This design comes from an exercise in tuning for small area and a short achievable clock period on the open sky130 flow, not from production work. RTL that was checked went through simulation tests only; none was proved equivalent to the original. Not every run is shown, and edits may drop behaviour that the tests do not exercise. No functional check of the RTL was part of run 2. Power and IR drop assume default switching activity.

Fig. 1: run 1, power grid
(1 px per µm) Pins as bars on the die edge. Tap cells in grey.
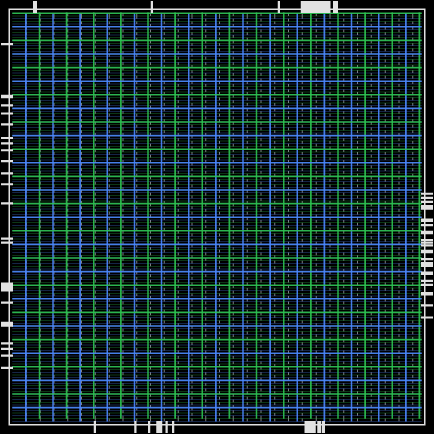
Fig. 2: run 1, cell classes on the final placement
(1.5 px per µm) Fill, decap, tap and diode cells in grey.
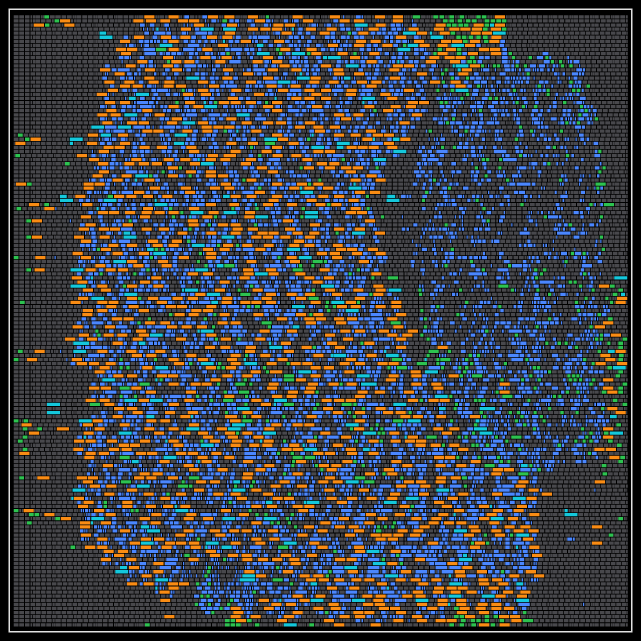
Fig. 3: run 1, clock network drawn from the DEF
(2 px per µm)
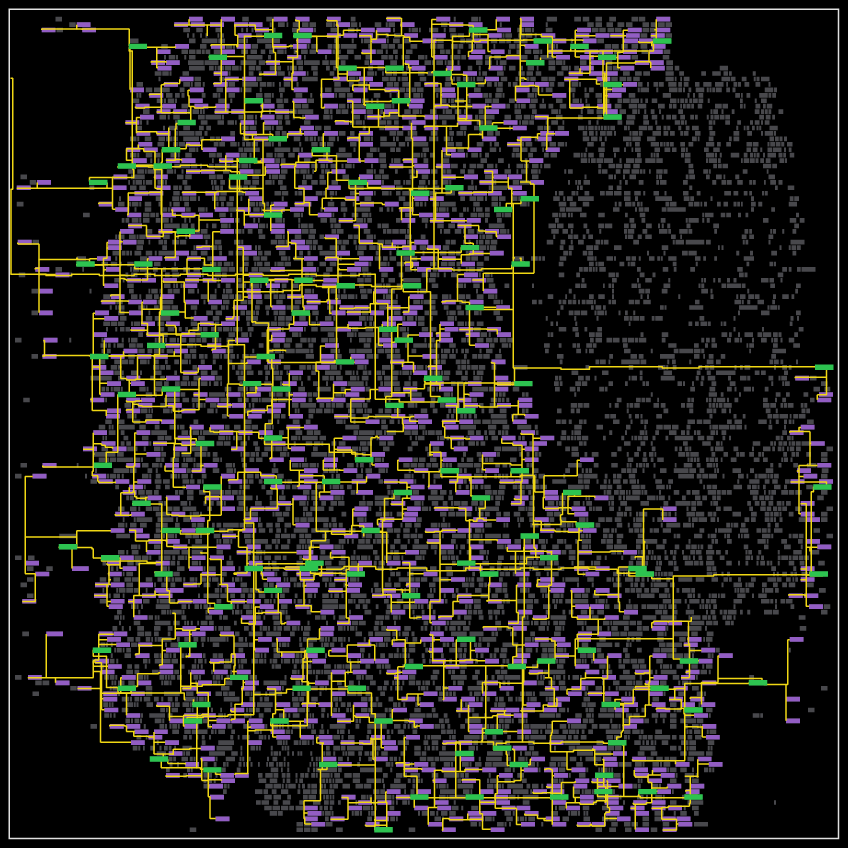
Fig. 4: run 1, routed metal, one colour a layer
(1 px per µm) Only two layers are drawn.
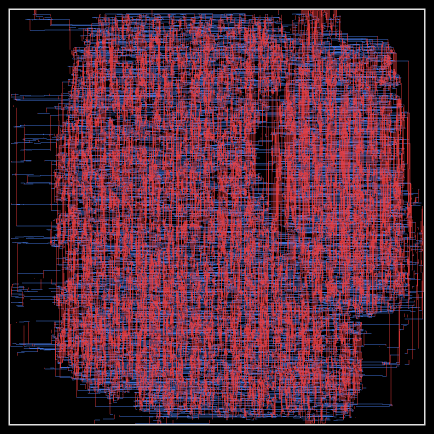
[design/flow/run.sh]
#!/bin/bash
# synth_recipe.tcl (not shown) runs the flow's synth.tcl, then flattens the netlist and writes it again
# the make line also repeats each setting of config.mk as NAME=value (left out here)
make -C /OpenROAD-flow-scripts/flow DESIGN_CONFIG=/design/flow/config.mk WORK_HOME=/design/flow/orfs CLKGATE_MAP_FILE= SYNTH_SCRIPT=/design/flow/synth_recipe.tcl finish
[design/flow/constraint.sdc]
create_clock -name core_clock -period 7.5 [get_ports {clk}]
set_input_delay 1.5000 -clock core_clock [delete_from_list [all_inputs] [get_ports {clk}]]
set_output_delay 1.5000 -clock core_clock [all_outputs]
set_load 0.01 [all_outputs]
[design/flow/config.mk]
export PLATFORM = sky130hd
export DESIGN_NAME = datapath_top
export DESIGN_NICKNAME = datapath_top
export VERILOG_FILES = /design/flow/design.v
export SDC_FILE = /design/flow/constraint.sdc
export NUM_CORES = 4
export LEC_CHECK = 0
export CAP_MARGIN = 20
export CORE_MARGIN = 2
export CORE_UTILIZATION = 40
export SLEW_MARGIN = 20
[design/flow/design.v]
module datapath_top (
  input  wire        clk,
  input  wire        rst_n,
  input  wire [4:0]  rs1,
  input  wire [4:0]  rs2,
  input  wire [4:0]  rd,
  input  wire        we,
  input  wire        use_imm,
  input  wire [31:0] imm,
  input  wire [3:0]  ctrl,
  output reg  [31:0] result,
  output reg         zero,
  output reg  [31:0] store_data
);
  reg  [4:0]  rs1_q, rs2_q, rd_q;
  reg         we_q, use_imm_q;
  reg  [31:0] imm_q;
  reg  [3:0]  ctrl_q;
  wire [31:0] res_d, sd_d;
  wire        zero_d;
  always @(posedge clk) begin
    rs1_q      <= rs1;
    rs2_q      <= rs2;
    rd_q       <= rd;
    we_q       <= we;
    use_imm_q  <= use_imm;
    imm_q      <= imm;
    ctrl_q     <= ctrl;
    result     <= res_d;
    zero       <= zero_d;
    store_data <= sd_d;
  end
  datapath u_dp (
    .clk(clk),
    .rst_n(rst_n),
    .rs1(rs1_q),
    .rs2(rs2_q),
    .rd(rd_q),
    .we(we_q),
    .use_imm(use_imm_q),
    .imm(imm_q),
    .ctrl(ctrl_q),
    .result(res_d),
    .zero(zero_d),
    .store_data(sd_d)
  );
endmodule

module ALU (X, Y, RESULTADO, ZERO, CONTROL);
input logic signed [31:0] X, Y;
input logic [3:0] CONTROL;
output logic [31:0] RESULTADO;
output logic ZERO;
logic [31:0] Xu,Yu;
assign Xu = X;
assign Yu = Y;
always_comb
begin
case (CONTROL)
	4'b0000: RESULTADO = X + Y;   
	4'b0111: RESULTADO = X - Y;   
	4'b0100: RESULTADO = (X < Y) ? 1 : 0;  
	4'b1100: RESULTADO = (Xu < Yu) ? 1 : 0;  
	4'b0010: RESULTADO = (X & Y);  
	4'b0001: RESULTADO = (X | Y);  
	4'b1001: RESULTADO = (X ^ Y);  
	4'b0110: RESULTADO = Y;  
	4'b1000: RESULTADO = Xu << Yu;  
	4'b1010: RESULTADO = Xu >> Yu;  
	4'b1110: RESULTADO = X >>> Y;  
	4'b1011: RESULTADO = (X >= Y) ? 1 : 0;  
	4'b1111: RESULTADO = X == Y;  
	default: RESULTADO = 0;  
endcase
end
assign ZERO = (RESULTADO == 0) ? 1 : 0;
endmodule 
module registerbank(read_reg1,read_reg2,write_reg,write_data,reg_write,read_data1,read_data2,clock,RST);
input [4:0] read_reg1,read_reg2,write_reg;
input [31:0] write_data;
input reg_write,clock,RST;
output logic [31:0] read_data1,read_data2;
logic [31:0] [31:0] dato ;  
always @(posedge clock)
	if(!RST)
			dato <= 0;
	else
		if(reg_write)	
			dato[write_reg] <= write_data;
assign read_data1 = dato[read_reg1];
assign read_data2 = dato[read_reg2];
endmodule 
module datapath (
  input  logic        clk,
  input  logic        rst_n,
  input  logic [4:0]  rs1,
  input  logic [4:0]  rs2,
  input  logic [4:0]  rd,
  input  logic        we,
  input  logic        use_imm,
  input  logic [31:0] imm,
  input  logic [3:0]  ctrl,
  output logic [31:0] result,
  output logic        zero,
  output logic [31:0] store_data
);
  logic [31:0] rdata1, rdata2, op_b;
  registerbank u_regs (
    .read_reg1(rs1),
    .read_reg2(rs2),
    .write_reg(rd),
    .write_data(result),
    .reg_write(we),
    .read_data1(rdata1),
    .read_data2(rdata2),
    .clock(clk),
    .RST(rst_n)
  );
  assign op_b = use_imm ? imm : rdata2;
  ALU u_alu (
    .X(rdata1),
    .Y(op_b),
    .RESULTADO(result),
    .ZERO(zero),
    .CONTROL(ctrl)
  );
  assign store_data = rdata2;
endmodule
==> results.ini, run 1 <==
[status]
run_status = complete, no violations

[worst_hold_path]
holdCritStartpoint = u_dp.u_regs.dato[26]
whs_endpoint = u_dp.u_regs.dato[26]
min_path_cells = 2

[global_route]
use_met1_pct = 45.7
grt_pass1_vias = 59917
grt.total_usage_pct = 35.2

[placed_design]
dp.final_hpwl_um = 211000
portBuffers = 119

[drt]
dr_total_vias = 63845
drc_errors = 0
drt_wl_total_um = 312000
met1_length_um = 123000
top_layer_used = met5
vias_per_cell = 6.62
wl_met2_um = 134000

[synthesis]
synthCells = 7360
muxShareOfSynthArea_pct = 18.4
synth_area_um2 = 67200
ys_seq_area_share_pct = 34.0
ys_async_sr_fraction_pct = 0
synth_cell_type_count = 112
synthSimpleGateAreaFrac_pct = 14.2
ys_ff_latch = 1142
ys_top_cells_by_area = dfxtp_1 34%, mux2i_1 12%, o211a_1 12%
synth_ff_type = dfxtp_1

[layout]
final_cell_mix = 1135 x dfxtp_1, 1029 x nand2_1, 823 x mux2i_1
antenna_cells = 3
areaGrowthSynthToFinish_pct = 14.1
largest-register = u_dp.u_regs.dato
buffer_area_share_pct = 7.18
largest_class = multi-input gates
final_area_um2 = 76700
fin_util_pct = 45.9

[timing]
tns_ps = 0
fin_ws_ps = 81.6
finalSetupViolations = 0
slew_viol_final = 0

[floorplanning]
io-pin-count = 120
die_y_um = 414
taps = 2204
core_um2 = 167000

[pwr]
power_frac_clock_pct = 40.3
p_int_uw = 11300
p_total_uw = 16700
seq-power_uw = 6360

[run]
max_cap_violations = 0

[worst_setup_path]
endpoint = u_dp.u_regs.dato[30]
criticalPathCategory = flip-flop to flip-flop
cp.required_ps = 8210
cp.depth = 26
worstPathBufferInverterCount = 6
rrSetupSlack_ps = 80
rr_endpoint = u_dp.u_regs.dato[30]

[clocking]
numCtsBuffers = 138
clock_latency_ps = 830
path_clk_slew_ps = 60
postCtsHoldBufs = 0
cts-root-buf = clkbuf_16

About Fig. 1:
[VDD] green
[VSS] blue
met1 rails: 151
signal pins: 120

About Fig. 2:
[sequential cells] orange | cells: 1142 | share of their area: 31%
[combinational and other logic] blue | cells: 5446 | share of their area: 56%
[clock drivers and dummy loads] cyan | cells: 240 | share of their area: 6.0%
[remaining buffers and delay cells] green | cells: 612 | share of their area: 7.4%

About Fig. 3:
[flip-flops] purple | count: 1142
[clock drivers] green | count: 138
[clock wires] yellow | length: 16300 µm
routed clock nets: 139

About Fig. 4:
[metal 1] blue | wire length: 123 mm
[metal 2] red | wire length: 134 mm

--- run 2 (changed files replaced; the others as in run 1) ---
==> design/flow/design.v <==
module datapath_top (
  input  wire        clk,
  input  wire        rst_n,
  input  wire [4:0]  rs1,
  input  wire [4:0]  rs2,
  input  wire [4:0]  rd,
  input  wire        we,
  input  wire        use_imm,
  input  wire [31:0] imm,
  input  wire [3:0]  ctrl,
  output reg  [31:0] result,
  output reg         zero,
  output reg  [31:0] store_data
);
  reg  [4:0]  rs1_q, rs2_q, rd_q;
  reg         we_q, use_imm_q;
  reg  [31:0] imm_q;
  reg  [3:0]  ctrl_q;
  wire [31:0] res_d, sd_d;
  wire        zero_d;
  always @(posedge clk) begin
    rs1_q      <= rs1;
    rs2_q      <= rs2;
    rd_q       <= rd;
    we_q       <= we;
    use_imm_q  <= use_imm;
    imm_q      <= imm;
    ctrl_q     <= ctrl;
    result     <= res_d;
    zero       <= zero_d;
    store_data <= sd_d;
  end
  datapath u_dp (
    .clk(clk),
    .rst_n(rst_n),
    .rs1(rs1_q),
    .rs2(rs2_q),
    .rd(rd_q),
    .we(we_q),
    .use_imm(use_imm_q),
    .imm(imm_q),
    .ctrl(ctrl_q),
    .result(res_d),
    .zero(zero_d),
    .store_data(sd_d)
  );
endmodule

module ALU (
  input  logic [31:0] a0, a1, a2,
  input  logic [31:0] b0, b1, b2,
  input  logic [31:0] imm,
  input  logic        use_imm,
  input  logic [3:0]  CONTROL,
  output logic [31:0] RESULTADO,
  output logic        ZERO,
  output logic [31:0] STORE
);
  logic op_add, op_sub, op_slt, op_sltu, op_and, op_or, op_xor, op_b;
  logic op_sll, op_srl, op_sra, op_bge, op_eq, sub, sel_sum;
  logic s_imm, s_pos, s_neg;
  logic [31:0] ix, imm_n;
  alu_dec u_dec (
    .ctrl(CONTROL), .use_imm(use_imm), .imm(imm),
    .op_add(op_add), .op_sub(op_sub), .op_slt(op_slt), .op_sltu(op_sltu),
    .op_and(op_and), .op_or(op_or), .op_xor(op_xor), .op_b(op_b),
    .op_sll(op_sll), .op_srl(op_srl), .op_sra(op_sra), .op_bge(op_bge),
    .op_eq(op_eq), .sub(sub), .sel_sum(sel_sum),
    .s_imm(s_imm), .s_pos(s_pos), .s_neg(s_neg), .ix(ix), .imm_n(imm_n)
  );
  logic [31:0] A, A_n, R2, R2_n, B, t_n, p, g, tt;
  for (genvar i = 0; i < 32; i++) begin : g_op
    c_nor3   u_an (.a(a0[i]), .b(a1[i]), .c(a2[i]), .y(A_n[i]));
    c_or3    u_a  (.a(a0[i]), .b(a1[i]), .c(a2[i]), .y(A[i]));
    c_nor3   u_rn (.a(b0[i]), .b(b1[i]), .c(b2[i]), .y(R2_n[i]));
    c_or3    u_r  (.a(b0[i]), .b(b1[i]), .c(b2[i]), .y(R2[i]));
    c_mux2i  u_b  (.a0(R2_n[i]), .a1(imm_n[i]), .s(use_imm), .y(B[i]));
    c_a222oi u_t  (.a1(s_imm), .a2(ix[i]), .b1(s_pos), .b2(R2_n[i]),
                   .c1(s_neg), .c2(R2[i]), .y(t_n[i]));
    c_xor2   u_p  (.a(A_n[i]), .b(t_n[i]), .y(p[i]));
    c_nand2  u_tt (.a(A_n[i]), .b(t_n[i]), .y(tt[i]));
    if (i == 0) begin : g_cin
      c_gcin u_g (.an(A_n[i]), .tn(t_n[i]), .cin(sub), .y(g[i]));
    end else begin : g_nocin
      c_nor2 u_g (.a(A_n[i]), .b(t_n[i]), .y(g[i]));
    end
  end
  assign STORE = R2;
  logic [31:0] G [0:5];
  logic [31:0] T [0:5];
  assign G[0] = g;
  assign T[0] = tt;
  for (genvar l = 1; l <= 5; l++) begin : g_lvl
    localparam int D = 1 << (l - 1);
    for (genvar i = 0; i < 32; i++) begin : g_i
      if (i < D) begin : g_pass
        c_inv u_g (.a(G[l-1][i]), .y(G[l][i]));
        assign T[l][i] = 1'b0;    
      end else if (l % 2 == 1) begin : g_odd
        c_a21oi u_g (.a1(T[l-1][i]), .a2(G[l-1][i-D]), .b1(G[l-1][i]), .y(G[l][i]));
        if (i >= 2 * D) begin : g_t
          c_nand2 u_t (.a(T[l-1][i]), .b(T[l-1][i-D]), .y(T[l][i]));
        end else begin : g_tn
          assign T[l][i] = 1'b0;  
        end
      end else begin : g_even
        c_o21ai u_g (.a1(T[l-1][i]), .a2(G[l-1][i-D]), .b1(G[l-1][i]), .y(G[l][i]));
        if (i >= 2 * D) begin : g_t
          c_nor2 u_t (.a(T[l-1][i]), .b(T[l-1][i-D]), .y(T[l][i]));
        end else begin : g_tn
          assign T[l][i] = 1'b0;  
        end
      end
    end
  end
  logic [31:0] cn;     
  logic        cout_n;
  assign cn = {G[5][30:0], ~sub};
  assign cout_n = G[5][31];
  logic left, fillbit, big, sel_r, sel_l, bigfill, fill, fill_n;
  assign left = op_sll;
  alu_shctl u_shctl (
    .op_sll(op_sll), .op_srl(op_srl), .op_sra(op_sra), .a31(A[31]), .bhi(B[31:5]),
    .fillbit(fillbit), .big(big), .sel_r(sel_r), .sel_l(sel_l), .bigfill(bigfill)
  );
  assign fill = fillbit;
  c_inv u_filln (.a(fillbit), .y(fill_n));
  logic [31:0] S [0:5];    
  for (genvar i = 0; i < 32; i++) begin : g_ain
    c_mux2i u (.a0(A[i]), .a1(A[31-i]), .s(left), .y(S[0][i]));
  end
  for (genvar k = 1; k <= 5; k++) begin : g_sh
    localparam int D = 1 << (k - 1);
    for (genvar i = 0; i < 32; i++) begin : g_i
      logic hi;
      if (i + D < 32) begin : g_in
        assign hi = S[k-1][i+D];
      end else begin : g_fill
        assign hi = (k % 2 == 1) ? fill_n : fill;
      end
      c_mux2i u (.a0(S[k-1][i]), .a1(hi), .s(B[k-1]), .y(S[k][i]));
    end
  end
  logic [31:0] sh;         
  assign sh = S[5];
  logic [31:0] lu_n, shift_n, arith_n, ssp, sspn;
  logic        cmp_n;
  for (genvar i = 0; i < 32; i++) begin : g_res
    alu_lu u_lu (.a(A[i]), .b(B[i]), .op_and(op_and), .op_or(op_or), .op_xor(op_xor),
                 .op_b(op_b), .bigfill(bigfill), .y_n(lu_n[i]));
    c_a22oi u_sh (.a1(sel_r), .a2(sh[i]), .b1(sel_l), .b2(sh[31-i]), .y(shift_n[i]));
    alu_ss  u_ss (.sel(sel_sum), .p(p[i]), .ssp(ssp[i]), .sspn(sspn[i]));
    c_mux2i u_ar (.a0(sspn[i]), .a1(ssp[i]), .s(cn[i]), .y(arith_n[i]));
    if (i == 0) begin : g_r0
      c_nand4 u_r (.a(arith_n[i]), .b(shift_n[i]), .c(lu_n[i]), .d(cmp_n), .y(RESULTADO[i]));
    end else begin : g_r
      c_nand3 u_r (.a(arith_n[i]), .b(shift_n[i]), .c(lu_n[i]), .y(RESULTADO[i]));
    end
  end
  logic z0n, z1n, c0, c1;
  alu_zero u_zero (
    .p(p), .tt(tt), .lu_n(lu_n), .ain_n(S[0]), .samt(B[4:0]), .big(big),
    .fillbit(fillbit), .a31(A[31]),
    .op_add(op_add), .op_sub(op_sub), .op_slt(op_slt), .op_sltu(op_sltu),
    .op_and(op_and), .op_or(op_or), .op_xor(op_xor), .op_b(op_b),
    .op_sll(op_sll), .op_srl(op_srl), .op_sra(op_sra), .op_bge(op_bge), .op_eq(op_eq),
    .z0n(z0n), .z1n(z1n), .c0(c0), .c1(c1)
  );
  c_mux2i u_zero_m (.a0(z1n), .a1(z0n), .s(cout_n), .y(ZERO));
  c_mux2i u_cmp_m  (.a0(c1), .a1(c0), .s(cout_n), .y(cmp_n));
endmodule
module alu_dec (
  input  logic [3:0]  ctrl,
  input  logic        use_imm,
  input  logic [31:0] imm,
  output logic op_add, op_sub, op_slt, op_sltu, op_and, op_or, op_xor, op_b,
  output logic op_sll, op_srl, op_sra, op_bge, op_eq, sub, sel_sum,
  output logic s_imm, s_pos, s_neg,
  output logic [31:0] ix, imm_n
);
  assign op_add  = ctrl == 4'b0000;
  assign op_sub  = ctrl == 4'b0111;
  assign op_slt  = ctrl == 4'b0100;
  assign op_sltu = ctrl == 4'b1100;
  assign op_and  = ctrl == 4'b0010;
  assign op_or   = ctrl == 4'b0001;
  assign op_xor  = ctrl == 4'b1001;
  assign op_b    = ctrl == 4'b0110;
  assign op_sll  = ctrl == 4'b1000;
  assign op_srl  = ctrl == 4'b1010;
  assign op_sra  = ctrl == 4'b1110;
  assign op_bge  = ctrl == 4'b1011;
  assign op_eq   = ctrl == 4'b1111;
  assign sub     = op_sub | op_slt | op_sltu | op_bge | op_eq;
  assign sel_sum = op_add | op_sub;
  assign s_imm   = use_imm;
  assign s_pos   = !use_imm & sub;
  assign s_neg   = !use_imm & !sub;
  assign ix      = imm ^ {32{sub}};
  assign imm_n   = ~imm;
endmodule
module alu_shctl (
  input  logic        op_sll, op_srl, op_sra, a31,
  input  logic [31:5] bhi,
  output logic        fillbit, big, sel_r, sel_l, bigfill
);
  assign fillbit = op_sra & a31;
  assign big     = |bhi;
  assign sel_r   = (op_srl | op_sra) & !big;
  assign sel_l   = op_sll & !big;
  assign bigfill = op_sra & big & a31;
endmodule
module c_gcin (input logic an, tn, cin, output logic y);
  assign y = cin ? !(an & tn) : !(an | tn);
endmodule
module alu_lu (
  input  logic a, b, op_and, op_or, op_xor, op_b, bigfill,
  output logic y_n
);
  assign y_n = !((op_and & a & b) | (op_or & (a | b)) | (op_xor & (a ^ b)) |
                 (op_b & b) | bigfill);
endmodule
module alu_ss (input logic sel, p, output logic ssp, sspn);
  assign ssp  = sel & p;
  assign sspn = sel & !p;
endmodule
module alu_zero (
  input  logic [31:0] p, tt, lu_n, ain_n,
  input  logic [4:0]  samt,
  input  logic        big, fillbit, a31,
  input  logic        op_add, op_sub, op_slt, op_sltu, op_and, op_or, op_xor, op_b,
  input  logic        op_sll, op_srl, op_sra, op_bge, op_eq,
  output logic        z0n, z1n, c0, c1
);
  logic zadd, eq, lz, shz, zsh;
  assign zadd = &(p ~^ {tt[30:0], 1'b0});
  assign eq   = &p;
  assign lz   = &lu_n;
  logic [31:0] th;
  always_comb
    for (int j = 0; j < 32; j++)
      th[j] = samt > j;
  assign shz = &(ain_n | th);
  assign zsh = big ? !fillbit : shz;
  logic lts1, lts0;    
  assign lts1 = p[31] ? 1'b0 : a31;
  assign lts0 = p[31] ? 1'b1 : a31;
  logic zc;            
  assign zc = op_add ? zadd :
              op_sub ? eq :
              op_eq  ? !eq :
              (op_and | op_or | op_xor | op_b) ? lz :
              (op_sll | op_srl | op_sra) ? zsh : 1'b1;
  logic cmpop;
  assign cmpop = op_slt | op_sltu | op_bge;
  assign z1n = !(cmpop ? ((op_slt & !lts1) | (op_sltu & 1'b1) | (op_bge & lts1)) : zc);
  assign z0n = !(cmpop ? ((op_slt & !lts0) | (op_sltu & 1'b0) | (op_bge & lts0)) : zc);
  assign c1  = (op_slt & lts1) | (op_sltu & 1'b0) | (op_bge & !lts1) | (op_eq & eq);
  assign c0  = (op_slt & lts0) | (op_sltu & 1'b1) | (op_bge & !lts0) | (op_eq & eq);
endmodule
module registerbank (
  input  logic        clock,
  input  logic        RST,           
  input  logic [4:0]  read_reg1,
  input  logic [4:0]  read_reg2,
  input  logic [4:0]  write_reg,
  input  logic [31:0] write_data,
  input  logic        reg_write,
  output logic [31:0] rd1_q0, rd1_q1, rd1_q2,
  output logic [31:0] rd2_q0, rd2_q1, rd2_q2
);
  logic [31:0] dato [0:31];
  logic [31:0] pend;
  logic [4:0]  pend_rd;
  logic        pend_v;
  logic [31:0] load, hold;
  always_comb
    for (int i = 0; i < 32; i++) begin
      load[i] = RST &  (pend_v && pend_rd == i);
      hold[i] = RST & !(pend_v && pend_rd == i);
    end
  logic [31:0] nxt [0:31];
  for (genvar r = 0; r < 32; r++) begin : g_wr
    for (genvar b = 0; b < 32; b++) begin : g_b
      c_a22o u (.a1(dato[r][b]), .a2(hold[r]), .b1(pend[b]), .b2(load[r]), .y(nxt[r][b]));
    end
  end
  always_ff @(posedge clock) begin
    for (int i = 0; i < 32; i++)
      dato[i] <= nxt[i];
    pend    <= write_data;
    pend_rd <= write_reg;
    pend_v  <= reg_write & RST;
  end
  logic [32:0] sel1, sel2;
  rdsel u_sel1 (.rs(read_reg1), .pend_rd(pend_rd), .pend_v(pend_v), .sel(sel1));
  rdsel u_sel2 (.rs(read_reg2), .pend_rd(pend_rd), .pend_v(pend_v), .sel(sel2));
  for (genvar b = 0; b < 32; b++) begin : g_bit
    logic [32:0] d;
    for (genvar r = 0; r < 32; r++) begin : g_r
      assign d[r] = dato[r][b];
    end
    assign d[32] = pend[b];
    rdbit u_rd1 (.d(d), .s(sel1), .q0(rd1_q0[b]), .q1(rd1_q1[b]), .q2(rd1_q2[b]));
    rdbit u_rd2 (.d(d), .s(sel2), .q0(rd2_q0[b]), .q1(rd2_q1[b]), .q2(rd2_q2[b]));
  end
endmodule
module rdsel (
  input  logic [4:0]  rs,
  input  logic [4:0]  pend_rd,
  input  logic        pend_v,
  output logic [32:0] sel
);
  logic hit;
  assign hit = pend_v && (pend_rd == rs);
  always_comb begin
    for (int i = 0; i < 32; i++)
      sel[i] = !hit && (rs == i);
    sel[32] = hit;
  end
endmodule
module rdbit (
  input  logic [32:0] d,
  input  logic [32:0] s,
  output logic        q0, q1, q2
);
  logic [10:0] g;
  for (genvar k = 0; k < 11; k++) begin : g_aoi
    c_a222oi u (.a1(d[3*k]), .a2(s[3*k]), .b1(d[3*k+1]), .b2(s[3*k+1]),
                .c1(d[3*k+2]), .c2(s[3*k+2]), .y(g[k]));
  end
  c_nand4 u_n0 (.a(g[0]), .b(g[1]), .c(g[2]),  .d(g[3]), .y(q0));
  c_nand4 u_n1 (.a(g[4]), .b(g[5]), .c(g[6]),  .d(g[7]), .y(q1));
  c_nand3 u_n2 (.a(g[8]), .b(g[9]), .c(g[10]),          .y(q2));
endmodule
module datapath (
  input  logic        clk,
  input  logic        rst_n,
  input  logic [4:0]  rs1,
  input  logic [4:0]  rs2,
  input  logic [4:0]  rd,
  input  logic        we,
  input  logic        use_imm,
  input  logic [31:0] imm,
  input  logic [3:0]  ctrl,
  output logic [31:0] result,
  output logic        zero,
  output logic [31:0] store_data
);
  logic [31:0] a0, a1, a2, b0, b1, b2;
  registerbank u_regs (
    .clock(clk),
    .RST(rst_n),
    .read_reg1(rs1),
    .read_reg2(rs2),
    .write_reg(rd),
    .write_data(result),
    .reg_write(we),
    .rd1_q0(a0), .rd1_q1(a1), .rd1_q2(a2),
    .rd2_q0(b0), .rd2_q1(b1), .rd2_q2(b2)
  );
  ALU u_alu (
    .a0(a0), .a1(a1), .a2(a2),
    .b0(b0), .b1(b1), .b2(b2),
    .imm(imm),
    .use_imm(use_imm),
    .CONTROL(ctrl),
    .RESULTADO(result),
    .ZERO(zero),
    .STORE(store_data)
  );
endmodule
module c_inv    (input logic a, output logic y); assign y = ~a; endmodule
module c_nand2  (input logic a, b, output logic y); assign y = ~(a & b); endmodule
module c_nor2   (input logic a, b, output logic y); assign y = ~(a | b); endmodule
module c_nand3  (input logic a, b, c, output logic y); assign y = ~(a & b & c); endmodule
module c_nor3   (input logic a, b, c, output logic y); assign y = ~(a | b | c); endmodule
module c_or3    (input logic a, b, c, output logic y); assign y = a | b | c; endmodule
module c_nand4  (input logic a, b, c, d, output logic y); assign y = ~(a & b & c & d); endmodule
module c_xnor2  (input logic a, b, output logic y); assign y = ~(a ^ b); endmodule
module c_xor2   (input logic a, b, output logic y); assign y = a ^ b; endmodule
module c_a21oi  (input logic a1, a2, b1, output logic y); assign y = ~((a1 & a2) | b1); endmodule
module c_o21ai  (input logic a1, a2, b1, output logic y); assign y = ~((a1 | a2) & b1); endmodule
module c_a22o   (input logic a1, a2, b1, b2, output logic y); assign y = (a1 & a2) | (b1 & b2); endmodule
module c_a22oi  (input logic a1, a2, b1, b2, output logic y); assign y = ~((a1 & a2) | (b1 & b2)); endmodule
module c_a222oi (input logic a1, a2, b1, b2, c1, c2, output logic y);
  assign y = ~((a1 & a2) | (b1 & b2) | (c1 & c2));
endmodule
module c_mux2i  (input logic a0, a1, s, output logic y); assign y = ~(s ? a1 : a0); endmodule
==> design/flow/config.mk <==
export PLATFORM = sky130hd
export DESIGN_NAME = datapath_top
export DESIGN_NICKNAME = datapath_top
export VERILOG_FILES = /design/flow/design.v
export SDC_FILE = /design/flow/constraint.sdc
export NUM_CORES = 4
export LEC_CHECK = 0
export CAP_MARGIN = 20
export CORE_MARGIN = 2
export CORE_UTILIZATION = 50
export SETUP_SLACK_MARGIN = 3.5
export SLEW_MARGIN = 20
export SYNTH_HIERARCHICAL = 1
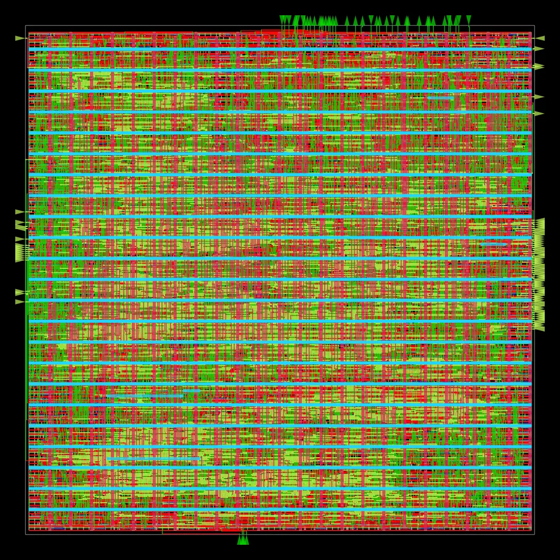
Fig. 5. Final layout (run 2).
row cnt: 119
Routed WL: 272000 µm
Ports: 120
Die ar.: 110000 µm²
final core occ: 63.2%

==> results.ini, run 2 <==
[synthesis]
synth_cell_type_count = 67  ; was 112
ys_top_cells_by_area = dfxtp_1 44%, a22o_1 17%, a222oi_1 14%  ; was dfxtp_1 34%, mux2i_1 12%, o211a_1 12%
ys_ff_latch = 1180  ; was 1142
synth_ff_type = dfxtp_1  ; unchanged
synthCells = 4775  ; was 7360
synth_area_um2 = 53500  ; was 67200 µm²
muxShareOfSynthArea_pct = 4.87  ; was 18.4%
ys_seq_area_share_pct = 44.2  ; was 34.0%
ys_async_sr_fraction_pct = 0  ; unchanged
synthSimpleGateAreaFrac_pct = 9.52  ; was 14.2%

[layout]
largest-register = u_dp.u_regs.dato  ; unchanged
antenna_cells = 3  ; unchanged
final_cell_mix = 1167 x dfxtp_1, 1024 x a22o_1, 736 x a222oi_1  ; was 1135 x dfxtp_1, 1029 x nand2_1, 823 x mux2i_1
largest_class = multi-input gates  ; unchanged
final_area_um2 = 66800  ; was 76700 µm²
buffer_area_share_pct = 8.29  ; was 7.18%
areaGrowthSynthToFinish_pct = 24.9  ; was 14.1%

[run]
max_cap_violations = 0  ; unchanged

[worst_setup_path]
cpPeakStageDelay_ps = 570  ; was 590 ps
rrSetupSlack_ps = 1580  ; was 80 ps
criticalPathCategory = flip-flop to flip-flop  ; unchanged
worstPathBufferInverterCount = 8  ; was 6
cp.depth = 25  ; was 26
rr_endpoint = zero  ; was u_dp.u_regs.dato[30]
cp.required_ps = 8160  ; was 8210 ps

[worst_hold_path]
whs_endpoint = u_dp.u_regs.pend_rd[4]  ; was u_dp.u_regs.dato[26]
min_path_cells = 0  ; was 2
holdCritStartpoint = rd_q[4]  ; was u_dp.u_regs.dato[26]

[timing]
clock_skew_ps = 47.5  ; was 53.0 ps
slew_viol_final = 0  ; unchanged
finalSetupViolations = 0  ; unchanged
fin_ws_ps = 1580  ; was 81.6 ps
tns_ps = 0  ; unchanged

[clocking]
clock_latency_ps = 760  ; was 830 ps
postCtsHoldBufs = 0  ; unchanged
path_clk_slew_ps = 60  ; about the same
numCtsBuffers = 121  ; was 138
cts-root-buf = clkbuf_16  ; unchanged

[pwr]
p_int_uw = 10400  ; was 11300 µW
seq-power_uw = 6370  ; was 6360 µW
p_total_uw = 14100  ; was 16700 µW
power_frac_clock_pct = 46.0  ; was 40.3%

[floorplanning]
start_util_pct = 50.6  ; was 40.2%
core_um2 = 106000  ; was 167000 µm²
die_y_um = 331  ; was 414 µm

[global_route]
use_met1_pct = 61.8  ; was 45.7%
grt_pass1_vias = 49882  ; was 59917
grt.total_usage_pct = 47.2  ; was 35.2%

[drt]
top_layer_used = met5  ; unchanged
met1_length_um = 101000  ; was 123000 µm
dr_total_vias = 55220  ; was 63845
vias_per_cell = 7.94  ; was 6.62
drc_errors = 0  ; unchanged
wl_met2_um = 109000  ; was 134000 µm

[placed_design]
dp.final_hpwl_um = 172000  ; was 211000 µm
place_inst = 6429  ; was 9397
portBuffers = 119  ; unchanged

[status]
run_status = complete, no violations  ; unchanged

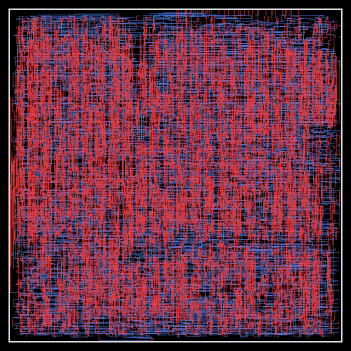
Fig. 6. Routed metal, one colour a layer (run 2).
(1 px per µm) Only two layers are drawn.
[metal 2] red | wire length: 109 mm
[metal 1] blue | wire length: 101 mm

--- run 3 (changed files replaced; the others as in run 2) ---
==> design/flow/design.v <==
module datapath_top (
  input  wire        clk,
  input  wire        rst_n,
  input  wire [4:0]  rs1,
  input  wire [4:0]  rs2,
  input  wire [4:0]  rd,
  input  wire        we,
  input  wire        use_imm,
  input  wire [31:0] imm,
  input  wire [3:0]  ctrl,
  output reg  [31:0] result,
  output reg         zero,
  output reg  [31:0] store_data
);
  reg  [4:0]  rs1_q, rs2_q, rd_q;
  reg         we_q, use_imm_q;
  reg  [31:0] imm_q;
  reg  [3:0]  ctrl_q;
  wire [31:0] res_d, sd_d;
  wire        zero_d;
  always @(posedge clk) begin
    rs1_q      <= rs1;
    rs2_q      <= rs2;
    rd_q       <= rd;
    we_q       <= we;
    use_imm_q  <= use_imm;
    imm_q      <= imm;
    ctrl_q     <= ctrl;
    result     <= res_d;
    zero       <= zero_d;
    store_data <= sd_d;
  end
  datapath u_dp (
    .clk(clk),
    .rst_n(rst_n),
    .rs1(rs1_q),
    .rs2(rs2_q),
    .rd(rd_q),
    .we(we_q),
    .use_imm(use_imm_q),
    .imm(imm_q),
    .ctrl(ctrl_q),
    .result(res_d),
    .zero(zero_d),
    .store_data(sd_d)
  );
endmodule

module ALU (
  input  logic [31:0] A,           
  input  logic [31:0] R2,          
  input  logic [31:0] imm,
  input  logic        use_imm,
  input  logic [3:0]  CONTROL,
  output logic [31:0] RESULTADO,
  output logic        ZERO
);
  logic op_slt, op_sltu, op_bge, op_eq, sub, sel_sum, op_sll, op_sra;
  logic sel_add, sel_sub, sel_log, sel_sh, cmpop, ncmpop, sel_r, sel_l;
  logic op_and, op_or, op_xor, op_b;
  logic [31:0] imm_n;
  alu_dec u_dec (
    .ctrl(CONTROL), .imm(imm),
    .op_slt(op_slt), .op_sltu(op_sltu), .op_bge(op_bge), .op_eq(op_eq), .op_sll(op_sll), .op_sra(op_sra),
    .op_and(op_and), .op_or(op_or), .op_xor(op_xor), .op_b(op_b),
    .sub(sub), .sel_sum(sel_sum), .sel_add(sel_add), .sel_sub(sel_sub),
    .sel_log(sel_log), .sel_sh(sel_sh), .cmpop(cmpop), .ncmpop(ncmpop),
    .sel_r(sel_r), .sel_l(sel_l), .imm_n(imm_n)
  );
  logic [31:0] Bn, Bxn, Apn, g, t, p, px;
  for (genvar i = 0; i < 32; i++) begin : g_op
    c_mux2i  u_b  (.a0(R2[i]), .a1(imm[i]), .s(use_imm), .y(Bn[i]));
    c_mux2i  u_bx (.a0(R2[i]), .a1(imm[i]), .s(use_imm), .y(Bxn[i]));
    c_xnor2  u_ap (.a(A[i]), .b(sub), .y(Apn[i]));
    c_nor2   u_g  (.a(Apn[i]), .b(Bxn[i]), .y(g[i]));
    c_nand2  u_t  (.a(Apn[i]), .b(Bxn[i]), .y(t[i]));
    c_xor2   u_p  (.a(Apn[i]), .b(Bxn[i]), .y(p[i]));
    c_xor2   u_px (.a(p[i]), .b(sub), .y(px[i]));
  end
  logic [31:0] G [0:5];
  logic [31:0] T [0:5];
  assign G[0] = g;
  assign T[0] = t;
  for (genvar l = 1; l <= 5; l++) begin : g_lvl
    localparam int D = 1 << (l - 1);
    for (genvar i = 0; i < 32; i++) begin : g_i
      if (i < D) begin : g_pass
        c_inv u_g (.a(G[l-1][i]), .y(G[l][i]));
        assign T[l][i] = 1'b0;    
      end else if (l % 2 == 1) begin : g_odd
        c_a21oi u_g (.a1(T[l-1][i]), .a2(G[l-1][i-D]), .b1(G[l-1][i]), .y(G[l][i]));
        if (i >= 2 * D) begin : g_t
          c_nand2 u_t (.a(T[l-1][i]), .b(T[l-1][i-D]), .y(T[l][i]));
        end else begin : g_tn
          assign T[l][i] = 1'b0;  
        end
      end else begin : g_even
        c_o21ai u_g (.a1(T[l-1][i]), .a2(G[l-1][i-D]), .b1(G[l-1][i]), .y(G[l][i]));
        if (i >= 2 * D) begin : g_t
          c_nor2 u_t (.a(T[l-1][i]), .b(T[l-1][i-D]), .y(T[l][i]));
        end else begin : g_tn
          assign T[l][i] = 1'b0;  
        end
      end
    end
  end
  logic [31:0] cn;       
  logic        cout_n;   
  assign cn     = {G[5][30:0], 1'b1};
  assign cout_n = G[5][31];
  logic fillbit, big, fill, fill_n, shr, shl, bigfill;
  alu_big u_big (.r(R2[31:5]), .imm(imm[31:5]), .use_imm(use_imm), .big(big));
  alu_shctl u_shctl (
    .op_sra(op_sra), .a31(A[31]), .big(big), .sel_r(sel_r), .sel_l(sel_l),
    .fillbit(fillbit), .shr(shr), .shl(shl), .bigfill(bigfill)
  );
  assign fill = fillbit;
  c_inv u_filln (.a(fillbit), .y(fill_n));
  logic [31:0] S [0:5];    
  for (genvar i = 0; i < 32; i++) begin : g_ain
    c_mux2i u (.a0(A[i]), .a1(A[31-i]), .s(op_sll), .y(S[0][i]));
  end
  for (genvar k = 1; k <= 5; k++) begin : g_sh
    localparam int D = 1 << (k - 1);
    for (genvar i = 0; i < 32; i++) begin : g_i
      logic hi;
      if (i + D < 32) begin : g_in
        assign hi = S[k-1][i+D];
      end else begin : g_fill
        assign hi = (k % 2 == 1) ? fill_n : fill;
      end
      c_mux2i u (.a0(hi), .a1(S[k-1][i]), .s(Bn[k-1]), .y(S[k][i]));
    end
  end
  logic [31:0] sh;         
  assign sh = S[5];
  logic k01, k10, k11;
  assign k01 = op_or | op_xor | op_b;
  assign k10 = op_or | op_xor;
  assign k11 = op_and | op_or | op_b;
  logic [31:0] lu_n, shift_n, arith_n, ssp, sspn;
  logic        cmp_n;
  for (genvar i = 0; i < 32; i++) begin : g_res
    logic lu_a1, lu_a0;
    c_mux2  u_lua (.a0(k01), .a1(k11), .s(A[i]), .y(lu_a1));
    c_and2  u_lub (.a(A[i]), .b(k10), .y(lu_a0));
    c_mux2i u_lu  (.a0(lu_a1), .a1(lu_a0), .s(Bn[i]), .y(lu_n[i]));
    c_a22oi u_sh (.a1(shr), .a2(sh[i]), .b1(shl), .b2(sh[31-i]), .y(shift_n[i]));
    alu_ss  u_ss (.sel(sel_sum), .p(px[i]), .bigfill(bigfill), .ssp(ssp[i]), .sspn(sspn[i]));
    if (i == 0) begin : g_r0
      c_inv   u_ar (.a(ssp[i]), .y(arith_n[i]));
      c_nand4 u_r (.a(arith_n[i]), .b(shift_n[i]), .c(lu_n[i]), .d(cmp_n), .y(RESULTADO[i]));
    end else begin : g_r
      c_mux2i u_ar (.a0(sspn[i]), .a1(ssp[i]), .s(cn[i]), .y(arith_n[i]));
      c_nand3 u_r (.a(arith_n[i]), .b(shift_n[i]), .c(lu_n[i]), .y(RESULTADO[i]));
    end
  end
  logic [31:0] x, th;
  logic        zadd, eq, eqn, lz, shz;
  c_inv u_x0 (.a(p[0]), .y(x[0]));
  for (genvar i = 1; i < 32; i++) begin : g_x
    c_xnor2 u (.a(p[i]), .b(t[i-1]), .y(x[i]));
  end
  c_and32 u_zadd (.a(x), .y(zadd));
  c_and32 u_eq (.a(p), .y(eq));
  c_inv   u_eqn (.a(eq), .y(eqn));
  c_and32 u_lz (.a(lu_n), .y(lz));
  alu_thermo u_th (.sn(Bn[4:0]), .th(th));
  c_andor32 u_shz (.a(S[0]), .b(th), .y(shz));
  logic zq1, zq2, nfill, sh_small, sh_big;
  alu_shsel u_shsel (.sel_sh(sel_sh), .big(big), .fillbit(fillbit),
                     .sh_small(sh_small), .sh_big(sh_big), .nfill(nfill));
  c_a222oi u_zq1 (.a1(sel_add), .a2(zadd), .b1(sel_sub), .b2(eq), .c1(op_eq), .c2(eqn), .y(zq1));
  c_a222oi u_zq2 (.a1(sel_log), .a2(lz), .b1(sh_small), .b2(shz), .c1(sh_big), .c2(nfill), .y(zq2));
  logic zn0, zn1, cm0, cm1, rc0, rc1;
  alu_cmp u_cmp (.op_slt(op_slt), .op_sltu(op_sltu), .op_bge(op_bge), .op_eq(op_eq),
                 .px31(px[31]), .a31(A[31]), .eq(eq),
                 .cm0(cm0), .cm1(cm1), .rc0(rc0), .rc1(rc1));
  c_a32o  u_zn0 (.a1(ncmpop), .a2(zq1), .a3(zq2), .b1(cmpop), .b2(cm0), .y(zn0));
  c_a32o  u_zn1 (.a1(ncmpop), .a2(zq1), .a3(zq2), .b1(cmpop), .b2(cm1), .y(zn1));
  c_mux2i u_zero (.a0(zn1), .a1(zn0), .s(cout_n), .y(ZERO));
  c_mux2i u_cmpm (.a0(rc1), .a1(rc0), .s(cout_n), .y(cmp_n));
endmodule
module alu_dec (
  input  logic [3:0]  ctrl,
  input  logic [31:0] imm,
  output logic op_slt, op_sltu, op_bge, op_eq, op_sll, op_sra, op_and, op_or, op_xor, op_b,
  output logic sub, sel_sum, sel_add, sel_sub, sel_log, sel_sh, cmpop, ncmpop,
  output logic sel_r, sel_l,
  output logic [31:0] imm_n
);
  logic op_add, op_sub, op_srl, op_def;
  assign op_add  = ctrl == 4'b0000;
  assign op_sub  = ctrl == 4'b0111;
  assign op_slt  = ctrl == 4'b0100;
  assign op_sltu = ctrl == 4'b1100;
  assign op_and  = ctrl == 4'b0010;
  assign op_or   = ctrl == 4'b0001;
  assign op_xor  = ctrl == 4'b1001;
  assign op_b    = ctrl == 4'b0110;
  assign op_sll  = ctrl == 4'b1000;
  assign op_srl  = ctrl == 4'b1010;
  assign op_sra  = ctrl == 4'b1110;
  assign op_bge  = ctrl == 4'b1011;
  assign op_eq   = ctrl == 4'b1111;
  assign op_def  = !(op_add | op_sub | op_slt | op_sltu | op_and | op_or | op_xor |
                     op_b | op_sll | op_srl | op_sra | op_bge | op_eq);
  assign sub     = op_sub | op_slt | op_sltu | op_bge | op_eq;
  assign sel_sum = op_add | op_sub;
  assign sel_add = op_add;
  assign sel_sub = op_sub;
  assign sel_log = op_and | op_or | op_xor | op_b | op_def;
  assign sel_sh  = op_sll | op_srl | op_sra;
  assign cmpop   = op_slt | op_sltu | op_bge;
  assign ncmpop  = !cmpop;
  assign sel_r   = op_srl | op_sra;
  assign sel_l   = op_sll;
  assign imm_n   = ~imm;
endmodule
module alu_shctl (
  input  logic op_sra, a31, big, sel_r, sel_l,
  output logic fillbit, shr, shl, bigfill
);
  assign fillbit = op_sra & a31;
  assign shr     = sel_r & !big;
  assign shl     = sel_l & !big;
  assign bigfill = fillbit & big;
endmodule
module alu_big (
  input  logic [31:5] r, imm,
  input  logic        use_imm,
  output logic        big
);
  logic [6:0] l1;
  logic [1:0] l2;
  logic       rbig_n, ibig;
  for (genvar k = 0; k < 6; k++) begin : g1
    c_nor4 u (.a(r[5+4*k]), .b(r[6+4*k]), .c(r[7+4*k]), .d(r[8+4*k]), .y(l1[k]));
  end
  c_nor3  u1 (.a(r[29]), .b(r[30]), .c(r[31]), .y(l1[6]));
  c_nand4 u2a (.a(l1[0]), .b(l1[1]), .c(l1[2]), .d(l1[3]), .y(l2[0]));
  c_nand3 u2b (.a(l1[4]), .b(l1[5]), .c(l1[6]), .y(l2[1]));
  c_nor2  u3 (.a(l2[0]), .b(l2[1]), .y(rbig_n));
  assign ibig = |imm;
  alu_bigsel u_sel (.rbig_n(rbig_n), .ibig(ibig), .use_imm(use_imm), .big(big));
endmodule
module alu_bigsel (input logic rbig_n, ibig, use_imm, output logic big);
  assign big = use_imm ? ibig : !rbig_n;
endmodule
module alu_shsel (
  input  logic sel_sh, big, fillbit,
  output logic sh_small, sh_big, nfill
);
  assign sh_small = sel_sh & !big;
  assign sh_big   = sel_sh & big;
  assign nfill    = !fillbit;
endmodule
module alu_ss (input logic sel, p, bigfill, output logic ssp, sspn);
  assign ssp  = (sel & p) | bigfill;
  assign sspn = (sel & !p) | bigfill;
endmodule
module alu_cmp (
  input  logic op_slt, op_sltu, op_bge, op_eq, px31, a31, eq,
  output logic cm0, cm1, rc0, rc1
);
  logic lts0, lts1;
  assign lts0 = px31 ? a31 : 1'b0;
  assign lts1 = px31 ? a31 : 1'b1;
  logic r0, r1;
  assign r0  = (op_slt & lts0) | (op_sltu & 1'b0) | (op_bge & !lts0);
  assign r1  = (op_slt & lts1) | (op_sltu & 1'b1) | (op_bge & !lts1);
  assign cm0 = r0;
  assign cm1 = r1;
  assign rc0 = r0 | (op_eq & eq);
  assign rc1 = r1 | (op_eq & eq);
endmodule
module c_and32 (input logic [31:0] a, output logic y);
  logic [7:0] l1;
  logic [3:0] l2;
  logic [1:0] l3;
  for (genvar k = 0; k < 8; k++) begin : g1
    c_nand4 u (.a(a[4*k]), .b(a[4*k+1]), .c(a[4*k+2]), .d(a[4*k+3]), .y(l1[k]));
  end
  for (genvar k = 0; k < 4; k++) begin : g2
    c_nor2 u (.a(l1[2*k]), .b(l1[2*k+1]), .y(l2[k]));
  end
  for (genvar k = 0; k < 2; k++) begin : g3
    c_nand2 u (.a(l2[2*k]), .b(l2[2*k+1]), .y(l3[k]));
  end
  c_nor2 u4 (.a(l3[0]), .b(l3[1]), .y(y));
endmodule
module c_andor32 (input logic [31:0] a, b, output logic y);
  logic [15:0] l1;
  logic [3:0]  l2;
  logic [1:0]  l3;
  for (genvar k = 0; k < 16; k++) begin : g1
    c_o22ai u (.a1(a[2*k]), .a2(b[2*k]), .b1(a[2*k+1]), .b2(b[2*k+1]), .y(l1[k]));
  end
  for (genvar k = 0; k < 4; k++) begin : g2
    c_nor4 u (.a(l1[4*k]), .b(l1[4*k+1]), .c(l1[4*k+2]), .d(l1[4*k+3]), .y(l2[k]));
  end
  for (genvar k = 0; k < 2; k++) begin : g3
    c_nand2 u (.a(l2[2*k]), .b(l2[2*k+1]), .y(l3[k]));
  end
  c_nor2 u4 (.a(l3[0]), .b(l3[1]), .y(y));
endmodule
module alu_thermo (input logic [4:0] sn, output logic [31:0] th);
  logic [4:0] s;
  assign s = ~sn;
  always_comb
    for (int j = 0; j < 32; j++)
      th[j] = s > j;
endmodule
module registerbank (
  input  logic        clock,
  input  logic        RST,           
  input  logic [4:0]  read_reg1,
  input  logic [4:0]  read_reg2,
  input  logic [4:0]  write_reg,
  input  logic [31:0] write_data,
  input  logic        reg_write,
  output logic [31:0] read_data1,
  output logic [31:0] read_data2
);
  logic [31:0] dato [0:31];
  logic [31:0] pend;
  logic [4:0]  pend_rd;
  logic        pend_v;
  logic [31:0] load, hold;
  always_comb
    for (int i = 0; i < 32; i++) begin
      load[i] = RST &  (pend_v && pend_rd == i);
      hold[i] = RST & !(pend_v && pend_rd == i);
    end
  logic [31:0] nxt [0:31];
  for (genvar r = 0; r < 32; r++) begin : g_wr
    for (genvar b = 0; b < 32; b++) begin : g_b
      c_a22o u (.a1(dato[r][b]), .a2(hold[r]), .b1(pend[b]), .b2(load[r]), .y(nxt[r][b]));
    end
  end
  always_ff @(posedge clock) begin
    for (int i = 0; i < 32; i++)
      dato[i] <= nxt[i];
    pend    <= write_data;
    pend_rd <= write_reg;
    pend_v  <= reg_write & RST;
  end
  logic [31:0] sel1, sel2;
  logic        hit1, hit2;
  rdsel u_sel1 (.rs(read_reg1), .pend_rd(pend_rd), .pend_v(pend_v), .sel(sel1), .hit(hit1));
  rdsel u_sel2 (.rs(read_reg2), .pend_rd(pend_rd), .pend_v(pend_v), .sel(sel2), .hit(hit2));
  for (genvar b = 0; b < 32; b++) begin : g_bit
    logic [31:0] d;
    for (genvar r = 0; r < 32; r++) begin : g_r
      assign d[r] = dato[r][b];
    end
    rdbit u_rd1 (.d(d), .s(sel1), .pend(pend[b]), .hit(hit1), .y(read_data1[b]));
    rdbit u_rd2 (.d(d), .s(sel2), .pend(pend[b]), .hit(hit2), .y(read_data2[b]));
  end
endmodule
module rdsel (
  input  logic [4:0]  rs,
  input  logic [4:0]  pend_rd,
  input  logic        pend_v,
  output logic [31:0] sel,
  output logic        hit
);
  logic [4:0] x, rsn, rsv [0:1];
  logic       pvn, h1, h2;
  for (genvar k = 0; k < 5; k++) begin : g_x
    c_xor2 u_x (.a(rs[k]), .b(pend_rd[k]), .y(x[k]));
    c_inv  u_n (.a(rs[k]), .y(rsn[k]));
  end
  assign rsv[0] = rs;
  assign rsv[1] = rsn;
  c_inv  u_pvn (.a(pend_v), .y(pvn));
  c_nor3 u_h1 (.a(x[0]), .b(x[1]), .c(x[2]), .y(h1));
  c_nor3 u_h2 (.a(x[3]), .b(x[4]), .c(pvn), .y(h2));
  c_and2 u_hit (.a(h1), .b(h2), .y(hit));
  logic [3:0] lo;
  logic [7:0] hi;
  for (genvar k = 0; k < 4; k++) begin : g_lo
    c_nor2 u (.a(rsv[(k >> 1) & 1][1]), .b(rsv[k & 1][0]), .y(lo[k]));
  end
  for (genvar m = 0; m < 8; m++) begin : g_hi
    c_nor3 u (.a(rsv[(m >> 2) & 1][4]), .b(rsv[(m >> 1) & 1][3]), .c(rsv[m & 1][2]), .y(hi[m]));
  end
  for (genvar i = 0; i < 32; i++) begin : g_sel
    c_and2 u (.a(lo[i % 4]), .b(hi[i / 4]), .y(sel[i]));
  end
endmodule
module rdbit (
  input  logic [31:0] d,
  input  logic [31:0] s,
  input  logic        pend,
  input  logic        hit,
  output logic        y
);
  logic [10:0] g;
  for (genvar k = 0; k < 10; k++) begin : g_aoi
    c_a222oi u (.a1(d[3*k]), .a2(s[3*k]), .b1(d[3*k+1]), .b2(s[3*k+1]),
                .c1(d[3*k+2]), .c2(s[3*k+2]), .y(g[k]));
  end
  c_a22oi u_g10 (.a1(d[30]), .a2(s[30]), .b1(d[31]), .b2(s[31]), .y(g[10]));
  logic h0, h1, h2, pn;
  c_a41o  u_h0 (.a1(g[0]), .a2(g[1]), .a3(g[2]), .a4(g[3]), .b1(hit), .y(h0));
  c_a41o  u_h1 (.a1(g[4]), .a2(g[5]), .a3(g[6]), .a4(g[7]), .b1(hit), .y(h1));
  c_a31o  u_h2 (.a1(g[8]), .a2(g[9]), .a3(g[10]), .b1(hit), .y(h2));
  c_nand2 u_pn (.a(pend), .b(hit), .y(pn));
  c_nand4 u_y  (.a(h0), .b(h1), .c(h2), .d(pn), .y(y));
endmodule
module datapath (
  input  logic        clk,
  input  logic        rst_n,
  input  logic [4:0]  rs1,
  input  logic [4:0]  rs2,
  input  logic [4:0]  rd,
  input  logic        we,
  input  logic        use_imm,
  input  logic [31:0] imm,
  input  logic [3:0]  ctrl,
  output logic [31:0] result,
  output logic        zero,
  output logic [31:0] store_data
);
  logic [31:0] rdata1, rdata2;
  registerbank u_regs (
    .clock(clk),
    .RST(rst_n),
    .read_reg1(rs1),
    .read_reg2(rs2),
    .write_reg(rd),
    .write_data(result),
    .reg_write(we),
    .read_data1(rdata1),
    .read_data2(rdata2)
  );
  ALU u_alu (
    .A(rdata1),
    .R2(rdata2),
    .imm(imm),
    .use_imm(use_imm),
    .CONTROL(ctrl),
    .RESULTADO(result),
    .ZERO(zero)
  );
  assign store_data = rdata2;
endmodule
module c_inv    (input logic a, output logic y); assign y = ~a; endmodule
module c_and2   (input logic a, b, output logic y); assign y = a & b; endmodule
module c_nand2  (input logic a, b, output logic y); assign y = ~(a & b); endmodule
module c_nor2   (input logic a, b, output logic y); assign y = ~(a | b); endmodule
module c_nand3  (input logic a, b, c, output logic y); assign y = ~(a & b & c); endmodule
module c_nor3   (input logic a, b, c, output logic y); assign y = ~(a | b | c); endmodule
module c_or3    (input logic a, b, c, output logic y); assign y = a | b | c; endmodule
module c_nand4  (input logic a, b, c, d, output logic y); assign y = ~(a & b & c & d); endmodule
module c_xnor2  (input logic a, b, output logic y); assign y = ~(a ^ b); endmodule
module c_xor2   (input logic a, b, output logic y); assign y = a ^ b; endmodule
module c_a21oi  (input logic a1, a2, b1, output logic y); assign y = ~((a1 & a2) | b1); endmodule
module c_o21ai  (input logic a1, a2, b1, output logic y); assign y = ~((a1 | a2) & b1); endmodule
module c_a22o   (input logic a1, a2, b1, b2, output logic y); assign y = (a1 & a2) | (b1 & b2); endmodule
module c_a41o   (input logic a1, a2, a3, a4, b1, output logic y); assign y = (a1 & a2 & a3 & a4) | b1; endmodule
module c_a31o   (input logic a1, a2, a3, b1, output logic y); assign y = (a1 & a2 & a3) | b1; endmodule
module c_o22ai  (input logic a1, a2, b1, b2, output logic y); assign y = ~((a1 | a2) & (b1 | b2)); endmodule
module c_a32o   (input logic a1, a2, a3, b1, b2, output logic y); assign y = (a1 & a2 & a3) | (b1 & b2); endmodule
module c_nor4   (input logic a, b, c, d, output logic y); assign y = ~(a | b | c | d); endmodule
module c_a221oi (input logic a1, a2, b1, b2, c1, output logic y); assign y = ~((a1 & a2) | (b1 & b2) | c1); endmodule
module c_a22oi  (input logic a1, a2, b1, b2, output logic y); assign y = ~((a1 & a2) | (b1 & b2)); endmodule
module c_a222oi (input logic a1, a2, b1, b2, c1, c2, output logic y);
  assign y = ~((a1 & a2) | (b1 & b2) | (c1 & c2));
endmodule
module c_mux2   (input logic a0, a1, s, output logic y); assign y = s ? a1 : a0; endmodule
module c_mux2i  (input logic a0, a1, s, output logic y); assign y = ~(s ? a1 : a0); endmodule
==> design/flow/config.mk <==
export PLATFORM = sky130hd
export DESIGN_NAME = datapath_top
export DESIGN_NICKNAME = datapath_top
export VERILOG_FILES = /design/flow/design.v
export SDC_FILE = /design/flow/constraint.sdc
export NUM_CORES = 4
export LEC_CHECK = 0
export CAP_MARGIN = 20
export CORE_MARGIN = 2
export CORE_UTILIZATION = 40
export SETUP_SLACK_MARGIN = 4.0
export SLEW_MARGIN = 20
export SYNTH_HIERARCHICAL = 1
export TNS_END_PERCENT = 0
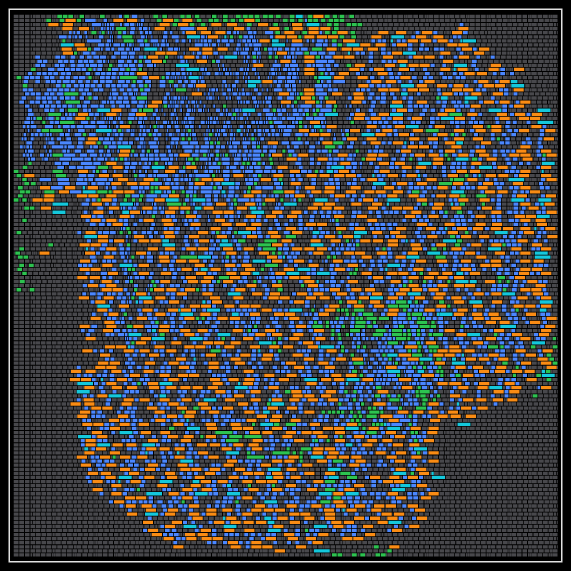
Fig. 7. Cell classes on the final placement (run 3).
(1.5 px per µm) Fill, decap, tap and diode cells in grey.
[clock drivers and dummy loads] cyan | cells: 235 | share of their area: 6.8%
[remaining buffers and delay cells] green | cells: 565 | share of their area: 9.1%
[sequential cells] orange | cells: 1180 | share of their area: 37%
[combinational and other logic] blue | cells: 3438 | share of their area: 48%

==> results.ini, run 3 <==
[status]
run_status = complete, no violations  ; unchanged

[global_route]
gr-usage-met3_pct = 12.5  ; was 15.9%
busiest_layer = met2  ; unchanged
grt.total_usage_pct = 37.1  ; was 47.2%
grt_pass1_wl_um = 370000  ; was 375000 µm
grt_pass1_vias = 49048  ; was 49882
use_met2_pct = 51.8  ; was 67.3%
use_met1_pct = 48.3  ; was 61.8%
grt_max_degree = 65  ; unchanged

[timing]
slew_viol_final = 0  ; unchanged
slew_headroom_pct = 17.0  ; was 14.3%
clock_skew_ps = 39.8  ; was 47.5 ps
tns_ps = 0  ; unchanged
clock.fmax_mhz = 217  ; was 169 MHz
fin_ws_ps = 2900  ; was 1580 ps
finalSetupViolations = 0  ; unchanged
fin_crit_sh_pct = 61.4  ; was 79.0%

[drt]
drc_errors = 0  ; unchanged
met1_length_um = 100000  ; was 101000 µm
drt_wl_total_um = 268000  ; was 272000 µm
drtPass1Iterations = 15  ; unchanged
vias_per_cell = 7.54  ; was 7.94
top_layer_used = met5  ; unchanged
wl_met3_um = 38700  ; was 40800 µm
wl_met2_um = 107000  ; was 109000 µm
dr_total_vias = 54149  ; was 55220

[clocking]
numCtsBuffers = 133  ; was 121
postCtsHoldBufs = 0  ; unchanged
clock_latency_ps = 800  ; was 760 ps
cts_tree = yes  ; unchanged
numClockSinks = 1180  ; unchanged
path_clk_slew_ps = 60  ; about the same
cts-root-buf = clkbuf_16  ; unchanged
post_cts_buffers = 213  ; was 256

[worst_setup_path]
criticalPathCategory = flip-flop to flip-flop  ; unchanged
cp_max_fo = 7  ; was 27
cp.required_ps = 8140  ; was 8160 ps
rrSetupSlack_ps = 2900  ; was 1580 ps
rr_endpoint = u_dp.u_regs.pend[20]  ; was zero
r2r_cells = 18  ; was 25
crit_path_start = rs2_q[3]  ; was u_dp.u_regs.pend_rd[1]
endpoint = u_dp.u_regs.pend[20]  ; was zero
cpPeakStageDelay_ps = 450  ; was 570 ps
slowest_stage = a41o_2  ; was a2111oi_4
cpMostUsedCell = buf_6  ; was buf_4
cp-start-kind = flip-flop  ; unchanged
cp.depth = 18  ; was 25
crit_family = simple AND/OR/NAND/NOR gates  ; was buffers and inverters
worstPathBufferInverterCount = 5  ; was 8

[pwr]
ir_worst_vdd_mv = 0.171  ; was 0.204 mV
p_total_uw = 14500  ; was 14100 µW
p_leak_uw = 0.0247  ; about the same
pg_comb_uw = 1360  ; was 1260 µW
switching_share_pct = 26.5  ; was 26.2%
p_per_area_nw_per_um2 = 217  ; was 212 nW/µm²
seqPwrFrac_pct = 44.2  ; was 45.0%
pg_clk_uw = 6750  ; was 6510 µW
p_int_uw = 10700  ; was 10400 µW
pwr-share-comb_pct = 9.4  ; was 8.9%
power_frac_clock_pct = 46.5  ; was 46.0%
seq-power_uw = 6410  ; was 6370 µW

[floorplanning]
taps = 1755  ; was 1391
die_area_um2 = 135000  ; was 110000 µm²
io-pin-count = 120  ; unchanged
start_util_pct = 40.2  ; was 50.6%
die_y_um = 367  ; was 331 µm
row_count = 133  ; was 119
core_um2 = 131000  ; was 106000 µm²
die_w_um = 367  ; was 331 µm

[layout]
final_common_cell = dfxtp_1  ; unchanged
multi_input_area_um2 = 30400  ; was 31100 µm²
clk_share_pct = 6.61  ; was 6.37%
multi_input_area_share_pct = 45.4  ; was 46.5%
layout.nets = 5373  ; was 5540
buffer_area_share_pct = 8.80  ; was 8.29%
areaGrowthSynthToFinish_pct = 26.8  ; was 24.9%
final_cell_mix = 1162 x dfxtp_1, 1024 x a22o_1, 642 x a222oi_1  ; was 1167 x dfxtp_1, 1024 x a22o_1, 736 x a222oi_1
final.clkbuf_count = 195  ; was 160
multi_input_gates = 3348  ; was 3406
largest_class = multi-input gates  ; unchanged
final_area_um2 = 67000  ; was 66800 µm²
final_layout_size_suffix_gt1_share_pct = 23.9  ; was 22.3%
antenna_cells = 5  ; was 3
largest-register = u_dp.u_regs.dato  ; unchanged
seq_cells = 1180  ; unchanged
seq_area_um2 = 23700  ; about the same
seq-cell-share_pct = 35.3  ; was 35.4%
largest_register_ffs = 1024  ; unchanged
fin_util_pct = 51.0  ; was 63.2%

[worst_hold_path]
min_path_cells = 0  ; unchanged
hp-class = flip-flop to flip-flop  ; unchanged
whs_endpoint = u_dp.u_regs.pend_rd[1]  ; was u_dp.u_regs.pend_rd[4]
holdCritStartpoint = rd_q[1]  ; was rd_q[4]

[run]
max_cap_violations = 0  ; unchanged

[synthesis]
yosys_warnings = 21  ; was 19
synthCells = 4639  ; was 4775
synth_area_um2 = 52800  ; was 53500 µm²
synth_area_per_cell_um2 = 11.4  ; was 11.2 µm²

[placed_design]
place_area_um2 = 57700  ; was 58700 µm²
portBuffers = 119  ; unchanged
dp.final_hpwl_um = 159000  ; was 172000 µm
place_inst = 6651  ; was 6429

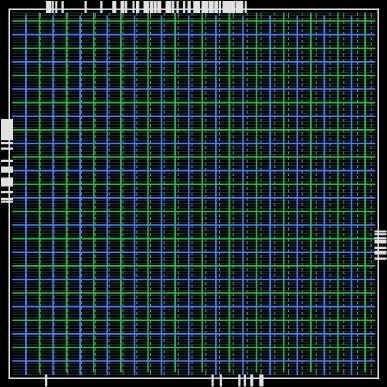
Fig. 8. Power grid (run 3).
(1 px per µm) Pins as bars on the die edge. Tap cells in grey.
[VSS] blue
[VDD] green
signal pins: 120
tap cells: 1755
rows: 133
met1 rails: 134
met5 straps: 26

--- run 4 (changed files replaced; the others as in run 3) ---
==> design/flow/design.v <==
module datapath_top (
  input  wire        clk,
  input  wire        rst_n,
  input  wire [4:0]  rs1,
  input  wire [4:0]  rs2,
  input  wire [4:0]  rd,
  input  wire        we,
  input  wire        use_imm,
  input  wire [31:0] imm,
  input  wire [3:0]  ctrl,
  output reg  [31:0] result,
  output reg         zero,
  output reg  [31:0] store_data
);
  reg  [4:0]  rs1_q, rs2_q, rd_q;
  reg         we_q, use_imm_q;
  reg  [31:0] imm_q;
  reg  [3:0]  ctrl_q;
  wire [31:0] res_d, sd_d;
  wire        zero_d;
  always @(posedge clk) begin
    rs1_q      <= rs1;
    rs2_q      <= rs2;
    rd_q       <= rd;
    we_q       <= we;
    use_imm_q  <= use_imm;
    imm_q      <= imm;
    ctrl_q     <= ctrl;
    result     <= res_d;
    zero       <= zero_d;
    store_data <= sd_d;
  end
  datapath u_dp (
    .clk(clk),
    .rst_n(rst_n),
    .rs1(rs1_q),
    .rs2(rs2_q),
    .rd(rd_q),
    .we(we_q),
    .use_imm(use_imm_q),
    .imm(imm_q),
    .ctrl(ctrl_q),
    .result(res_d),
    .zero(zero_d),
    .store_data(sd_d)
  );
endmodule

module ALU (
  input  logic [31:0] A,           
  input  logic [31:0] R2,          
  input  logic [31:0] bh0, bh1, bh2, bpn,    
  input  logic [31:0] imm,
  input  logic        use_imm,
  input  logic [3:0]  CONTROL,
  output logic [31:0] RESULTADO,
  output logic        ZERO
);
  logic op_slt, op_sltu, op_bge, op_eq, sub, sel_sum, op_sll, op_sra;
  logic sel_add, sel_sub, sel_log, sel_sh, cmpop, ncmpop, sel_r, sel_l;
  logic op_and, op_or, op_xor, op_b;
  logic [31:0] imm_n;
  alu_dec u_dec (
    .ctrl(CONTROL), .imm(imm),
    .op_slt(op_slt), .op_sltu(op_sltu), .op_bge(op_bge), .op_eq(op_eq), .op_sll(op_sll), .op_sra(op_sra),
    .op_and(op_and), .op_or(op_or), .op_xor(op_xor), .op_b(op_b),
    .sub(sub), .sel_sum(sel_sum), .sel_add(sel_add), .sel_sub(sel_sub),
    .sel_log(sel_log), .sel_sh(sel_sh), .cmpop(cmpop), .ncmpop(ncmpop),
    .sel_r(sel_r), .sel_l(sel_l), .imm_n(imm_n)
  );
  logic [31:0] B, Bx, Ap, gn, tn, p, px;
  logic [4:0]  Bs;
  for (genvar i = 0; i < 5; i++) begin : g_bs
    c_nand4  u_bs (.a(bh0[i]), .b(bh1[i]), .c(bh2[i]), .d(bpn[i]), .y(Bs[i]));
  end
  for (genvar i = 0; i < 32; i++) begin : g_op
    c_nand4  u_b  (.a(bh0[i]), .b(bh1[i]), .c(bh2[i]), .d(bpn[i]), .y(B[i]));
    c_nand4  u_bx (.a(bh0[i]), .b(bh1[i]), .c(bh2[i]), .d(bpn[i]), .y(Bx[i]));
    c_xor2   u_ap (.a(A[i]), .b(sub), .y(Ap[i]));
    c_nand2  u_g  (.a(Ap[i]), .b(Bx[i]), .y(gn[i]));
    c_nor2   u_t  (.a(Ap[i]), .b(Bx[i]), .y(tn[i]));
    c_xor2   u_p  (.a(Ap[i]), .b(Bx[i]), .y(p[i]));
    c_xor2   u_px (.a(p[i]), .b(sub), .y(px[i]));
  end
  logic [31:0] G [0:5];
  logic [31:0] T [0:5];
  assign G[0] = gn;
  assign T[0] = tn;
  for (genvar l = 1; l <= 5; l++) begin : g_lvl
    localparam int D = 1 << (l - 1);
    for (genvar i = 0; i < 32; i++) begin : g_i
      if (i < D) begin : g_pass
        c_inv u_g (.a(G[l-1][i]), .y(G[l][i]));
        assign T[l][i] = 1'b0;    
      end else if (l % 2 == 0) begin : g_even
        c_a21oi u_g (.a1(T[l-1][i]), .a2(G[l-1][i-D]), .b1(G[l-1][i]), .y(G[l][i]));
        if (i >= 2 * D) begin : g_t
          c_nand2 u_t (.a(T[l-1][i]), .b(T[l-1][i-D]), .y(T[l][i]));
        end else begin : g_tn
          assign T[l][i] = 1'b0;  
        end
      end else begin : g_odd
        c_o21ai u_g (.a1(T[l-1][i]), .a2(G[l-1][i-D]), .b1(G[l-1][i]), .y(G[l][i]));
        if (i >= 2 * D) begin : g_t
          c_nor2 u_t (.a(T[l-1][i]), .b(T[l-1][i-D]), .y(T[l][i]));
        end else begin : g_tn
          assign T[l][i] = 1'b0;  
        end
      end
    end
  end
  logic [31:0] c;        
  logic        cout;     
  assign c    = {G[5][30:0], 1'b0};
  assign cout = G[5][31];
  logic fillbit, big, fill, fill_n, shr, shl, bigfill_n;
  alu_big u_big (.r(R2[31:5]), .imm(imm[31:5]), .use_imm(use_imm), .big(big));
  alu_shctl u_shctl (
    .op_sra(op_sra), .a31(A[31]), .big(big), .sel_r(sel_r), .sel_l(sel_l),
    .fillbit(fillbit), .shr(shr), .shl(shl), .bigfill_n(bigfill_n)
  );
  assign fill = fillbit;
  c_inv u_filln (.a(fillbit), .y(fill_n));
  logic [31:0] S [0:5];    
  for (genvar i = 0; i < 32; i++) begin : g_ain
    c_mux2i u (.a0(A[i]), .a1(A[31-i]), .s(op_sll), .y(S[0][i]));
  end
  for (genvar k = 1; k <= 5; k++) begin : g_sh
    localparam int D = 1 << (k - 1);
    for (genvar i = 0; i < 32; i++) begin : g_i
      logic hi;
      if (i + D < 32) begin : g_in
        assign hi = S[k-1][i+D];
      end else begin : g_fill
        assign hi = (k % 2 == 1) ? fill_n : fill;
      end
      c_mux2i u (.a0(S[k-1][i]), .a1(hi), .s(Bs[k-1]), .y(S[k][i]));
    end
  end
  logic [31:0] sh;         
  assign sh = S[5];
  logic k01n, k10, k11n;
  assign k01n = !(op_or | op_xor | op_b);
  assign k10  = op_or | op_xor;
  assign k11n = !(op_and | op_or | op_b);
  logic [31:0] lu_n, shift_n, arith_n, ssp, sspn;
  logic        cmp_n;
  for (genvar i = 0; i < 32; i++) begin : g_res
    logic lu_a1, lu_a0;
    c_mux2i u_lua (.a0(k01n), .a1(k11n), .s(A[i]), .y(lu_a1));
    c_and2  u_lub (.a(A[i]), .b(k10), .y(lu_a0));
    c_mux2i u_lu  (.a0(lu_a0), .a1(lu_a1), .s(B[i]), .y(lu_n[i]));
    c_a22oi u_sh (.a1(shr), .a2(sh[i]), .b1(shl), .b2(sh[31-i]), .y(shift_n[i]));
    alu_ss  u_ss (.sel(sel_sum), .p(px[i]), .ssp(ssp[i]), .sspn(sspn[i]));
    if (i == 0) begin : g_r0
      c_inv   u_ar (.a(ssp[i]), .y(arith_n[i]));
      logic lub_n;
      c_and2  u_lb (.a(lu_n[i]), .b(bigfill_n), .y(lub_n));
      c_nand4 u_r (.a(arith_n[i]), .b(shift_n[i]), .c(lub_n), .d(cmp_n), .y(RESULTADO[i]));
    end else begin : g_r
      c_mux2i u_ar (.a0(ssp[i]), .a1(sspn[i]), .s(c[i]), .y(arith_n[i]));
      c_nand4 u_r (.a(arith_n[i]), .b(shift_n[i]), .c(lu_n[i]), .d(bigfill_n), .y(RESULTADO[i]));
    end
  end
  logic [31:0] x, th;
  logic        zadd, eq, eqn, lz, shz;
  c_inv u_x0 (.a(p[0]), .y(x[0]));
  for (genvar i = 1; i < 32; i++) begin : g_x
    c_xor2 u (.a(p[i]), .b(tn[i-1]), .y(x[i]));
  end
  c_and32 u_zadd (.a(x), .y(zadd));
  c_and32 u_eq (.a(p), .y(eq));
  c_inv   u_eqn (.a(eq), .y(eqn));
  c_and32 u_lz (.a(lu_n), .y(lz));
  alu_thermo u_th (.s(B[4:0]), .th(th));
  c_andor32 u_shz (.a(S[0]), .b(th), .y(shz));
  logic zq1, zq2, nfill, sh_small, sh_big;
  alu_shsel u_shsel (.sel_sh(sel_sh), .big(big), .fillbit(fillbit),
                     .sh_small(sh_small), .sh_big(sh_big), .nfill(nfill));
  c_a222oi u_zq1 (.a1(sel_add), .a2(zadd), .b1(sel_sub), .b2(eq), .c1(op_eq), .c2(eqn), .y(zq1));
  c_a222oi u_zq2 (.a1(sel_log), .a2(lz), .b1(sh_small), .b2(shz), .c1(sh_big), .c2(nfill), .y(zq2));
  logic zn0, zn1, cm0, cm1, rc0, rc1;
  alu_cmp u_cmp (.op_slt(op_slt), .op_sltu(op_sltu), .op_bge(op_bge), .op_eq(op_eq),
                 .px31(px[31]), .a31(A[31]), .eq(eq),
                 .cm0(cm0), .cm1(cm1), .rc0(rc0), .rc1(rc1));
  c_a32o  u_zn0 (.a1(ncmpop), .a2(zq1), .a3(zq2), .b1(cmpop), .b2(cm0), .y(zn0));
  c_a32o  u_zn1 (.a1(ncmpop), .a2(zq1), .a3(zq2), .b1(cmpop), .b2(cm1), .y(zn1));
  c_mux2i u_zero (.a0(zn0), .a1(zn1), .s(cout), .y(ZERO));
  c_mux2i u_cmpm (.a0(rc0), .a1(rc1), .s(cout), .y(cmp_n));
endmodule
module alu_dec (
  input  logic [3:0]  ctrl,
  input  logic [31:0] imm,
  output logic op_slt, op_sltu, op_bge, op_eq, op_sll, op_sra, op_and, op_or, op_xor, op_b,
  output logic sub, sel_sum, sel_add, sel_sub, sel_log, sel_sh, cmpop, ncmpop,
  output logic sel_r, sel_l,
  output logic [31:0] imm_n
);
  logic op_add, op_sub, op_srl, op_def;
  assign op_add  = ctrl == 4'b0000;
  assign op_sub  = ctrl == 4'b0111;
  assign op_slt  = ctrl == 4'b0100;
  assign op_sltu = ctrl == 4'b1100;
  assign op_and  = ctrl == 4'b0010;
  assign op_or   = ctrl == 4'b0001;
  assign op_xor  = ctrl == 4'b1001;
  assign op_b    = ctrl == 4'b0110;
  assign op_sll  = ctrl == 4'b1000;
  assign op_srl  = ctrl == 4'b1010;
  assign op_sra  = ctrl == 4'b1110;
  assign op_bge  = ctrl == 4'b1011;
  assign op_eq   = ctrl == 4'b1111;
  assign op_def  = !(op_add | op_sub | op_slt | op_sltu | op_and | op_or | op_xor |
                     op_b | op_sll | op_srl | op_sra | op_bge | op_eq);
  assign sub     = op_sub | op_slt | op_sltu | op_bge | op_eq;
  assign sel_sum = op_add | op_sub;
  assign sel_add = op_add;
  assign sel_sub = op_sub;
  assign sel_log = op_and | op_or | op_xor | op_b | op_def;
  assign sel_sh  = op_sll | op_srl | op_sra;
  assign cmpop   = op_slt | op_sltu | op_bge;
  assign ncmpop  = !cmpop;
  assign sel_r   = op_srl | op_sra;
  assign sel_l   = op_sll;
  assign imm_n   = ~imm;
endmodule
module alu_shctl (
  input  logic op_sra, a31, big, sel_r, sel_l,
  output logic fillbit, shr, shl, bigfill_n
);
  assign fillbit = op_sra & a31;
  assign shr     = sel_r & !big;
  assign shl     = sel_l & !big;
  assign bigfill_n = !(fillbit & big);
endmodule
module alu_big (
  input  logic [31:5] r, imm,
  input  logic        use_imm,
  output logic        big
);
  logic [6:0] l1;
  logic [1:0] l2;
  logic       ibig;
  for (genvar k = 0; k < 6; k++) begin : g1
    c_nor4 u (.a(r[5+4*k]), .b(r[6+4*k]), .c(r[7+4*k]), .d(r[8+4*k]), .y(l1[k]));
  end
  c_nor3  u1 (.a(r[29]), .b(r[30]), .c(r[31]), .y(l1[6]));
  c_nand4 u2a (.a(l1[0]), .b(l1[1]), .c(l1[2]), .d(l1[3]), .y(l2[0]));
  c_nand3 u2b (.a(l1[4]), .b(l1[5]), .c(l1[6]), .y(l2[1]));
  assign ibig = |imm;
  alu_bigsel u_sel (.r0(l2[0]), .r1(l2[1]), .ibig(ibig), .use_imm(use_imm), .big(big));
endmodule
module alu_bigsel (input logic r0, r1, ibig, use_imm, output logic big);
  assign big = use_imm ? ibig : (r0 | r1);
endmodule
module alu_shsel (
  input  logic sel_sh, big, fillbit,
  output logic sh_small, sh_big, nfill
);
  assign sh_small = sel_sh & !big;
  assign sh_big   = sel_sh & big;
  assign nfill    = !fillbit;
endmodule
module alu_ss (input logic sel, p, output logic ssp, sspn);
  assign ssp  = sel & p;
  assign sspn = sel & !p;
endmodule
module alu_cmp (
  input  logic op_slt, op_sltu, op_bge, op_eq, px31, a31, eq,
  output logic cm0, cm1, rc0, rc1
);
  logic lts0, lts1;
  assign lts0 = px31 ? a31 : 1'b0;
  assign lts1 = px31 ? a31 : 1'b1;
  logic r0, r1;
  assign r0  = (op_slt & lts0) | (op_sltu & 1'b0) | (op_bge & !lts0);
  assign r1  = (op_slt & lts1) | (op_sltu & 1'b1) | (op_bge & !lts1);
  assign cm0 = r0;
  assign cm1 = r1;
  assign rc0 = r0 | (op_eq & eq);
  assign rc1 = r1 | (op_eq & eq);
endmodule
module c_and32 (input logic [31:0] a, output logic y);
  logic [7:0] l1;
  logic [3:0] l2;
  logic [1:0] l3;
  for (genvar k = 0; k < 8; k++) begin : g1
    c_nand4 u (.a(a[4*k]), .b(a[4*k+1]), .c(a[4*k+2]), .d(a[4*k+3]), .y(l1[k]));
  end
  for (genvar k = 0; k < 4; k++) begin : g2
    c_nor2 u (.a(l1[2*k]), .b(l1[2*k+1]), .y(l2[k]));
  end
  for (genvar k = 0; k < 2; k++) begin : g3
    c_nand2 u (.a(l2[2*k]), .b(l2[2*k+1]), .y(l3[k]));
  end
  c_nor2 u4 (.a(l3[0]), .b(l3[1]), .y(y));
endmodule
module c_andor32 (input logic [31:0] a, b, output logic y);
  logic [15:0] l1;
  logic [3:0]  l2;
  logic [1:0]  l3;
  for (genvar k = 0; k < 16; k++) begin : g1
    c_o22ai u (.a1(a[2*k]), .a2(b[2*k]), .b1(a[2*k+1]), .b2(b[2*k+1]), .y(l1[k]));
  end
  for (genvar k = 0; k < 4; k++) begin : g2
    c_nor4 u (.a(l1[4*k]), .b(l1[4*k+1]), .c(l1[4*k+2]), .d(l1[4*k+3]), .y(l2[k]));
  end
  for (genvar k = 0; k < 2; k++) begin : g3
    c_nand2 u (.a(l2[2*k]), .b(l2[2*k+1]), .y(l3[k]));
  end
  c_nor2 u4 (.a(l3[0]), .b(l3[1]), .y(y));
endmodule
module alu_thermo (input logic [4:0] s, output logic [31:0] th);
  always_comb
    for (int j = 0; j < 32; j++)
      th[j] = s > j;
endmodule
module registerbank (
  input  logic        clock,
  input  logic        RST,           
  input  logic [4:0]  read_reg1,
  input  logic [4:0]  read_reg2,
  input  logic [4:0]  write_reg,
  input  logic [31:0] write_data,
  input  logic        reg_write,
  input  logic        use_imm,
  input  logic [31:0] imm,
  output logic [31:0] read_data1,
  output logic [31:0] read_data2,
  output logic [31:0] bh0, bh1, bh2, bpn
);
  logic [31:0] dato [0:31];
  logic [31:0] pend;
  logic [4:0]  pend_rd;
  logic        pend_v;
  logic [31:0] load, hold;
  always_comb
    for (int i = 0; i < 32; i++) begin
      load[i] = RST &  (pend_v && pend_rd == i);
      hold[i] = RST & !(pend_v && pend_rd == i);
    end
  logic [31:0] nxt [0:31];
  for (genvar r = 0; r < 32; r++) begin : g_wr
    for (genvar b = 0; b < 32; b++) begin : g_b
      c_a22o u (.a1(dato[r][b]), .a2(hold[r]), .b1(pend[b]), .b2(load[r]), .y(nxt[r][b]));
    end
  end
  always_ff @(posedge clock) begin
    for (int i = 0; i < 32; i++)
      dato[i] <= nxt[i];
    pend    <= write_data;
    pend_rd <= write_reg;
    pend_v  <= reg_write & RST;
  end
  logic [31:0] sel1 [0:1];
  logic [31:0] sel2 [0:1];
  logic        hit1, hit2;
  rdsel u_sel1 (.rs(read_reg1), .pend_rd(pend_rd), .pend_v(pend_v),
                .sel_lo(sel1[0]), .sel_hi(sel1[1]), .hit(hit1));
  rdsel u_sel2 (.rs(read_reg2), .pend_rd(pend_rd), .pend_v(pend_v),
                .sel_lo(sel2[0]), .sel_hi(sel2[1]), .hit(hit2));
  logic hb2, hit2nu;
  rd_bctl u_bctl (.hit(hit2), .use_imm(use_imm), .hb(hb2), .hit_nu(hit2nu));
  for (genvar b = 0; b < 32; b++) begin : g_bit
    logic [31:0] d;
    for (genvar r = 0; r < 32; r++) begin : g_r
      assign d[r] = dato[r][b];
    end
    rdbit u_rd1 (.d(d), .s(sel1[b / 16]), .pend(pend[b]), .hit(hit1), .y(read_data1[b]));
    rdbit2 u_rd2 (.d(d), .s(sel2[b / 16]), .pend(pend[b]), .hit(hit2), .hb(hb2),
                  .y(read_data2[b]), .bh0(bh0[b]), .bh1(bh1[b]), .bh2(bh2[b]));
    c_a22oi u_bpn (.a1(pend[b]), .a2(hit2nu), .b1(imm[b]), .b2(use_imm), .y(bpn[b]));
  end
endmodule
module rdsel (
  input  logic [4:0]  rs,
  input  logic [4:0]  pend_rd,
  input  logic        pend_v,
  output logic [31:0] sel_lo,
  output logic [31:0] sel_hi,
  output logic        hit
);
  logic [4:0] x, rsn, rsv [0:1];
  logic       pvn, h1, h2;
  for (genvar k = 0; k < 5; k++) begin : g_x
    c_xor2 u_x (.a(rs[k]), .b(pend_rd[k]), .y(x[k]));
    c_inv  u_n (.a(rs[k]), .y(rsn[k]));
  end
  assign rsv[0] = rs;
  assign rsv[1] = rsn;
  c_inv  u_pvn (.a(pend_v), .y(pvn));
  c_nor3 u_h1 (.a(x[0]), .b(x[1]), .c(x[2]), .y(h1));
  c_nor3 u_h2 (.a(x[3]), .b(x[4]), .c(pvn), .y(h2));
  c_and2 u_hit (.a(h1), .b(h2), .y(hit));
  logic [3:0] lo;
  logic [7:0] hi;
  for (genvar k = 0; k < 4; k++) begin : g_lo
    c_nor2 u (.a(rsv[(k >> 1) & 1][1]), .b(rsv[k & 1][0]), .y(lo[k]));
  end
  for (genvar m = 0; m < 8; m++) begin : g_hi
    c_nor3 u (.a(rsv[(m >> 2) & 1][4]), .b(rsv[(m >> 1) & 1][3]), .c(rsv[m & 1][2]), .y(hi[m]));
  end
  for (genvar i = 0; i < 32; i++) begin : g_sel
    c_and2 u_l (.a(lo[i % 4]), .b(hi[i / 4]), .y(sel_lo[i]));
    c_and2 u_h (.a(lo[i % 4]), .b(hi[i / 4]), .y(sel_hi[i]));
  end
endmodule
module rdbit (
  input  logic [31:0] d,
  input  logic [31:0] s,
  input  logic        pend,
  input  logic        hit,
  output logic        y
);
  logic [10:0] g;
  for (genvar k = 0; k < 10; k++) begin : g_aoi
    c_a222oi u (.a1(d[3*k]), .a2(s[3*k]), .b1(d[3*k+1]), .b2(s[3*k+1]),
                .c1(d[3*k+2]), .c2(s[3*k+2]), .y(g[k]));
  end
  c_a22oi u_g10 (.a1(d[30]), .a2(s[30]), .b1(d[31]), .b2(s[31]), .y(g[10]));
  logic h0, h1, h2, pn;
  c_a41o  u_h0 (.a1(g[0]), .a2(g[1]), .a3(g[2]), .a4(g[3]), .b1(hit), .y(h0));
  c_a41o  u_h1 (.a1(g[4]), .a2(g[5]), .a3(g[6]), .a4(g[7]), .b1(hit), .y(h1));
  c_a31o  u_h2 (.a1(g[8]), .a2(g[9]), .a3(g[10]), .b1(hit), .y(h2));
  c_nand2 u_pn (.a(pend), .b(hit), .y(pn));
  c_nand4 u_y  (.a(h0), .b(h1), .c(h2), .d(pn), .y(y));
endmodule
module rdbit2 (
  input  logic [31:0] d,
  input  logic [31:0] s,
  input  logic        pend,
  input  logic        hit,
  input  logic        hb,
  output logic        y,
  output logic        bh0, bh1, bh2
);
  logic [10:0] g;
  for (genvar k = 0; k < 10; k++) begin : g_aoi
    c_a222oi u (.a1(d[3*k]), .a2(s[3*k]), .b1(d[3*k+1]), .b2(s[3*k+1]),
                .c1(d[3*k+2]), .c2(s[3*k+2]), .y(g[k]));
  end
  c_a22oi u_g10 (.a1(d[30]), .a2(s[30]), .b1(d[31]), .b2(s[31]), .y(g[10]));
  logic h0, h1, h2, pn;
  c_a41o  u_h0 (.a1(g[0]), .a2(g[1]), .a3(g[2]), .a4(g[3]), .b1(hit), .y(h0));
  c_a41o  u_h1 (.a1(g[4]), .a2(g[5]), .a3(g[6]), .a4(g[7]), .b1(hit), .y(h1));
  c_a31o  u_h2 (.a1(g[8]), .a2(g[9]), .a3(g[10]), .b1(hit), .y(h2));
  c_nand2 u_pn (.a(pend), .b(hit), .y(pn));
  c_nand4 u_y  (.a(h0), .b(h1), .c(h2), .d(pn), .y(y));
  c_a41o  u_b0 (.a1(g[0]), .a2(g[1]), .a3(g[2]), .a4(g[3]), .b1(hb), .y(bh0));
  c_a41o  u_b1 (.a1(g[4]), .a2(g[5]), .a3(g[6]), .a4(g[7]), .b1(hb), .y(bh1));
  c_a31o  u_b2 (.a1(g[8]), .a2(g[9]), .a3(g[10]), .b1(hb), .y(bh2));
endmodule
module rd_bctl (input logic hit, use_imm, output logic hb, hit_nu);
  assign hb     = hit | use_imm;
  assign hit_nu = hit & !use_imm;
endmodule
module datapath (
  input  logic        clk,
  input  logic        rst_n,
  input  logic [4:0]  rs1,
  input  logic [4:0]  rs2,
  input  logic [4:0]  rd,
  input  logic        we,
  input  logic        use_imm,
  input  logic [31:0] imm,
  input  logic [3:0]  ctrl,
  output logic [31:0] result,
  output logic        zero,
  output logic [31:0] store_data
);
  logic [31:0] rdata1, rdata2, bh0, bh1, bh2, bpn;
  registerbank u_regs (
    .clock(clk),
    .RST(rst_n),
    .read_reg1(rs1),
    .read_reg2(rs2),
    .write_reg(rd),
    .write_data(result),
    .reg_write(we),
    .use_imm(use_imm),
    .imm(imm),
    .read_data1(rdata1),
    .read_data2(rdata2),
    .bh0(bh0), .bh1(bh1), .bh2(bh2), .bpn(bpn)
  );
  ALU u_alu (
    .A(rdata1),
    .R2(rdata2),
    .bh0(bh0), .bh1(bh1), .bh2(bh2), .bpn(bpn),
    .imm(imm),
    .use_imm(use_imm),
    .CONTROL(ctrl),
    .RESULTADO(result),
    .ZERO(zero)
  );
  assign store_data = rdata2;
endmodule
module c_inv    (input logic a, output logic y); assign y = ~a; endmodule
module c_and2   (input logic a, b, output logic y); assign y = a & b; endmodule
module c_nand2  (input logic a, b, output logic y); assign y = ~(a & b); endmodule
module c_nor2   (input logic a, b, output logic y); assign y = ~(a | b); endmodule
module c_nand3  (input logic a, b, c, output logic y); assign y = ~(a & b & c); endmodule
module c_nor3   (input logic a, b, c, output logic y); assign y = ~(a | b | c); endmodule
module c_or3    (input logic a, b, c, output logic y); assign y = a | b | c; endmodule
module c_nand4  (input logic a, b, c, d, output logic y); assign y = ~(a & b & c & d); endmodule
module c_xnor2  (input logic a, b, output logic y); assign y = ~(a ^ b); endmodule
module c_xor2   (input logic a, b, output logic y); assign y = a ^ b; endmodule
module c_a21oi  (input logic a1, a2, b1, output logic y); assign y = ~((a1 & a2) | b1); endmodule
module c_o21ai  (input logic a1, a2, b1, output logic y); assign y = ~((a1 | a2) & b1); endmodule
module c_a22o   (input logic a1, a2, b1, b2, output logic y); assign y = (a1 & a2) | (b1 & b2); endmodule
module c_a41o   (input logic a1, a2, a3, a4, b1, output logic y); assign y = (a1 & a2 & a3 & a4) | b1; endmodule
module c_a31o   (input logic a1, a2, a3, b1, output logic y); assign y = (a1 & a2 & a3) | b1; endmodule
module c_o22ai  (input logic a1, a2, b1, b2, output logic y); assign y = ~((a1 | a2) & (b1 | b2)); endmodule
module c_a32o   (input logic a1, a2, a3, b1, b2, output logic y); assign y = (a1 & a2 & a3) | (b1 & b2); endmodule
module c_nor4   (input logic a, b, c, d, output logic y); assign y = ~(a | b | c | d); endmodule
module c_a221oi (input logic a1, a2, b1, b2, c1, output logic y); assign y = ~((a1 & a2) | (b1 & b2) | c1); endmodule
module c_a22oi  (input logic a1, a2, b1, b2, output logic y); assign y = ~((a1 & a2) | (b1 & b2)); endmodule
module c_a222oi (input logic a1, a2, b1, b2, c1, c2, output logic y);
  assign y = ~((a1 & a2) | (b1 & b2) | (c1 & c2));
endmodule
module c_mux2   (input logic a0, a1, s, output logic y); assign y = s ? a1 : a0; endmodule
module c_mux2i  (input logic a0, a1, s, output logic y); assign y = ~(s ? a1 : a0); endmodule
==> design/flow/config.mk <==
export PLATFORM = sky130hd
export DESIGN_NAME = datapath_top
export DESIGN_NICKNAME = datapath_top
export VERILOG_FILES = /design/flow/design.v
export SDC_FILE = /design/flow/constraint.sdc
export NUM_CORES = 4
export LEC_CHECK = 0
export CAP_MARGIN = 20
export CORE_MARGIN = 2
export CORE_UTILIZATION = 40
export CTS_CLUSTER_DIAMETER = 100
export CTS_CLUSTER_SIZE = 20
export SETUP_SLACK_MARGIN = 4.0
export SLEW_MARGIN = 20
export SYNTH_HIERARCHICAL = 1
export TNS_END_PERCENT = 0
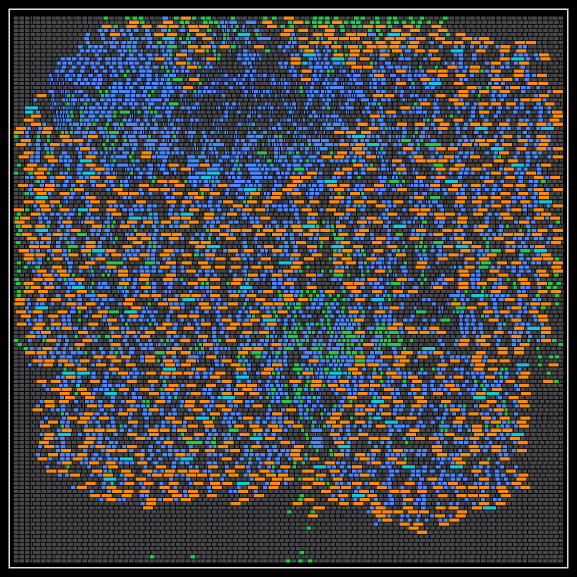
Fig. 9. Cell classes on the final placement (run 4).
(1.5 px per µm) Fill, decap, tap and diode cells in grey.
[remaining buffers and delay cells] green | cells: 594 | share of their area: 8.6%
[combinational and other logic] blue | cells: 3619 | share of their area: 51%
[clock drivers and dummy loads] cyan | cells: 82 | share of their area: 3.0%
[sequential cells] orange | cells: 1180 | share of their area: 38%

==> results.ini, run 4 <==
[global_route]
grt_overflow = 0  ; unchanged
grt_pass1_wl_um = 390000  ; was 370000 µm
grt.total_usage_pct = 38.9  ; was 37.1%
gr-usage-met3_pct = 12.2  ; was 12.5%
grt_pass1_vias = 50927  ; was 49048
busiest_layer = met2  ; unchanged
grt_max_degree = 65  ; unchanged
use_met1_pct = 51.1  ; was 48.3%
use_met2_pct = 54.7  ; was 51.8%

[timing]
tns_ps = 0  ; unchanged
fin_crit_sh_pct = 61.9  ; was 61.4%
fin_ws_ps = 2860  ; was 2900 ps
hold_viol_final = 0  ; unchanged
slew_viol_final = 0  ; unchanged
slew_headroom_pct = 8.53  ; was 17.0%
clock.fmax_mhz = 215  ; was 217 MHz
clock_skew_ps = 37.3  ; was 39.8 ps

[layout]
stdcell_count = 7244  ; was 7178
final.clkbuf_count = 70  ; was 195
multi_input_area_share_pct = 48.6  ; was 45.4%
multi_input_gates = 3557  ; was 3348
buffer_area_share_pct = 8.34  ; was 8.80%
largest-register = u_dp.u_regs.dato  ; unchanged
seq_area_um2 = 23700  ; about the same
layout.nets = 5520  ; was 5373
clk_share_pct = 2.91  ; was 6.61%
final_layout_size_suffix_gt1_share_pct = 21.8  ; was 23.9%
seq_cells = 1180  ; unchanged
largest_register_ffs = 1024  ; unchanged
areaGrowthSynthToFinish_pct = 20.7  ; was 26.8%
antenna_cells = 1  ; was 5
largest_class = multi-input gates  ; unchanged
seq-cell-share_pct = 36.3  ; was 35.3%

[worst_setup_path]
r2r_cells = 16  ; was 18
cp-start-kind = flip-flop  ; unchanged
rrSetupSlack_ps = 2860  ; was 2900 ps
worstPathCellList = clkinvlp_4, nor3_4, buf_4, and2_4, a222oi_1, a41o_2, nand4_1, buf_12, mux2i_2, mux2i_1, mux2i_1, mux2i_1, mux2i_1, mux2i_1, a22oi_2, nand4_1  ; was clkinvlp_4, buf_6, nor3_4, and2_4, buf_12, buf_6, a222oi_1, a41o_2, nand4_1, buf_6, nor4_4, nand4_1, nor2_4, o21ai_4, and3_4, a21o_2, mux2i_1, nand3_1
cp_max_fo = 16  ; was 7
criticalPathCategory = flip-flop to flip-flop  ; unchanged
worstPathBufferInverterCount = 3  ; was 5
cp.required_ps = 8040  ; was 8140 ps
cpPeakStageDelay_ps = 640  ; was 450 ps
cpMostUsedCell = mux2i_1  ; was buf_6
crit_path_start = rs1_q[2]  ; was rs2_q[3]
slowest_stage = a222oi_1  ; was a41o_2
rr_endpoint = u_dp.u_regs.pend[27]  ; was u_dp.u_regs.pend[20]
crit_family = compound AO/OA/AOI/OAI gates  ; was simple AND/OR/NAND/NOR gates
regToRegStartpoint = rs1_q[2]  ; was rs2_q[3]
endpoint = u_dp.u_regs.pend[27]  ; was u_dp.u_regs.pend[20]
cp.depth = 16  ; was 18

[clocking]
numClockSinks = 1180  ; unchanged
cts_tree = yes  ; unchanged
post_cts_buffers = 260  ; was 213
clock_latency_ps = 730  ; was 800 ps
cts-root-buf = clkbuf_16  ; unchanged
path_clk_slew_ps = 90  ; was 60 ps
postCtsHoldBufs = 0  ; unchanged
numCtsBuffers = 70  ; was 133

[pwr]
pg_comb_uw = 1350  ; was 1360 µW
p_int_uw = 8410  ; was 10700 µW
seqPwrFrac_pct = 54.4  ; was 44.2%
pg_clk_uw = 4020  ; was 6750 µW
seq-power_uw = 6410  ; about the same
ir_worst_vdd_mv = 0.179  ; was 0.171 mV
power_frac_clock_pct = 34.1  ; was 46.5%
pwr-share-comb_pct = 11.5  ; was 9.4%
p_per_area_nw_per_um2 = 181  ; was 217 nW/µm²
switching_share_pct = 28.7  ; was 26.5%
p_leak_uw = 0.0227  ; was 0.0247 µW

[drt]
dr_total_vias = 55831  ; was 54149
wl_met2_um = 111000  ; was 107000 µm
met1_length_um = 107000  ; was 100000 µm
wl_met3_um = 39600  ; was 38700 µm
vias_per_cell = 7.71  ; was 7.54
drc_errors = 0  ; unchanged
drtPass1Iterations = 14  ; was 15
top_layer_used = met5  ; unchanged

[placed_design]
gp_congestion = 1.01  ; was 0.978
place_area_um2 = 59000  ; was 57700 µm²
portBuffers = 119  ; unchanged
dp.final_hpwl_um = 184000  ; was 159000 µm

[floorplanning]
row_count = 134  ; was 133
core_um2 = 134000  ; was 131000 µm²
start_util_pct = 40.4  ; was 40.2%
die_w_um = 371  ; was 367 µm
io-pin-count = 120  ; unchanged

[run]
max_cap_violations = 0  ; unchanged

[synthesis]
synthCells = 4815  ; was 4639
synth_area_per_cell_um2 = 11.2  ; was 11.4 µm²
yosys_warnings = 23  ; was 21
synth_area_um2 = 54000  ; was 52800 µm²

[worst_hold_path]
min_path_cells = 0  ; unchanged
whs_endpoint = u_dp.u_regs.pend_rd[1]  ; unchanged
hp-class = flip-flop to flip-flop  ; unchanged
holdCritStartpoint = rd_q[1]  ; unchanged

[status]
run_status = complete, no violations  ; unchanged

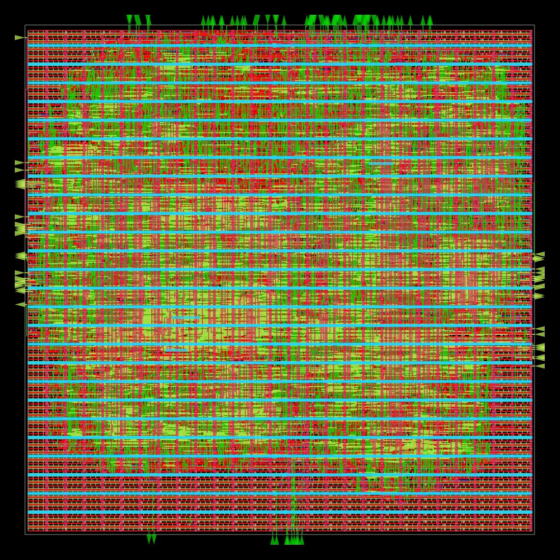
Fig. 10. Final layout (run 4).
Die ar.: 138000 µm²
final core occ: 48.7%
final design instance area without fill: 65100 µm²
die height: 371 µm

==> inputs of run 5 (changes only) <==
--- a/design/flow/config.mk
+++ b/design/flow/config.mk
@@ -9,6 +9,4 @@
 export CORE_MARGIN = 2
 export CORE_UTILIZATION = 40
-export CTS_CLUSTER_DIAMETER = 100
-export CTS_CLUSTER_SIZE = 20
 export SETUP_SLACK_MARGIN = 4.0
 export SLEW_MARGIN = 20
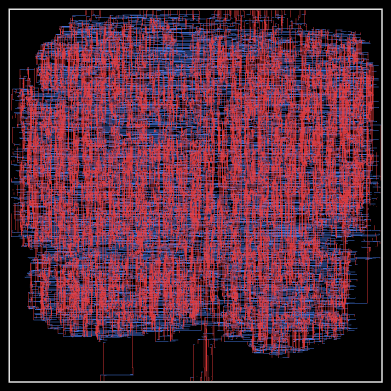
Fig. 11. Routed metal, one colour a layer (run 5).
(1 px per µm) Only two layers are drawn.
[metal 2] red | wire length: 112 mm
[metal 1] blue | wire length: 106 mm

==> results.ini, run 5 <==
[layout]
multi_input_area_um2 = 31700  ; about the same
final_common_cell = dfxtp_1  ; unchanged
antenna_cells = 4  ; was 1
buffer_area_share_pct = 7.59  ; was 8.34%
clk_share_pct = 6.42  ; was 2.91%
seq-cell-share_pct = 35.2  ; was 36.3%
seq_area_um2 = 23700  ; about the same
stdcell_count = 7369  ; was 7244
seq_cells = 1180  ; unchanged
final_area_um2 = 67300  ; was 65100 µm²
largest_register_ffs = 1024  ; unchanged
final_cell_mix = 1163 x dfxtp_1, 1024 x a22o_1, 642 x a222oi_1  ; was 1162 x dfxtp_1, 1024 x a22o_1, 642 x a222oi_1
final.clkbuf_count = 181  ; was 70
largest_class = multi-input gates  ; unchanged
multi_input_gates = 3557  ; unchanged
final_layout_size_suffix_gt1_share_pct = 23.2  ; was 21.8%

[worst_setup_path]
rr_endpoint = zero  ; was u_dp.u_regs.pend[27]
crit_family = simple AND/OR/NAND/NOR gates  ; was compound AO/OA/AOI/OAI gates
cp.required_ps = 8150  ; was 8040 ps
worstPathBufferInverterCount = 5  ; was 3
regToRegStartpoint = rs2_q[0]  ; was rs1_q[2]
cp_max_fo = 15  ; was 16
r2r_cells = 18  ; was 16
rrSetupSlack_ps = 2830  ; was 2860 ps
criticalPathCategory = flip-flop to flip-flop  ; unchanged
slowest_stage = nand4_1  ; was a222oi_1

[timing]
tns_ps = 0  ; unchanged
fin_crit_sh_pct = 62.3  ; was 61.9%
finalSetupViolations = 0  ; unchanged
clock.fmax_mhz = 214  ; was 215 MHz
clock_skew_ps = 29.8  ; was 37.3 ps
hold_viol_final = 0  ; unchanged
slew_headroom_pct = 15.1  ; was 8.53%

[pwr]
seq-power_uw = 6410  ; about the same
p_int_uw = 10500  ; was 8410 µW
p_leak_uw = 0.0237  ; was 0.0227 µW
seqPwrFrac_pct = 44.6  ; was 54.4%
pwr-share-comb_pct = 9.4  ; was 11.5%
pg_comb_uw = 1350  ; about the same
p_total_uw = 14400  ; was 11800 µW
p_per_area_nw_per_um2 = 214  ; was 181 nW/µm²
power_frac_clock_pct = 46.0  ; was 34.1%
switching_share_pct = 27.0  ; was 28.7%

[clocking]
clock_latency_ps = 800  ; was 730 ps
postCtsHoldBufs = 0  ; unchanged
post_cts_buffers = 238  ; was 260
cts-root-buf = clkbuf_16  ; unchanged
path_clk_slew_ps = 60  ; was 90 ps
numClockSinks = 1180  ; unchanged
numCtsBuffers = 130  ; was 70

[placed_design]
place_inst = 6869  ; unchanged
dp.final_hpwl_um = 184000  ; unchanged
place_area_um2 = 59000  ; unchanged
portBuffers = 119  ; unchanged

[synthesis]
synth_area_um2 = 54000  ; unchanged
yosys_warnings = 23  ; unchanged
synthCells = 4815  ; unchanged

[global_route]
grt_pass1_wl_um = 391000  ; was 390000 µm
gr-usage-met3_pct = 13.1  ; was 12.2%
grt.total_usage_pct = 39.2  ; was 38.9%
busiest_layer = met2  ; unchanged
grt_overflow = 0  ; unchanged
use_met1_pct = 50.8  ; was 51.1%
grt_pass1_vias = 51338  ; was 50927

[worst_hold_path]
hp-class = flip-flop to flip-flop  ; unchanged
holdCritStartpoint = rd_q[0]  ; was rd_q[1]
whs_endpoint = u_dp.u_regs.pend_rd[0]  ; was u_dp.u_regs.pend_rd[1]
min_path_cells = 0  ; unchanged

[floorplanning]
core_um2 = 134000  ; unchanged
io-pin-count = 120  ; unchanged
start_util_pct = 40.4  ; unchanged

[drt]
drtPass1Iterations = 15  ; was 14
vias_per_cell = 7.62  ; was 7.71
drc_errors = 0  ; unchanged
top_layer_used = met5  ; unchanged
drt_wl_total_um = 282000  ; was 281000 µm

[status]
run_status = complete, no violations  ; unchanged

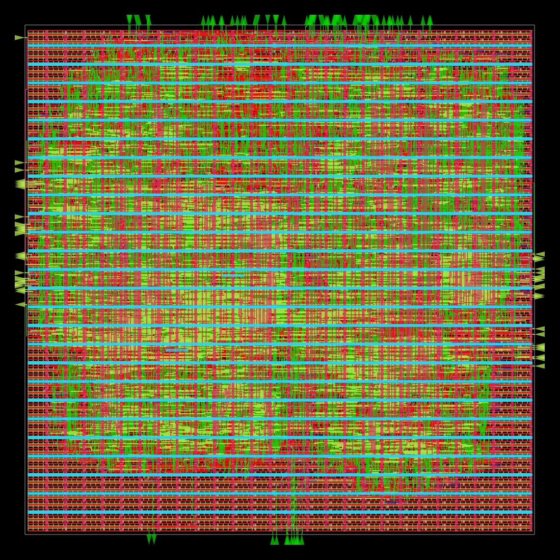
Fig. 12. Final layout (run 5).
final core occ: 50.3%
width of the die: 371 µm
row cnt: 134

==> inputs of run 6 (changes only) <==
--- a/design/flow/design.v
+++ b/design/flow/design.v
@@ -69,8 +69,10 @@
     .sel_r(sel_r), .sel_l(sel_l), .imm_n(imm_n)
   );
-  logic [31:0] B, Bx, Ap, gn, tn, p, px;
-  logic [4:0]  Bs;
+  logic [31:0] B, Bx, Ap, gn, tn, px;
+  logic [3:0]  Bs [0:4];     
   for (genvar i = 0; i < 5; i++) begin : g_bs
-    c_nand4  u_bs (.a(bh0[i]), .b(bh1[i]), .c(bh2[i]), .d(bpn[i]), .y(Bs[i]));
+    for (genvar q = 0; q < 4; q++) begin : g_q
+      c_nand4  u_bs (.a(bh0[i]), .b(bh1[i]), .c(bh2[i]), .d(bpn[i]), .y(Bs[i][q]));
+    end
   end
   for (genvar i = 0; i < 32; i++) begin : g_op
@@ -80,6 +82,4 @@
     c_nand2  u_g  (.a(Ap[i]), .b(Bx[i]), .y(gn[i]));
     c_nor2   u_t  (.a(Ap[i]), .b(Bx[i]), .y(tn[i]));
-    c_xor2   u_p  (.a(Ap[i]), .b(Bx[i]), .y(p[i]));
-    c_xor2   u_px (.a(p[i]), .b(sub), .y(px[i]));
   end
   logic [31:0] G [0:5];
@@ -135,5 +135,5 @@
         assign hi = (k % 2 == 1) ? fill_n : fill;
       end
-      c_mux2i u (.a0(S[k-1][i]), .a1(hi), .s(Bs[k-1]), .y(S[k][i]));
+      c_mux2i u (.a0(S[k-1][i]), .a1(hi), .s(Bs[k-1][i / 8]), .y(S[k][i]));
     end
   end
@@ -165,10 +165,16 @@
   logic [31:0] x, th;
   logic        zadd, eq, eqn, lz, shz;
-  c_inv u_x0 (.a(p[0]), .y(x[0]));
+  logic [31:0] e, o;
+  for (genvar i = 0; i < 32; i++) begin : g_eo
+    c_xnor2 u_e (.a(A[i]), .b(B[i]), .y(e[i]));
+    c_nor2  u_o (.a(A[i]), .b(B[i]), .y(o[i]));
+    c_inv   u_px (.a(e[i]), .y(px[i]));
+  end
+  assign x[0] = e[0];
   for (genvar i = 1; i < 32; i++) begin : g_x
-    c_xor2 u (.a(p[i]), .b(tn[i-1]), .y(x[i]));
+    c_xnor2 u (.a(e[i]), .b(o[i-1]), .y(x[i]));
   end
   c_and32 u_zadd (.a(x), .y(zadd));
-  c_and32 u_eq (.a(p), .y(eq));
+  c_and32 u_eq (.a(e), .y(eq));
   c_inv   u_eqn (.a(eq), .y(eqn));
   c_and32 u_lz (.a(lu_n), .y(lz));
@@ -239,18 +245,18 @@
   output logic        big
 );
-  logic [6:0] l1;
-  logic [1:0] l2;
+  logic [8:0] l1;
+  logic [2:0] l2;
   logic       ibig;
-  for (genvar k = 0; k < 6; k++) begin : g1
-    c_nor4 u (.a(r[5+4*k]), .b(r[6+4*k]), .c(r[7+4*k]), .d(r[8+4*k]), .y(l1[k]));
+  for (genvar k = 0; k < 9; k++) begin : g1
+    c_nor3 u (.a(r[5+3*k]), .b(r[6+3*k]), .c(r[7+3*k]), .y(l1[k]));
+  end
+  for (genvar k = 0; k < 3; k++) begin : g2
+    c_nand3 u (.a(l1[3*k]), .b(l1[3*k+1]), .c(l1[3*k+2]), .y(l2[k]));
   end
-  c_nor3  u1 (.a(r[29]), .b(r[30]), .c(r[31]), .y(l1[6]));
-  c_nand4 u2a (.a(l1[0]), .b(l1[1]), .c(l1[2]), .d(l1[3]), .y(l2[0]));
-  c_nand3 u2b (.a(l1[4]), .b(l1[5]), .c(l1[6]), .y(l2[1]));
   assign ibig = |imm;
-  alu_bigsel u_sel (.r0(l2[0]), .r1(l2[1]), .ibig(ibig), .use_imm(use_imm), .big(big));
+  alu_bigsel u_sel (.r0(l2[0]), .r1(l2[1]), .r2(l2[2]), .ibig(ibig), .use_imm(use_imm), .big(big));
 endmodule
-module alu_bigsel (input logic r0, r1, ibig, use_imm, output logic big);
-  assign big = use_imm ? ibig : (r0 | r1);
+module alu_bigsel (input logic r0, r1, r2, ibig, use_imm, output logic big);
+  assign big = use_imm ? ibig : (r0 | r1 | r2);
 endmodule
 module alu_shsel (
@@ -355,11 +361,12 @@
   logic [31:0] sel1 [0:1];
   logic [31:0] sel2 [0:1];
-  logic        hit1, hit2;
-  rdsel u_sel1 (.rs(read_reg1), .pend_rd(pend_rd), .pend_v(pend_v),
-                .sel_lo(sel1[0]), .sel_hi(sel1[1]), .hit(hit1));
-  rdsel u_sel2 (.rs(read_reg2), .pend_rd(pend_rd), .pend_v(pend_v),
-                .sel_lo(sel2[0]), .sel_hi(sel2[1]), .hit(hit2));
-  logic hb2, hit2nu;
-  rd_bctl u_bctl (.hit(hit2), .use_imm(use_imm), .hb(hb2), .hit_nu(hit2nu));
+  rdsel u_sel1 (.rs(read_reg1), .sel_lo(sel1[0]), .sel_hi(sel1[1]));
+  rdsel u_sel2 (.rs(read_reg2), .sel_lo(sel2[0]), .sel_hi(sel2[1]));
+  logic [3:0] hit1, hit2, hb2, hit2nu;
+  for (genvar q = 0; q < 4; q++) begin : g_hit
+    rdhit u_h1 (.rs(read_reg1), .pend_rd(pend_rd), .pend_v(pend_v), .hit(hit1[q]));
+    rdhit u_h2 (.rs(read_reg2), .pend_rd(pend_rd), .pend_v(pend_v), .hit(hit2[q]));
+    rd_bctl u_bctl (.hit(hit2[q]), .use_imm(use_imm), .hb(hb2[q]), .hit_nu(hit2nu[q]));
+  end
   for (genvar b = 0; b < 32; b++) begin : g_bit
     logic [31:0] d;
@@ -367,30 +374,21 @@
       assign d[r] = dato[r][b];
     end
-    rdbit u_rd1 (.d(d), .s(sel1[b / 16]), .pend(pend[b]), .hit(hit1), .y(read_data1[b]));
-    rdbit2 u_rd2 (.d(d), .s(sel2[b / 16]), .pend(pend[b]), .hit(hit2), .hb(hb2),
+    rdbit u_rd1 (.d(d), .s(sel1[b / 16]), .pend(pend[b]), .hit(hit1[b / 8]), .y(read_data1[b]));
+    rdbit2 u_rd2 (.d(d), .s(sel2[b / 16]), .pend(pend[b]), .hit(hit2[b / 8]), .hb(hb2[b / 8]),
                   .y(read_data2[b]), .bh0(bh0[b]), .bh1(bh1[b]), .bh2(bh2[b]));
-    c_a22oi u_bpn (.a1(pend[b]), .a2(hit2nu), .b1(imm[b]), .b2(use_imm), .y(bpn[b]));
+    c_a22oi u_bpn (.a1(pend[b]), .a2(hit2nu[b / 8]), .b1(imm[b]), .b2(use_imm), .y(bpn[b]));
   end
 endmodule
 module rdsel (
   input  logic [4:0]  rs,
-  input  logic [4:0]  pend_rd,
-  input  logic        pend_v,
   output logic [31:0] sel_lo,
-  output logic [31:0] sel_hi,
-  output logic        hit
+  output logic [31:0] sel_hi
 );
-  logic [4:0] x, rsn, rsv [0:1];
-  logic       pvn, h1, h2;
-  for (genvar k = 0; k < 5; k++) begin : g_x
-    c_xor2 u_x (.a(rs[k]), .b(pend_rd[k]), .y(x[k]));
+  logic [4:0] rsn, rsv [0:1];
+  for (genvar k = 0; k < 5; k++) begin : g_n
     c_inv  u_n (.a(rs[k]), .y(rsn[k]));
   end
   assign rsv[0] = rs;
   assign rsv[1] = rsn;
-  c_inv  u_pvn (.a(pend_v), .y(pvn));
-  c_nor3 u_h1 (.a(x[0]), .b(x[1]), .c(x[2]), .y(h1));
-  c_nor3 u_h2 (.a(x[3]), .b(x[4]), .c(pvn), .y(h2));
-  c_and2 u_hit (.a(h1), .b(h2), .y(hit));
   logic [3:0] lo;
   logic [7:0] hi;
@@ -406,4 +404,20 @@
   end
 endmodule
+module rdhit (
+  input  logic [4:0] rs,
+  input  logic [4:0] pend_rd,
+  input  logic       pend_v,
+  output logic       hit
+);
+  logic [4:0] x;
+  logic       pvn, h1, h2;
+  for (genvar k = 0; k < 5; k++) begin : g_x
+    c_xor2 u_x (.a(rs[k]), .b(pend_rd[k]), .y(x[k]));
+  end
+  c_inv  u_pvn (.a(pend_v), .y(pvn));
+  c_nor3 u_h1 (.a(x[0]), .b(x[1]), .c(x[2]), .y(h1));
+  c_nor3 u_h2 (.a(x[3]), .b(x[4]), .c(pvn), .y(h2));
+  c_and2 u_hit (.a(h1), .b(h2), .y(hit));
+endmodule
 module rdbit (
   input  logic [31:0] d,
--- a/design/flow/config.mk
+++ b/design/flow/config.mk
@@ -9,4 +9,6 @@
 export CORE_MARGIN = 2
 export CORE_UTILIZATION = 40
+export CTS_CLUSTER_DIAMETER = 100
+export CTS_CLUSTER_SIZE = 20
 export SETUP_SLACK_MARGIN = 4.0
 export SLEW_MARGIN = 20
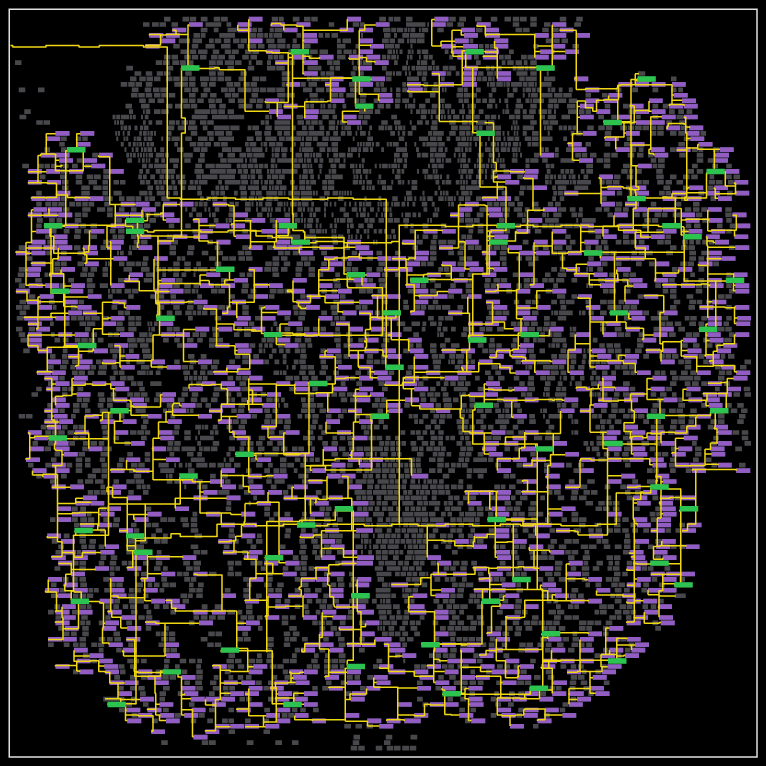
Fig. 13. Clock network drawn from the DEF (run 6).
(2 px per µm)
[flip-flops] purple | count: 1180
[clock wires] yellow | length: 14200 µm
[clock drivers] green | count: 72
flops lie: widely spread
routed clock nets: 73

==> results.ini, run 6 <==
[layout]
seq-cell-share_pct = 35.9  ; was 35.2%
largest-register = u_dp.u_regs.dato  ; unchanged
multi_input_gates = 3624  ; was 3557
seq_area_um2 = 23700  ; about the same
final_area_um2 = 66000  ; was 67300 µm²
layout.nets = 5667  ; was 5552
seq_cells = 1180  ; unchanged
final.clkbuf_count = 75  ; was 181
stdcell_count = 7412  ; was 7369
final_cell_mix = 1157 x dfxtp_1, 1024 x a22o_1, 642 x a222oi_1  ; was 1163 x dfxtp_1, 1024 x a22o_1, 642 x a222oi_1
fin_util_pct = 48.8  ; was 50.3%
largest_register_ffs = 1024  ; unchanged
buffer_area_share_pct = 8.59  ; was 7.59%
antenna_cells = 7  ; was 4
multi_input_area_um2 = 32000  ; was 31700 µm²
multi_input_area_share_pct = 48.4  ; was 47.1%
areaGrowthSynthToFinish_pct = 21.2  ; was 24.7%
clk_share_pct = 3.09  ; was 6.42%
final_common_cell = dfxtp_1  ; unchanged

[clocking]
numClockSinks = 1180  ; unchanged
cts_tree = yes  ; unchanged
clock_latency_ps = 740  ; was 800 ps
path_clk_slew_ps = 80  ; was 60 ps
post_cts_buffers = 282  ; was 238
cts-root-buf = clkbuf_16  ; unchanged
postCtsHoldBufs = 0  ; unchanged
numCtsBuffers = 72  ; was 130

[global_route]
grt_pass1_wl_um = 397000  ; was 391000 µm
use_met1_pct = 50.3  ; was 50.8%
gr-usage-met3_pct = 12.2  ; was 13.1%
use_met2_pct = 56.1  ; was 54.7%
grt_max_degree = 41  ; was 65
busiest_layer = met2  ; unchanged
grt_overflow = 0  ; unchanged
grt.total_usage_pct = 39.1  ; was 39.2%

[pwr]
seqPwrFrac_pct = 54.1  ; was 44.6%
p_total_uw = 11800  ; was 14400 µW
pg_clk_uw = 4200  ; was 6610 µW
p_per_area_nw_per_um2 = 178  ; was 214 nW/µm²
p_leak_uw = 0.0232  ; was 0.0237 µW
pg_comb_uw = 1200  ; was 1350 µW
power_frac_clock_pct = 35.7  ; was 46.0%
switching_share_pct = 27.7  ; was 27.0%
pwr-share-comb_pct = 10.2  ; was 9.4%
ir_worst_vdd_mv = 0.148  ; was 0.185 mV
p_int_uw = 8510  ; was 10500 µW

[worst_setup_path]
r2r_cells = 16  ; was 18
rrSetupSlack_ps = 2960  ; was 2830 ps
endpoint = result[30]  ; was zero
cp_max_fo = 16  ; was 15
cpPeakStageDelay_ps = 560  ; was 520 ps
cp.required_ps = 8130  ; was 8150 ps
worstPathBufferInverterCount = 4  ; was 5
crit_family = simple AND/OR/NAND/NOR gates  ; unchanged
cp-start-kind = flip-flop  ; unchanged
worstPathCellList = clkinvlp_4, buf_4, nor3_4, buf_4, and2_4, buf_8, a222oi_1, a31o_1, nand4_1, nor3_4, nand3_4, nor4_4, a21oi_4, nor2b_4, a22oi_2, nand4_1  ; was inv_4, nor2_2, buf_6, and2_4, buf_6, a222oi_1, buf_4, a31o_1, nand4_1, nor4_4, nand4_1, nor2_2, o21ai_4, and2_4, a222oi_1, buf_4, a32o_1, mux2i_1
cp.depth = 16  ; was 18
crit_path_start = rs2_q[4]  ; was rs2_q[0]
regToRegStartpoint = rs2_q[4]  ; was rs2_q[0]
slowest_stage = nor4_4  ; was nand4_1
rr_endpoint = result[30]  ; was zero
criticalPathCategory = flip-flop to flip-flop  ; unchanged

[timing]
hold_viol_final = 0  ; unchanged
fin_ws_ps = 2960  ; was 2830 ps
clock.fmax_mhz = 220  ; was 214 MHz
finalSetupViolations = 0  ; unchanged
clock_skew_ps = 73.9  ; was 29.8 ps
tns_ps = 0  ; unchanged
fin_crit_sh_pct = 60.5  ; was 62.3%
slew_viol_final = 0  ; unchanged
period_needed_ps = 4540  ; was 4670 ps

[synthesis]
synth_area_per_cell_um2 = 11.1  ; was 11.2 µm²
synthCells = 4922  ; was 4815
yosys_warnings = 24  ; was 23
synth_area_um2 = 54500  ; was 54000 µm²

[placed_design]
dp.final_hpwl_um = 189000  ; was 184000 µm
place_area_um2 = 59500  ; was 59000 µm²
place_inst = 6976  ; was 6869
gp_congestion = 1.03  ; was 1.01

[floorplanning]
io-pin-count = 120  ; unchanged
start_util_pct = 40.3  ; was 40.4%
die_area_um2 = 139000  ; was 138000 µm²
row_count = 135  ; was 134
die_w_um = 373  ; was 371 µm
core_um2 = 135000  ; was 134000 µm²
die_y_um = 373  ; was 371 µm
taps = 1781  ; was 1768

[drt]
wl_met3_um = 39600  ; was 40500 µm
wl_met2_um = 116000  ; was 112000 µm
vias_per_cell = 7.67  ; was 7.62
dr_total_vias = 56818  ; was 56126
top_layer_used = met5  ; unchanged
drtPass1Iterations = 15  ; unchanged
met1_length_um = 108000  ; was 106000 µm
drc_errors = 0  ; unchanged

[status]
run_status = complete, no violations  ; unchanged

[worst_hold_path]
whs_endpoint = u_dp.u_regs.pend_rd[2]  ; was u_dp.u_regs.pend_rd[0]
min_path_cells = 0  ; unchanged
hp-class = flip-flop to flip-flop  ; unchanged
holdCritStartpoint = rd_q[2]  ; was rd_q[0]

[run]
max_cap_violations = 0  ; unchanged

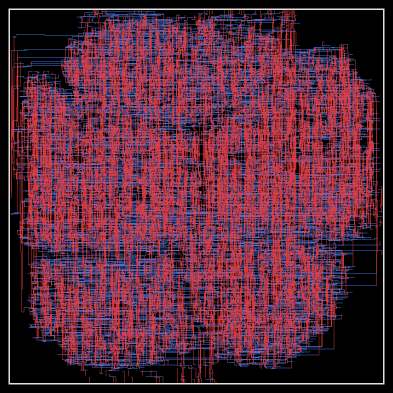
Fig. 14. Routed metal, one colour a layer (run 6).
(1 px per µm) Only two layers are drawn.
[metal 1] blue | wire length: 108 mm
[metal 2] red | wire length: 116 mm


==> layout pictures side by side <==
Cell classes on the final placement.
(1.5 px per µm) Fill, decap, tap and diode cells in grey.
image #1
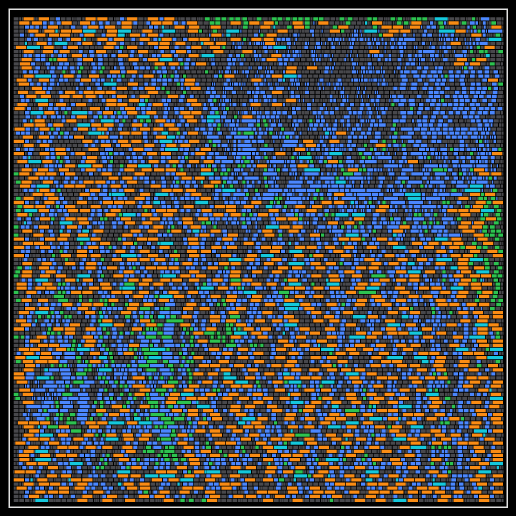
image #2
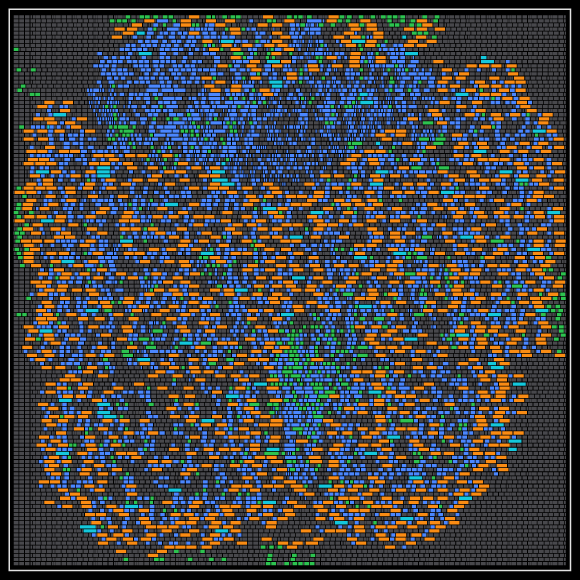
image #3
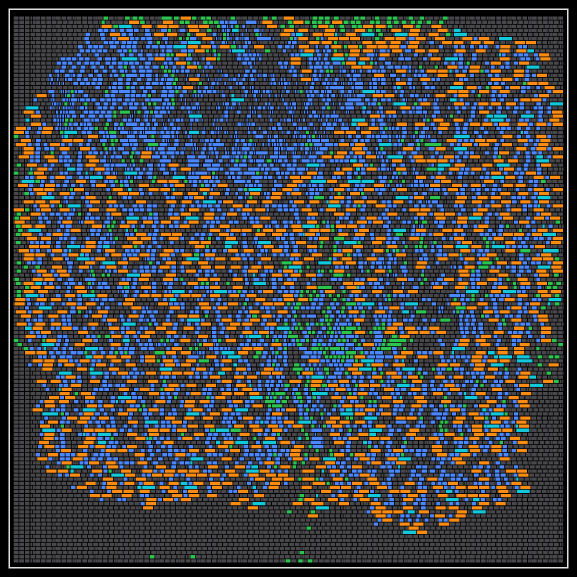
Image #1 comes from run 2.
Image #3 comes from run 5.
Image #2 comes from run 6.

Key to image #2:
[combinational and other logic] blue | cells: 3723 | share of their area: 51%
[sequential cells] orange | cells: 1180 | share of their area: 37%
[clock drivers and dummy loads] cyan | cells: 86 | share of their area: 3.2%
[remaining buffers and delay cells] green | cells: 635 | share of their area: 8.9%


==> notes/layouts.md <==
Pictures saved along the way, in no particular order.

Clock network drawn from the DEF.
(2 px per µm)
Plate I
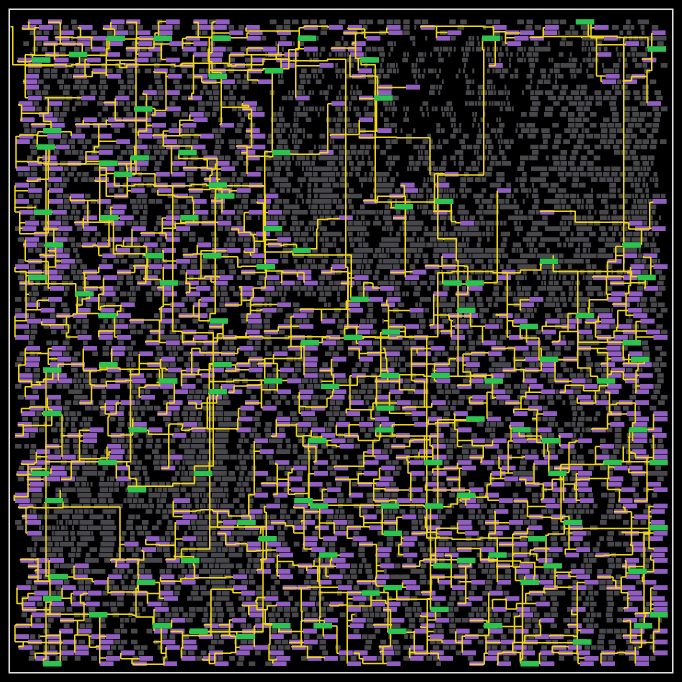
Plate II
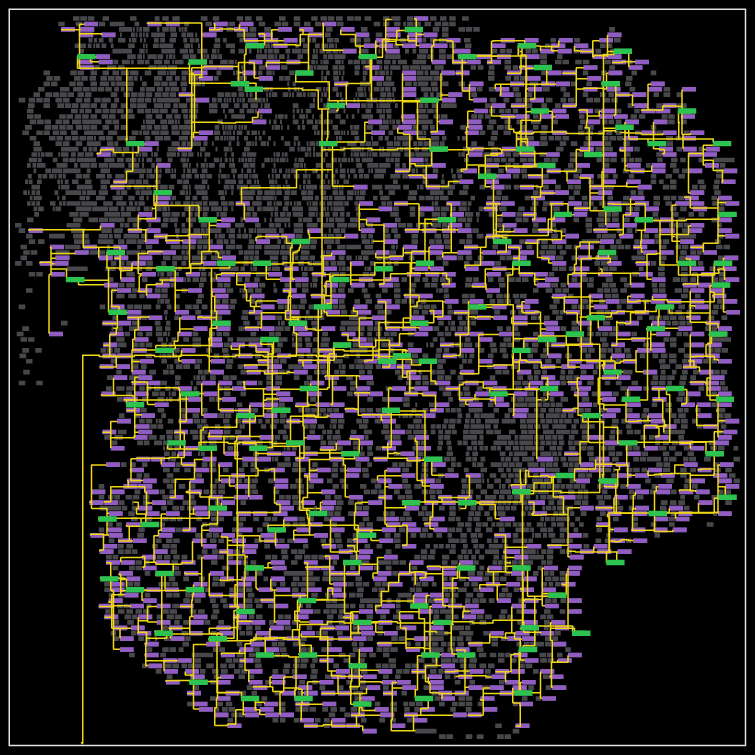
Plate III
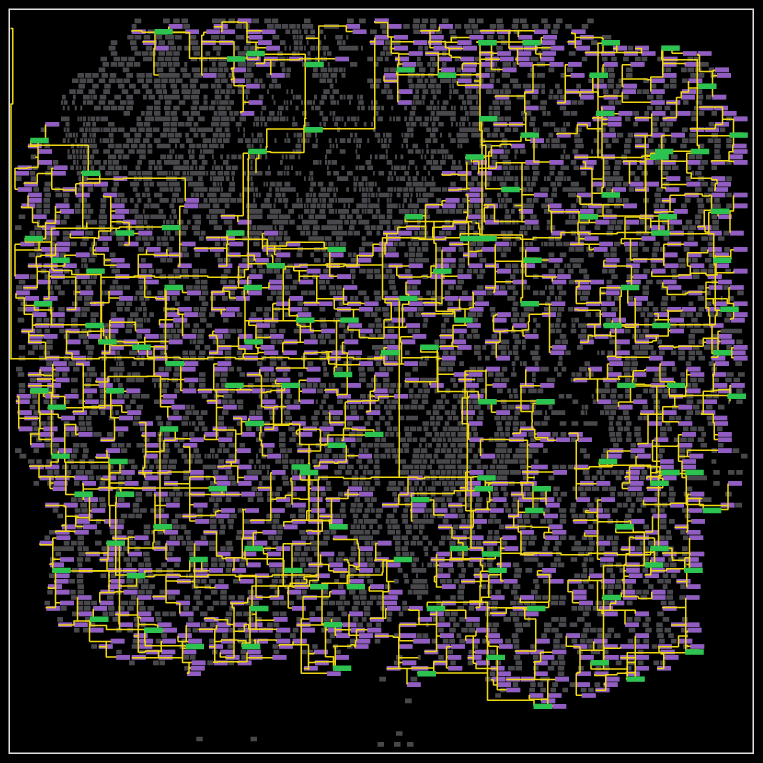
- Plate III = run 5
- Plate II = run 3
- Plate I = run 2
Of these, smallest die: Plate I

Key to Plate II:
[clock drivers] green | count: 133
[clock wires] yellow | length: 15400 µm
[flip-flops] purple | count: 1180
routed clock nets: 134
flops lie: widely spread

## afterwards: timing with drivers on the ports
The flow's constraints put no driver on any port. The routed layouts listed below were extracted and timed again, unchanged, in two steps. Step 1 (the two cells are an assumption about what drives the block):
set clk [get_ports {clk}]
set_driving_cell -lib_cell sky130_fd_sc_hd__clkbuf_16 $clk
set_driving_cell -lib_cell sky130_fd_sc_hd__buf_2 [delete_from_list [all_inputs] $clk]
Step 2, shift: input delay + t, output delay - t, t = (earliest + latest rising clock arrival at the registers) / 2. This alone moves slack from input paths to output paths. Three values: ideal ports, drivers, drivers and shift; two values: the first two.
| run | t (ns) | slack for setup (ns) | hold WS [ns] | worst setup path at the end |
|---|---|---|---|---|
| run 1 | 0.887 | 0.082 / 0.082 / 0.082 | 0.474 / 0.474 / 0.474 | register to register |
| run 2 | 0.821 | 1.577 / 1.577 / 1.577 | 0.326 / 0.326 / 0.326 | register to register |
| run 3 | 0.863 | 2.896 / 2.896 / 2.896 | 0.391 / 0.391 / 0.391 | register to register |
| run 4 | 0.795 | 2.856 / 2.856 / 2.856 | 0.331 / 0.331 / 0.331 | register to register |
| run 5 | 0.861 | 2.825 / 2.825 / 2.825 | 0.327 / 0.327 / 0.327 | register to register |
| run 6 | 0.785 | 2.962 / 2.962 / 2.651 | 0.329 / 0.329 / 0.329 | input to register |
After both steps every run listed still meets setup and hold. For run 6, which loses most, drivers alone change the setup slack by 0.000 ns; drivers and shift together by -0.311 ns.
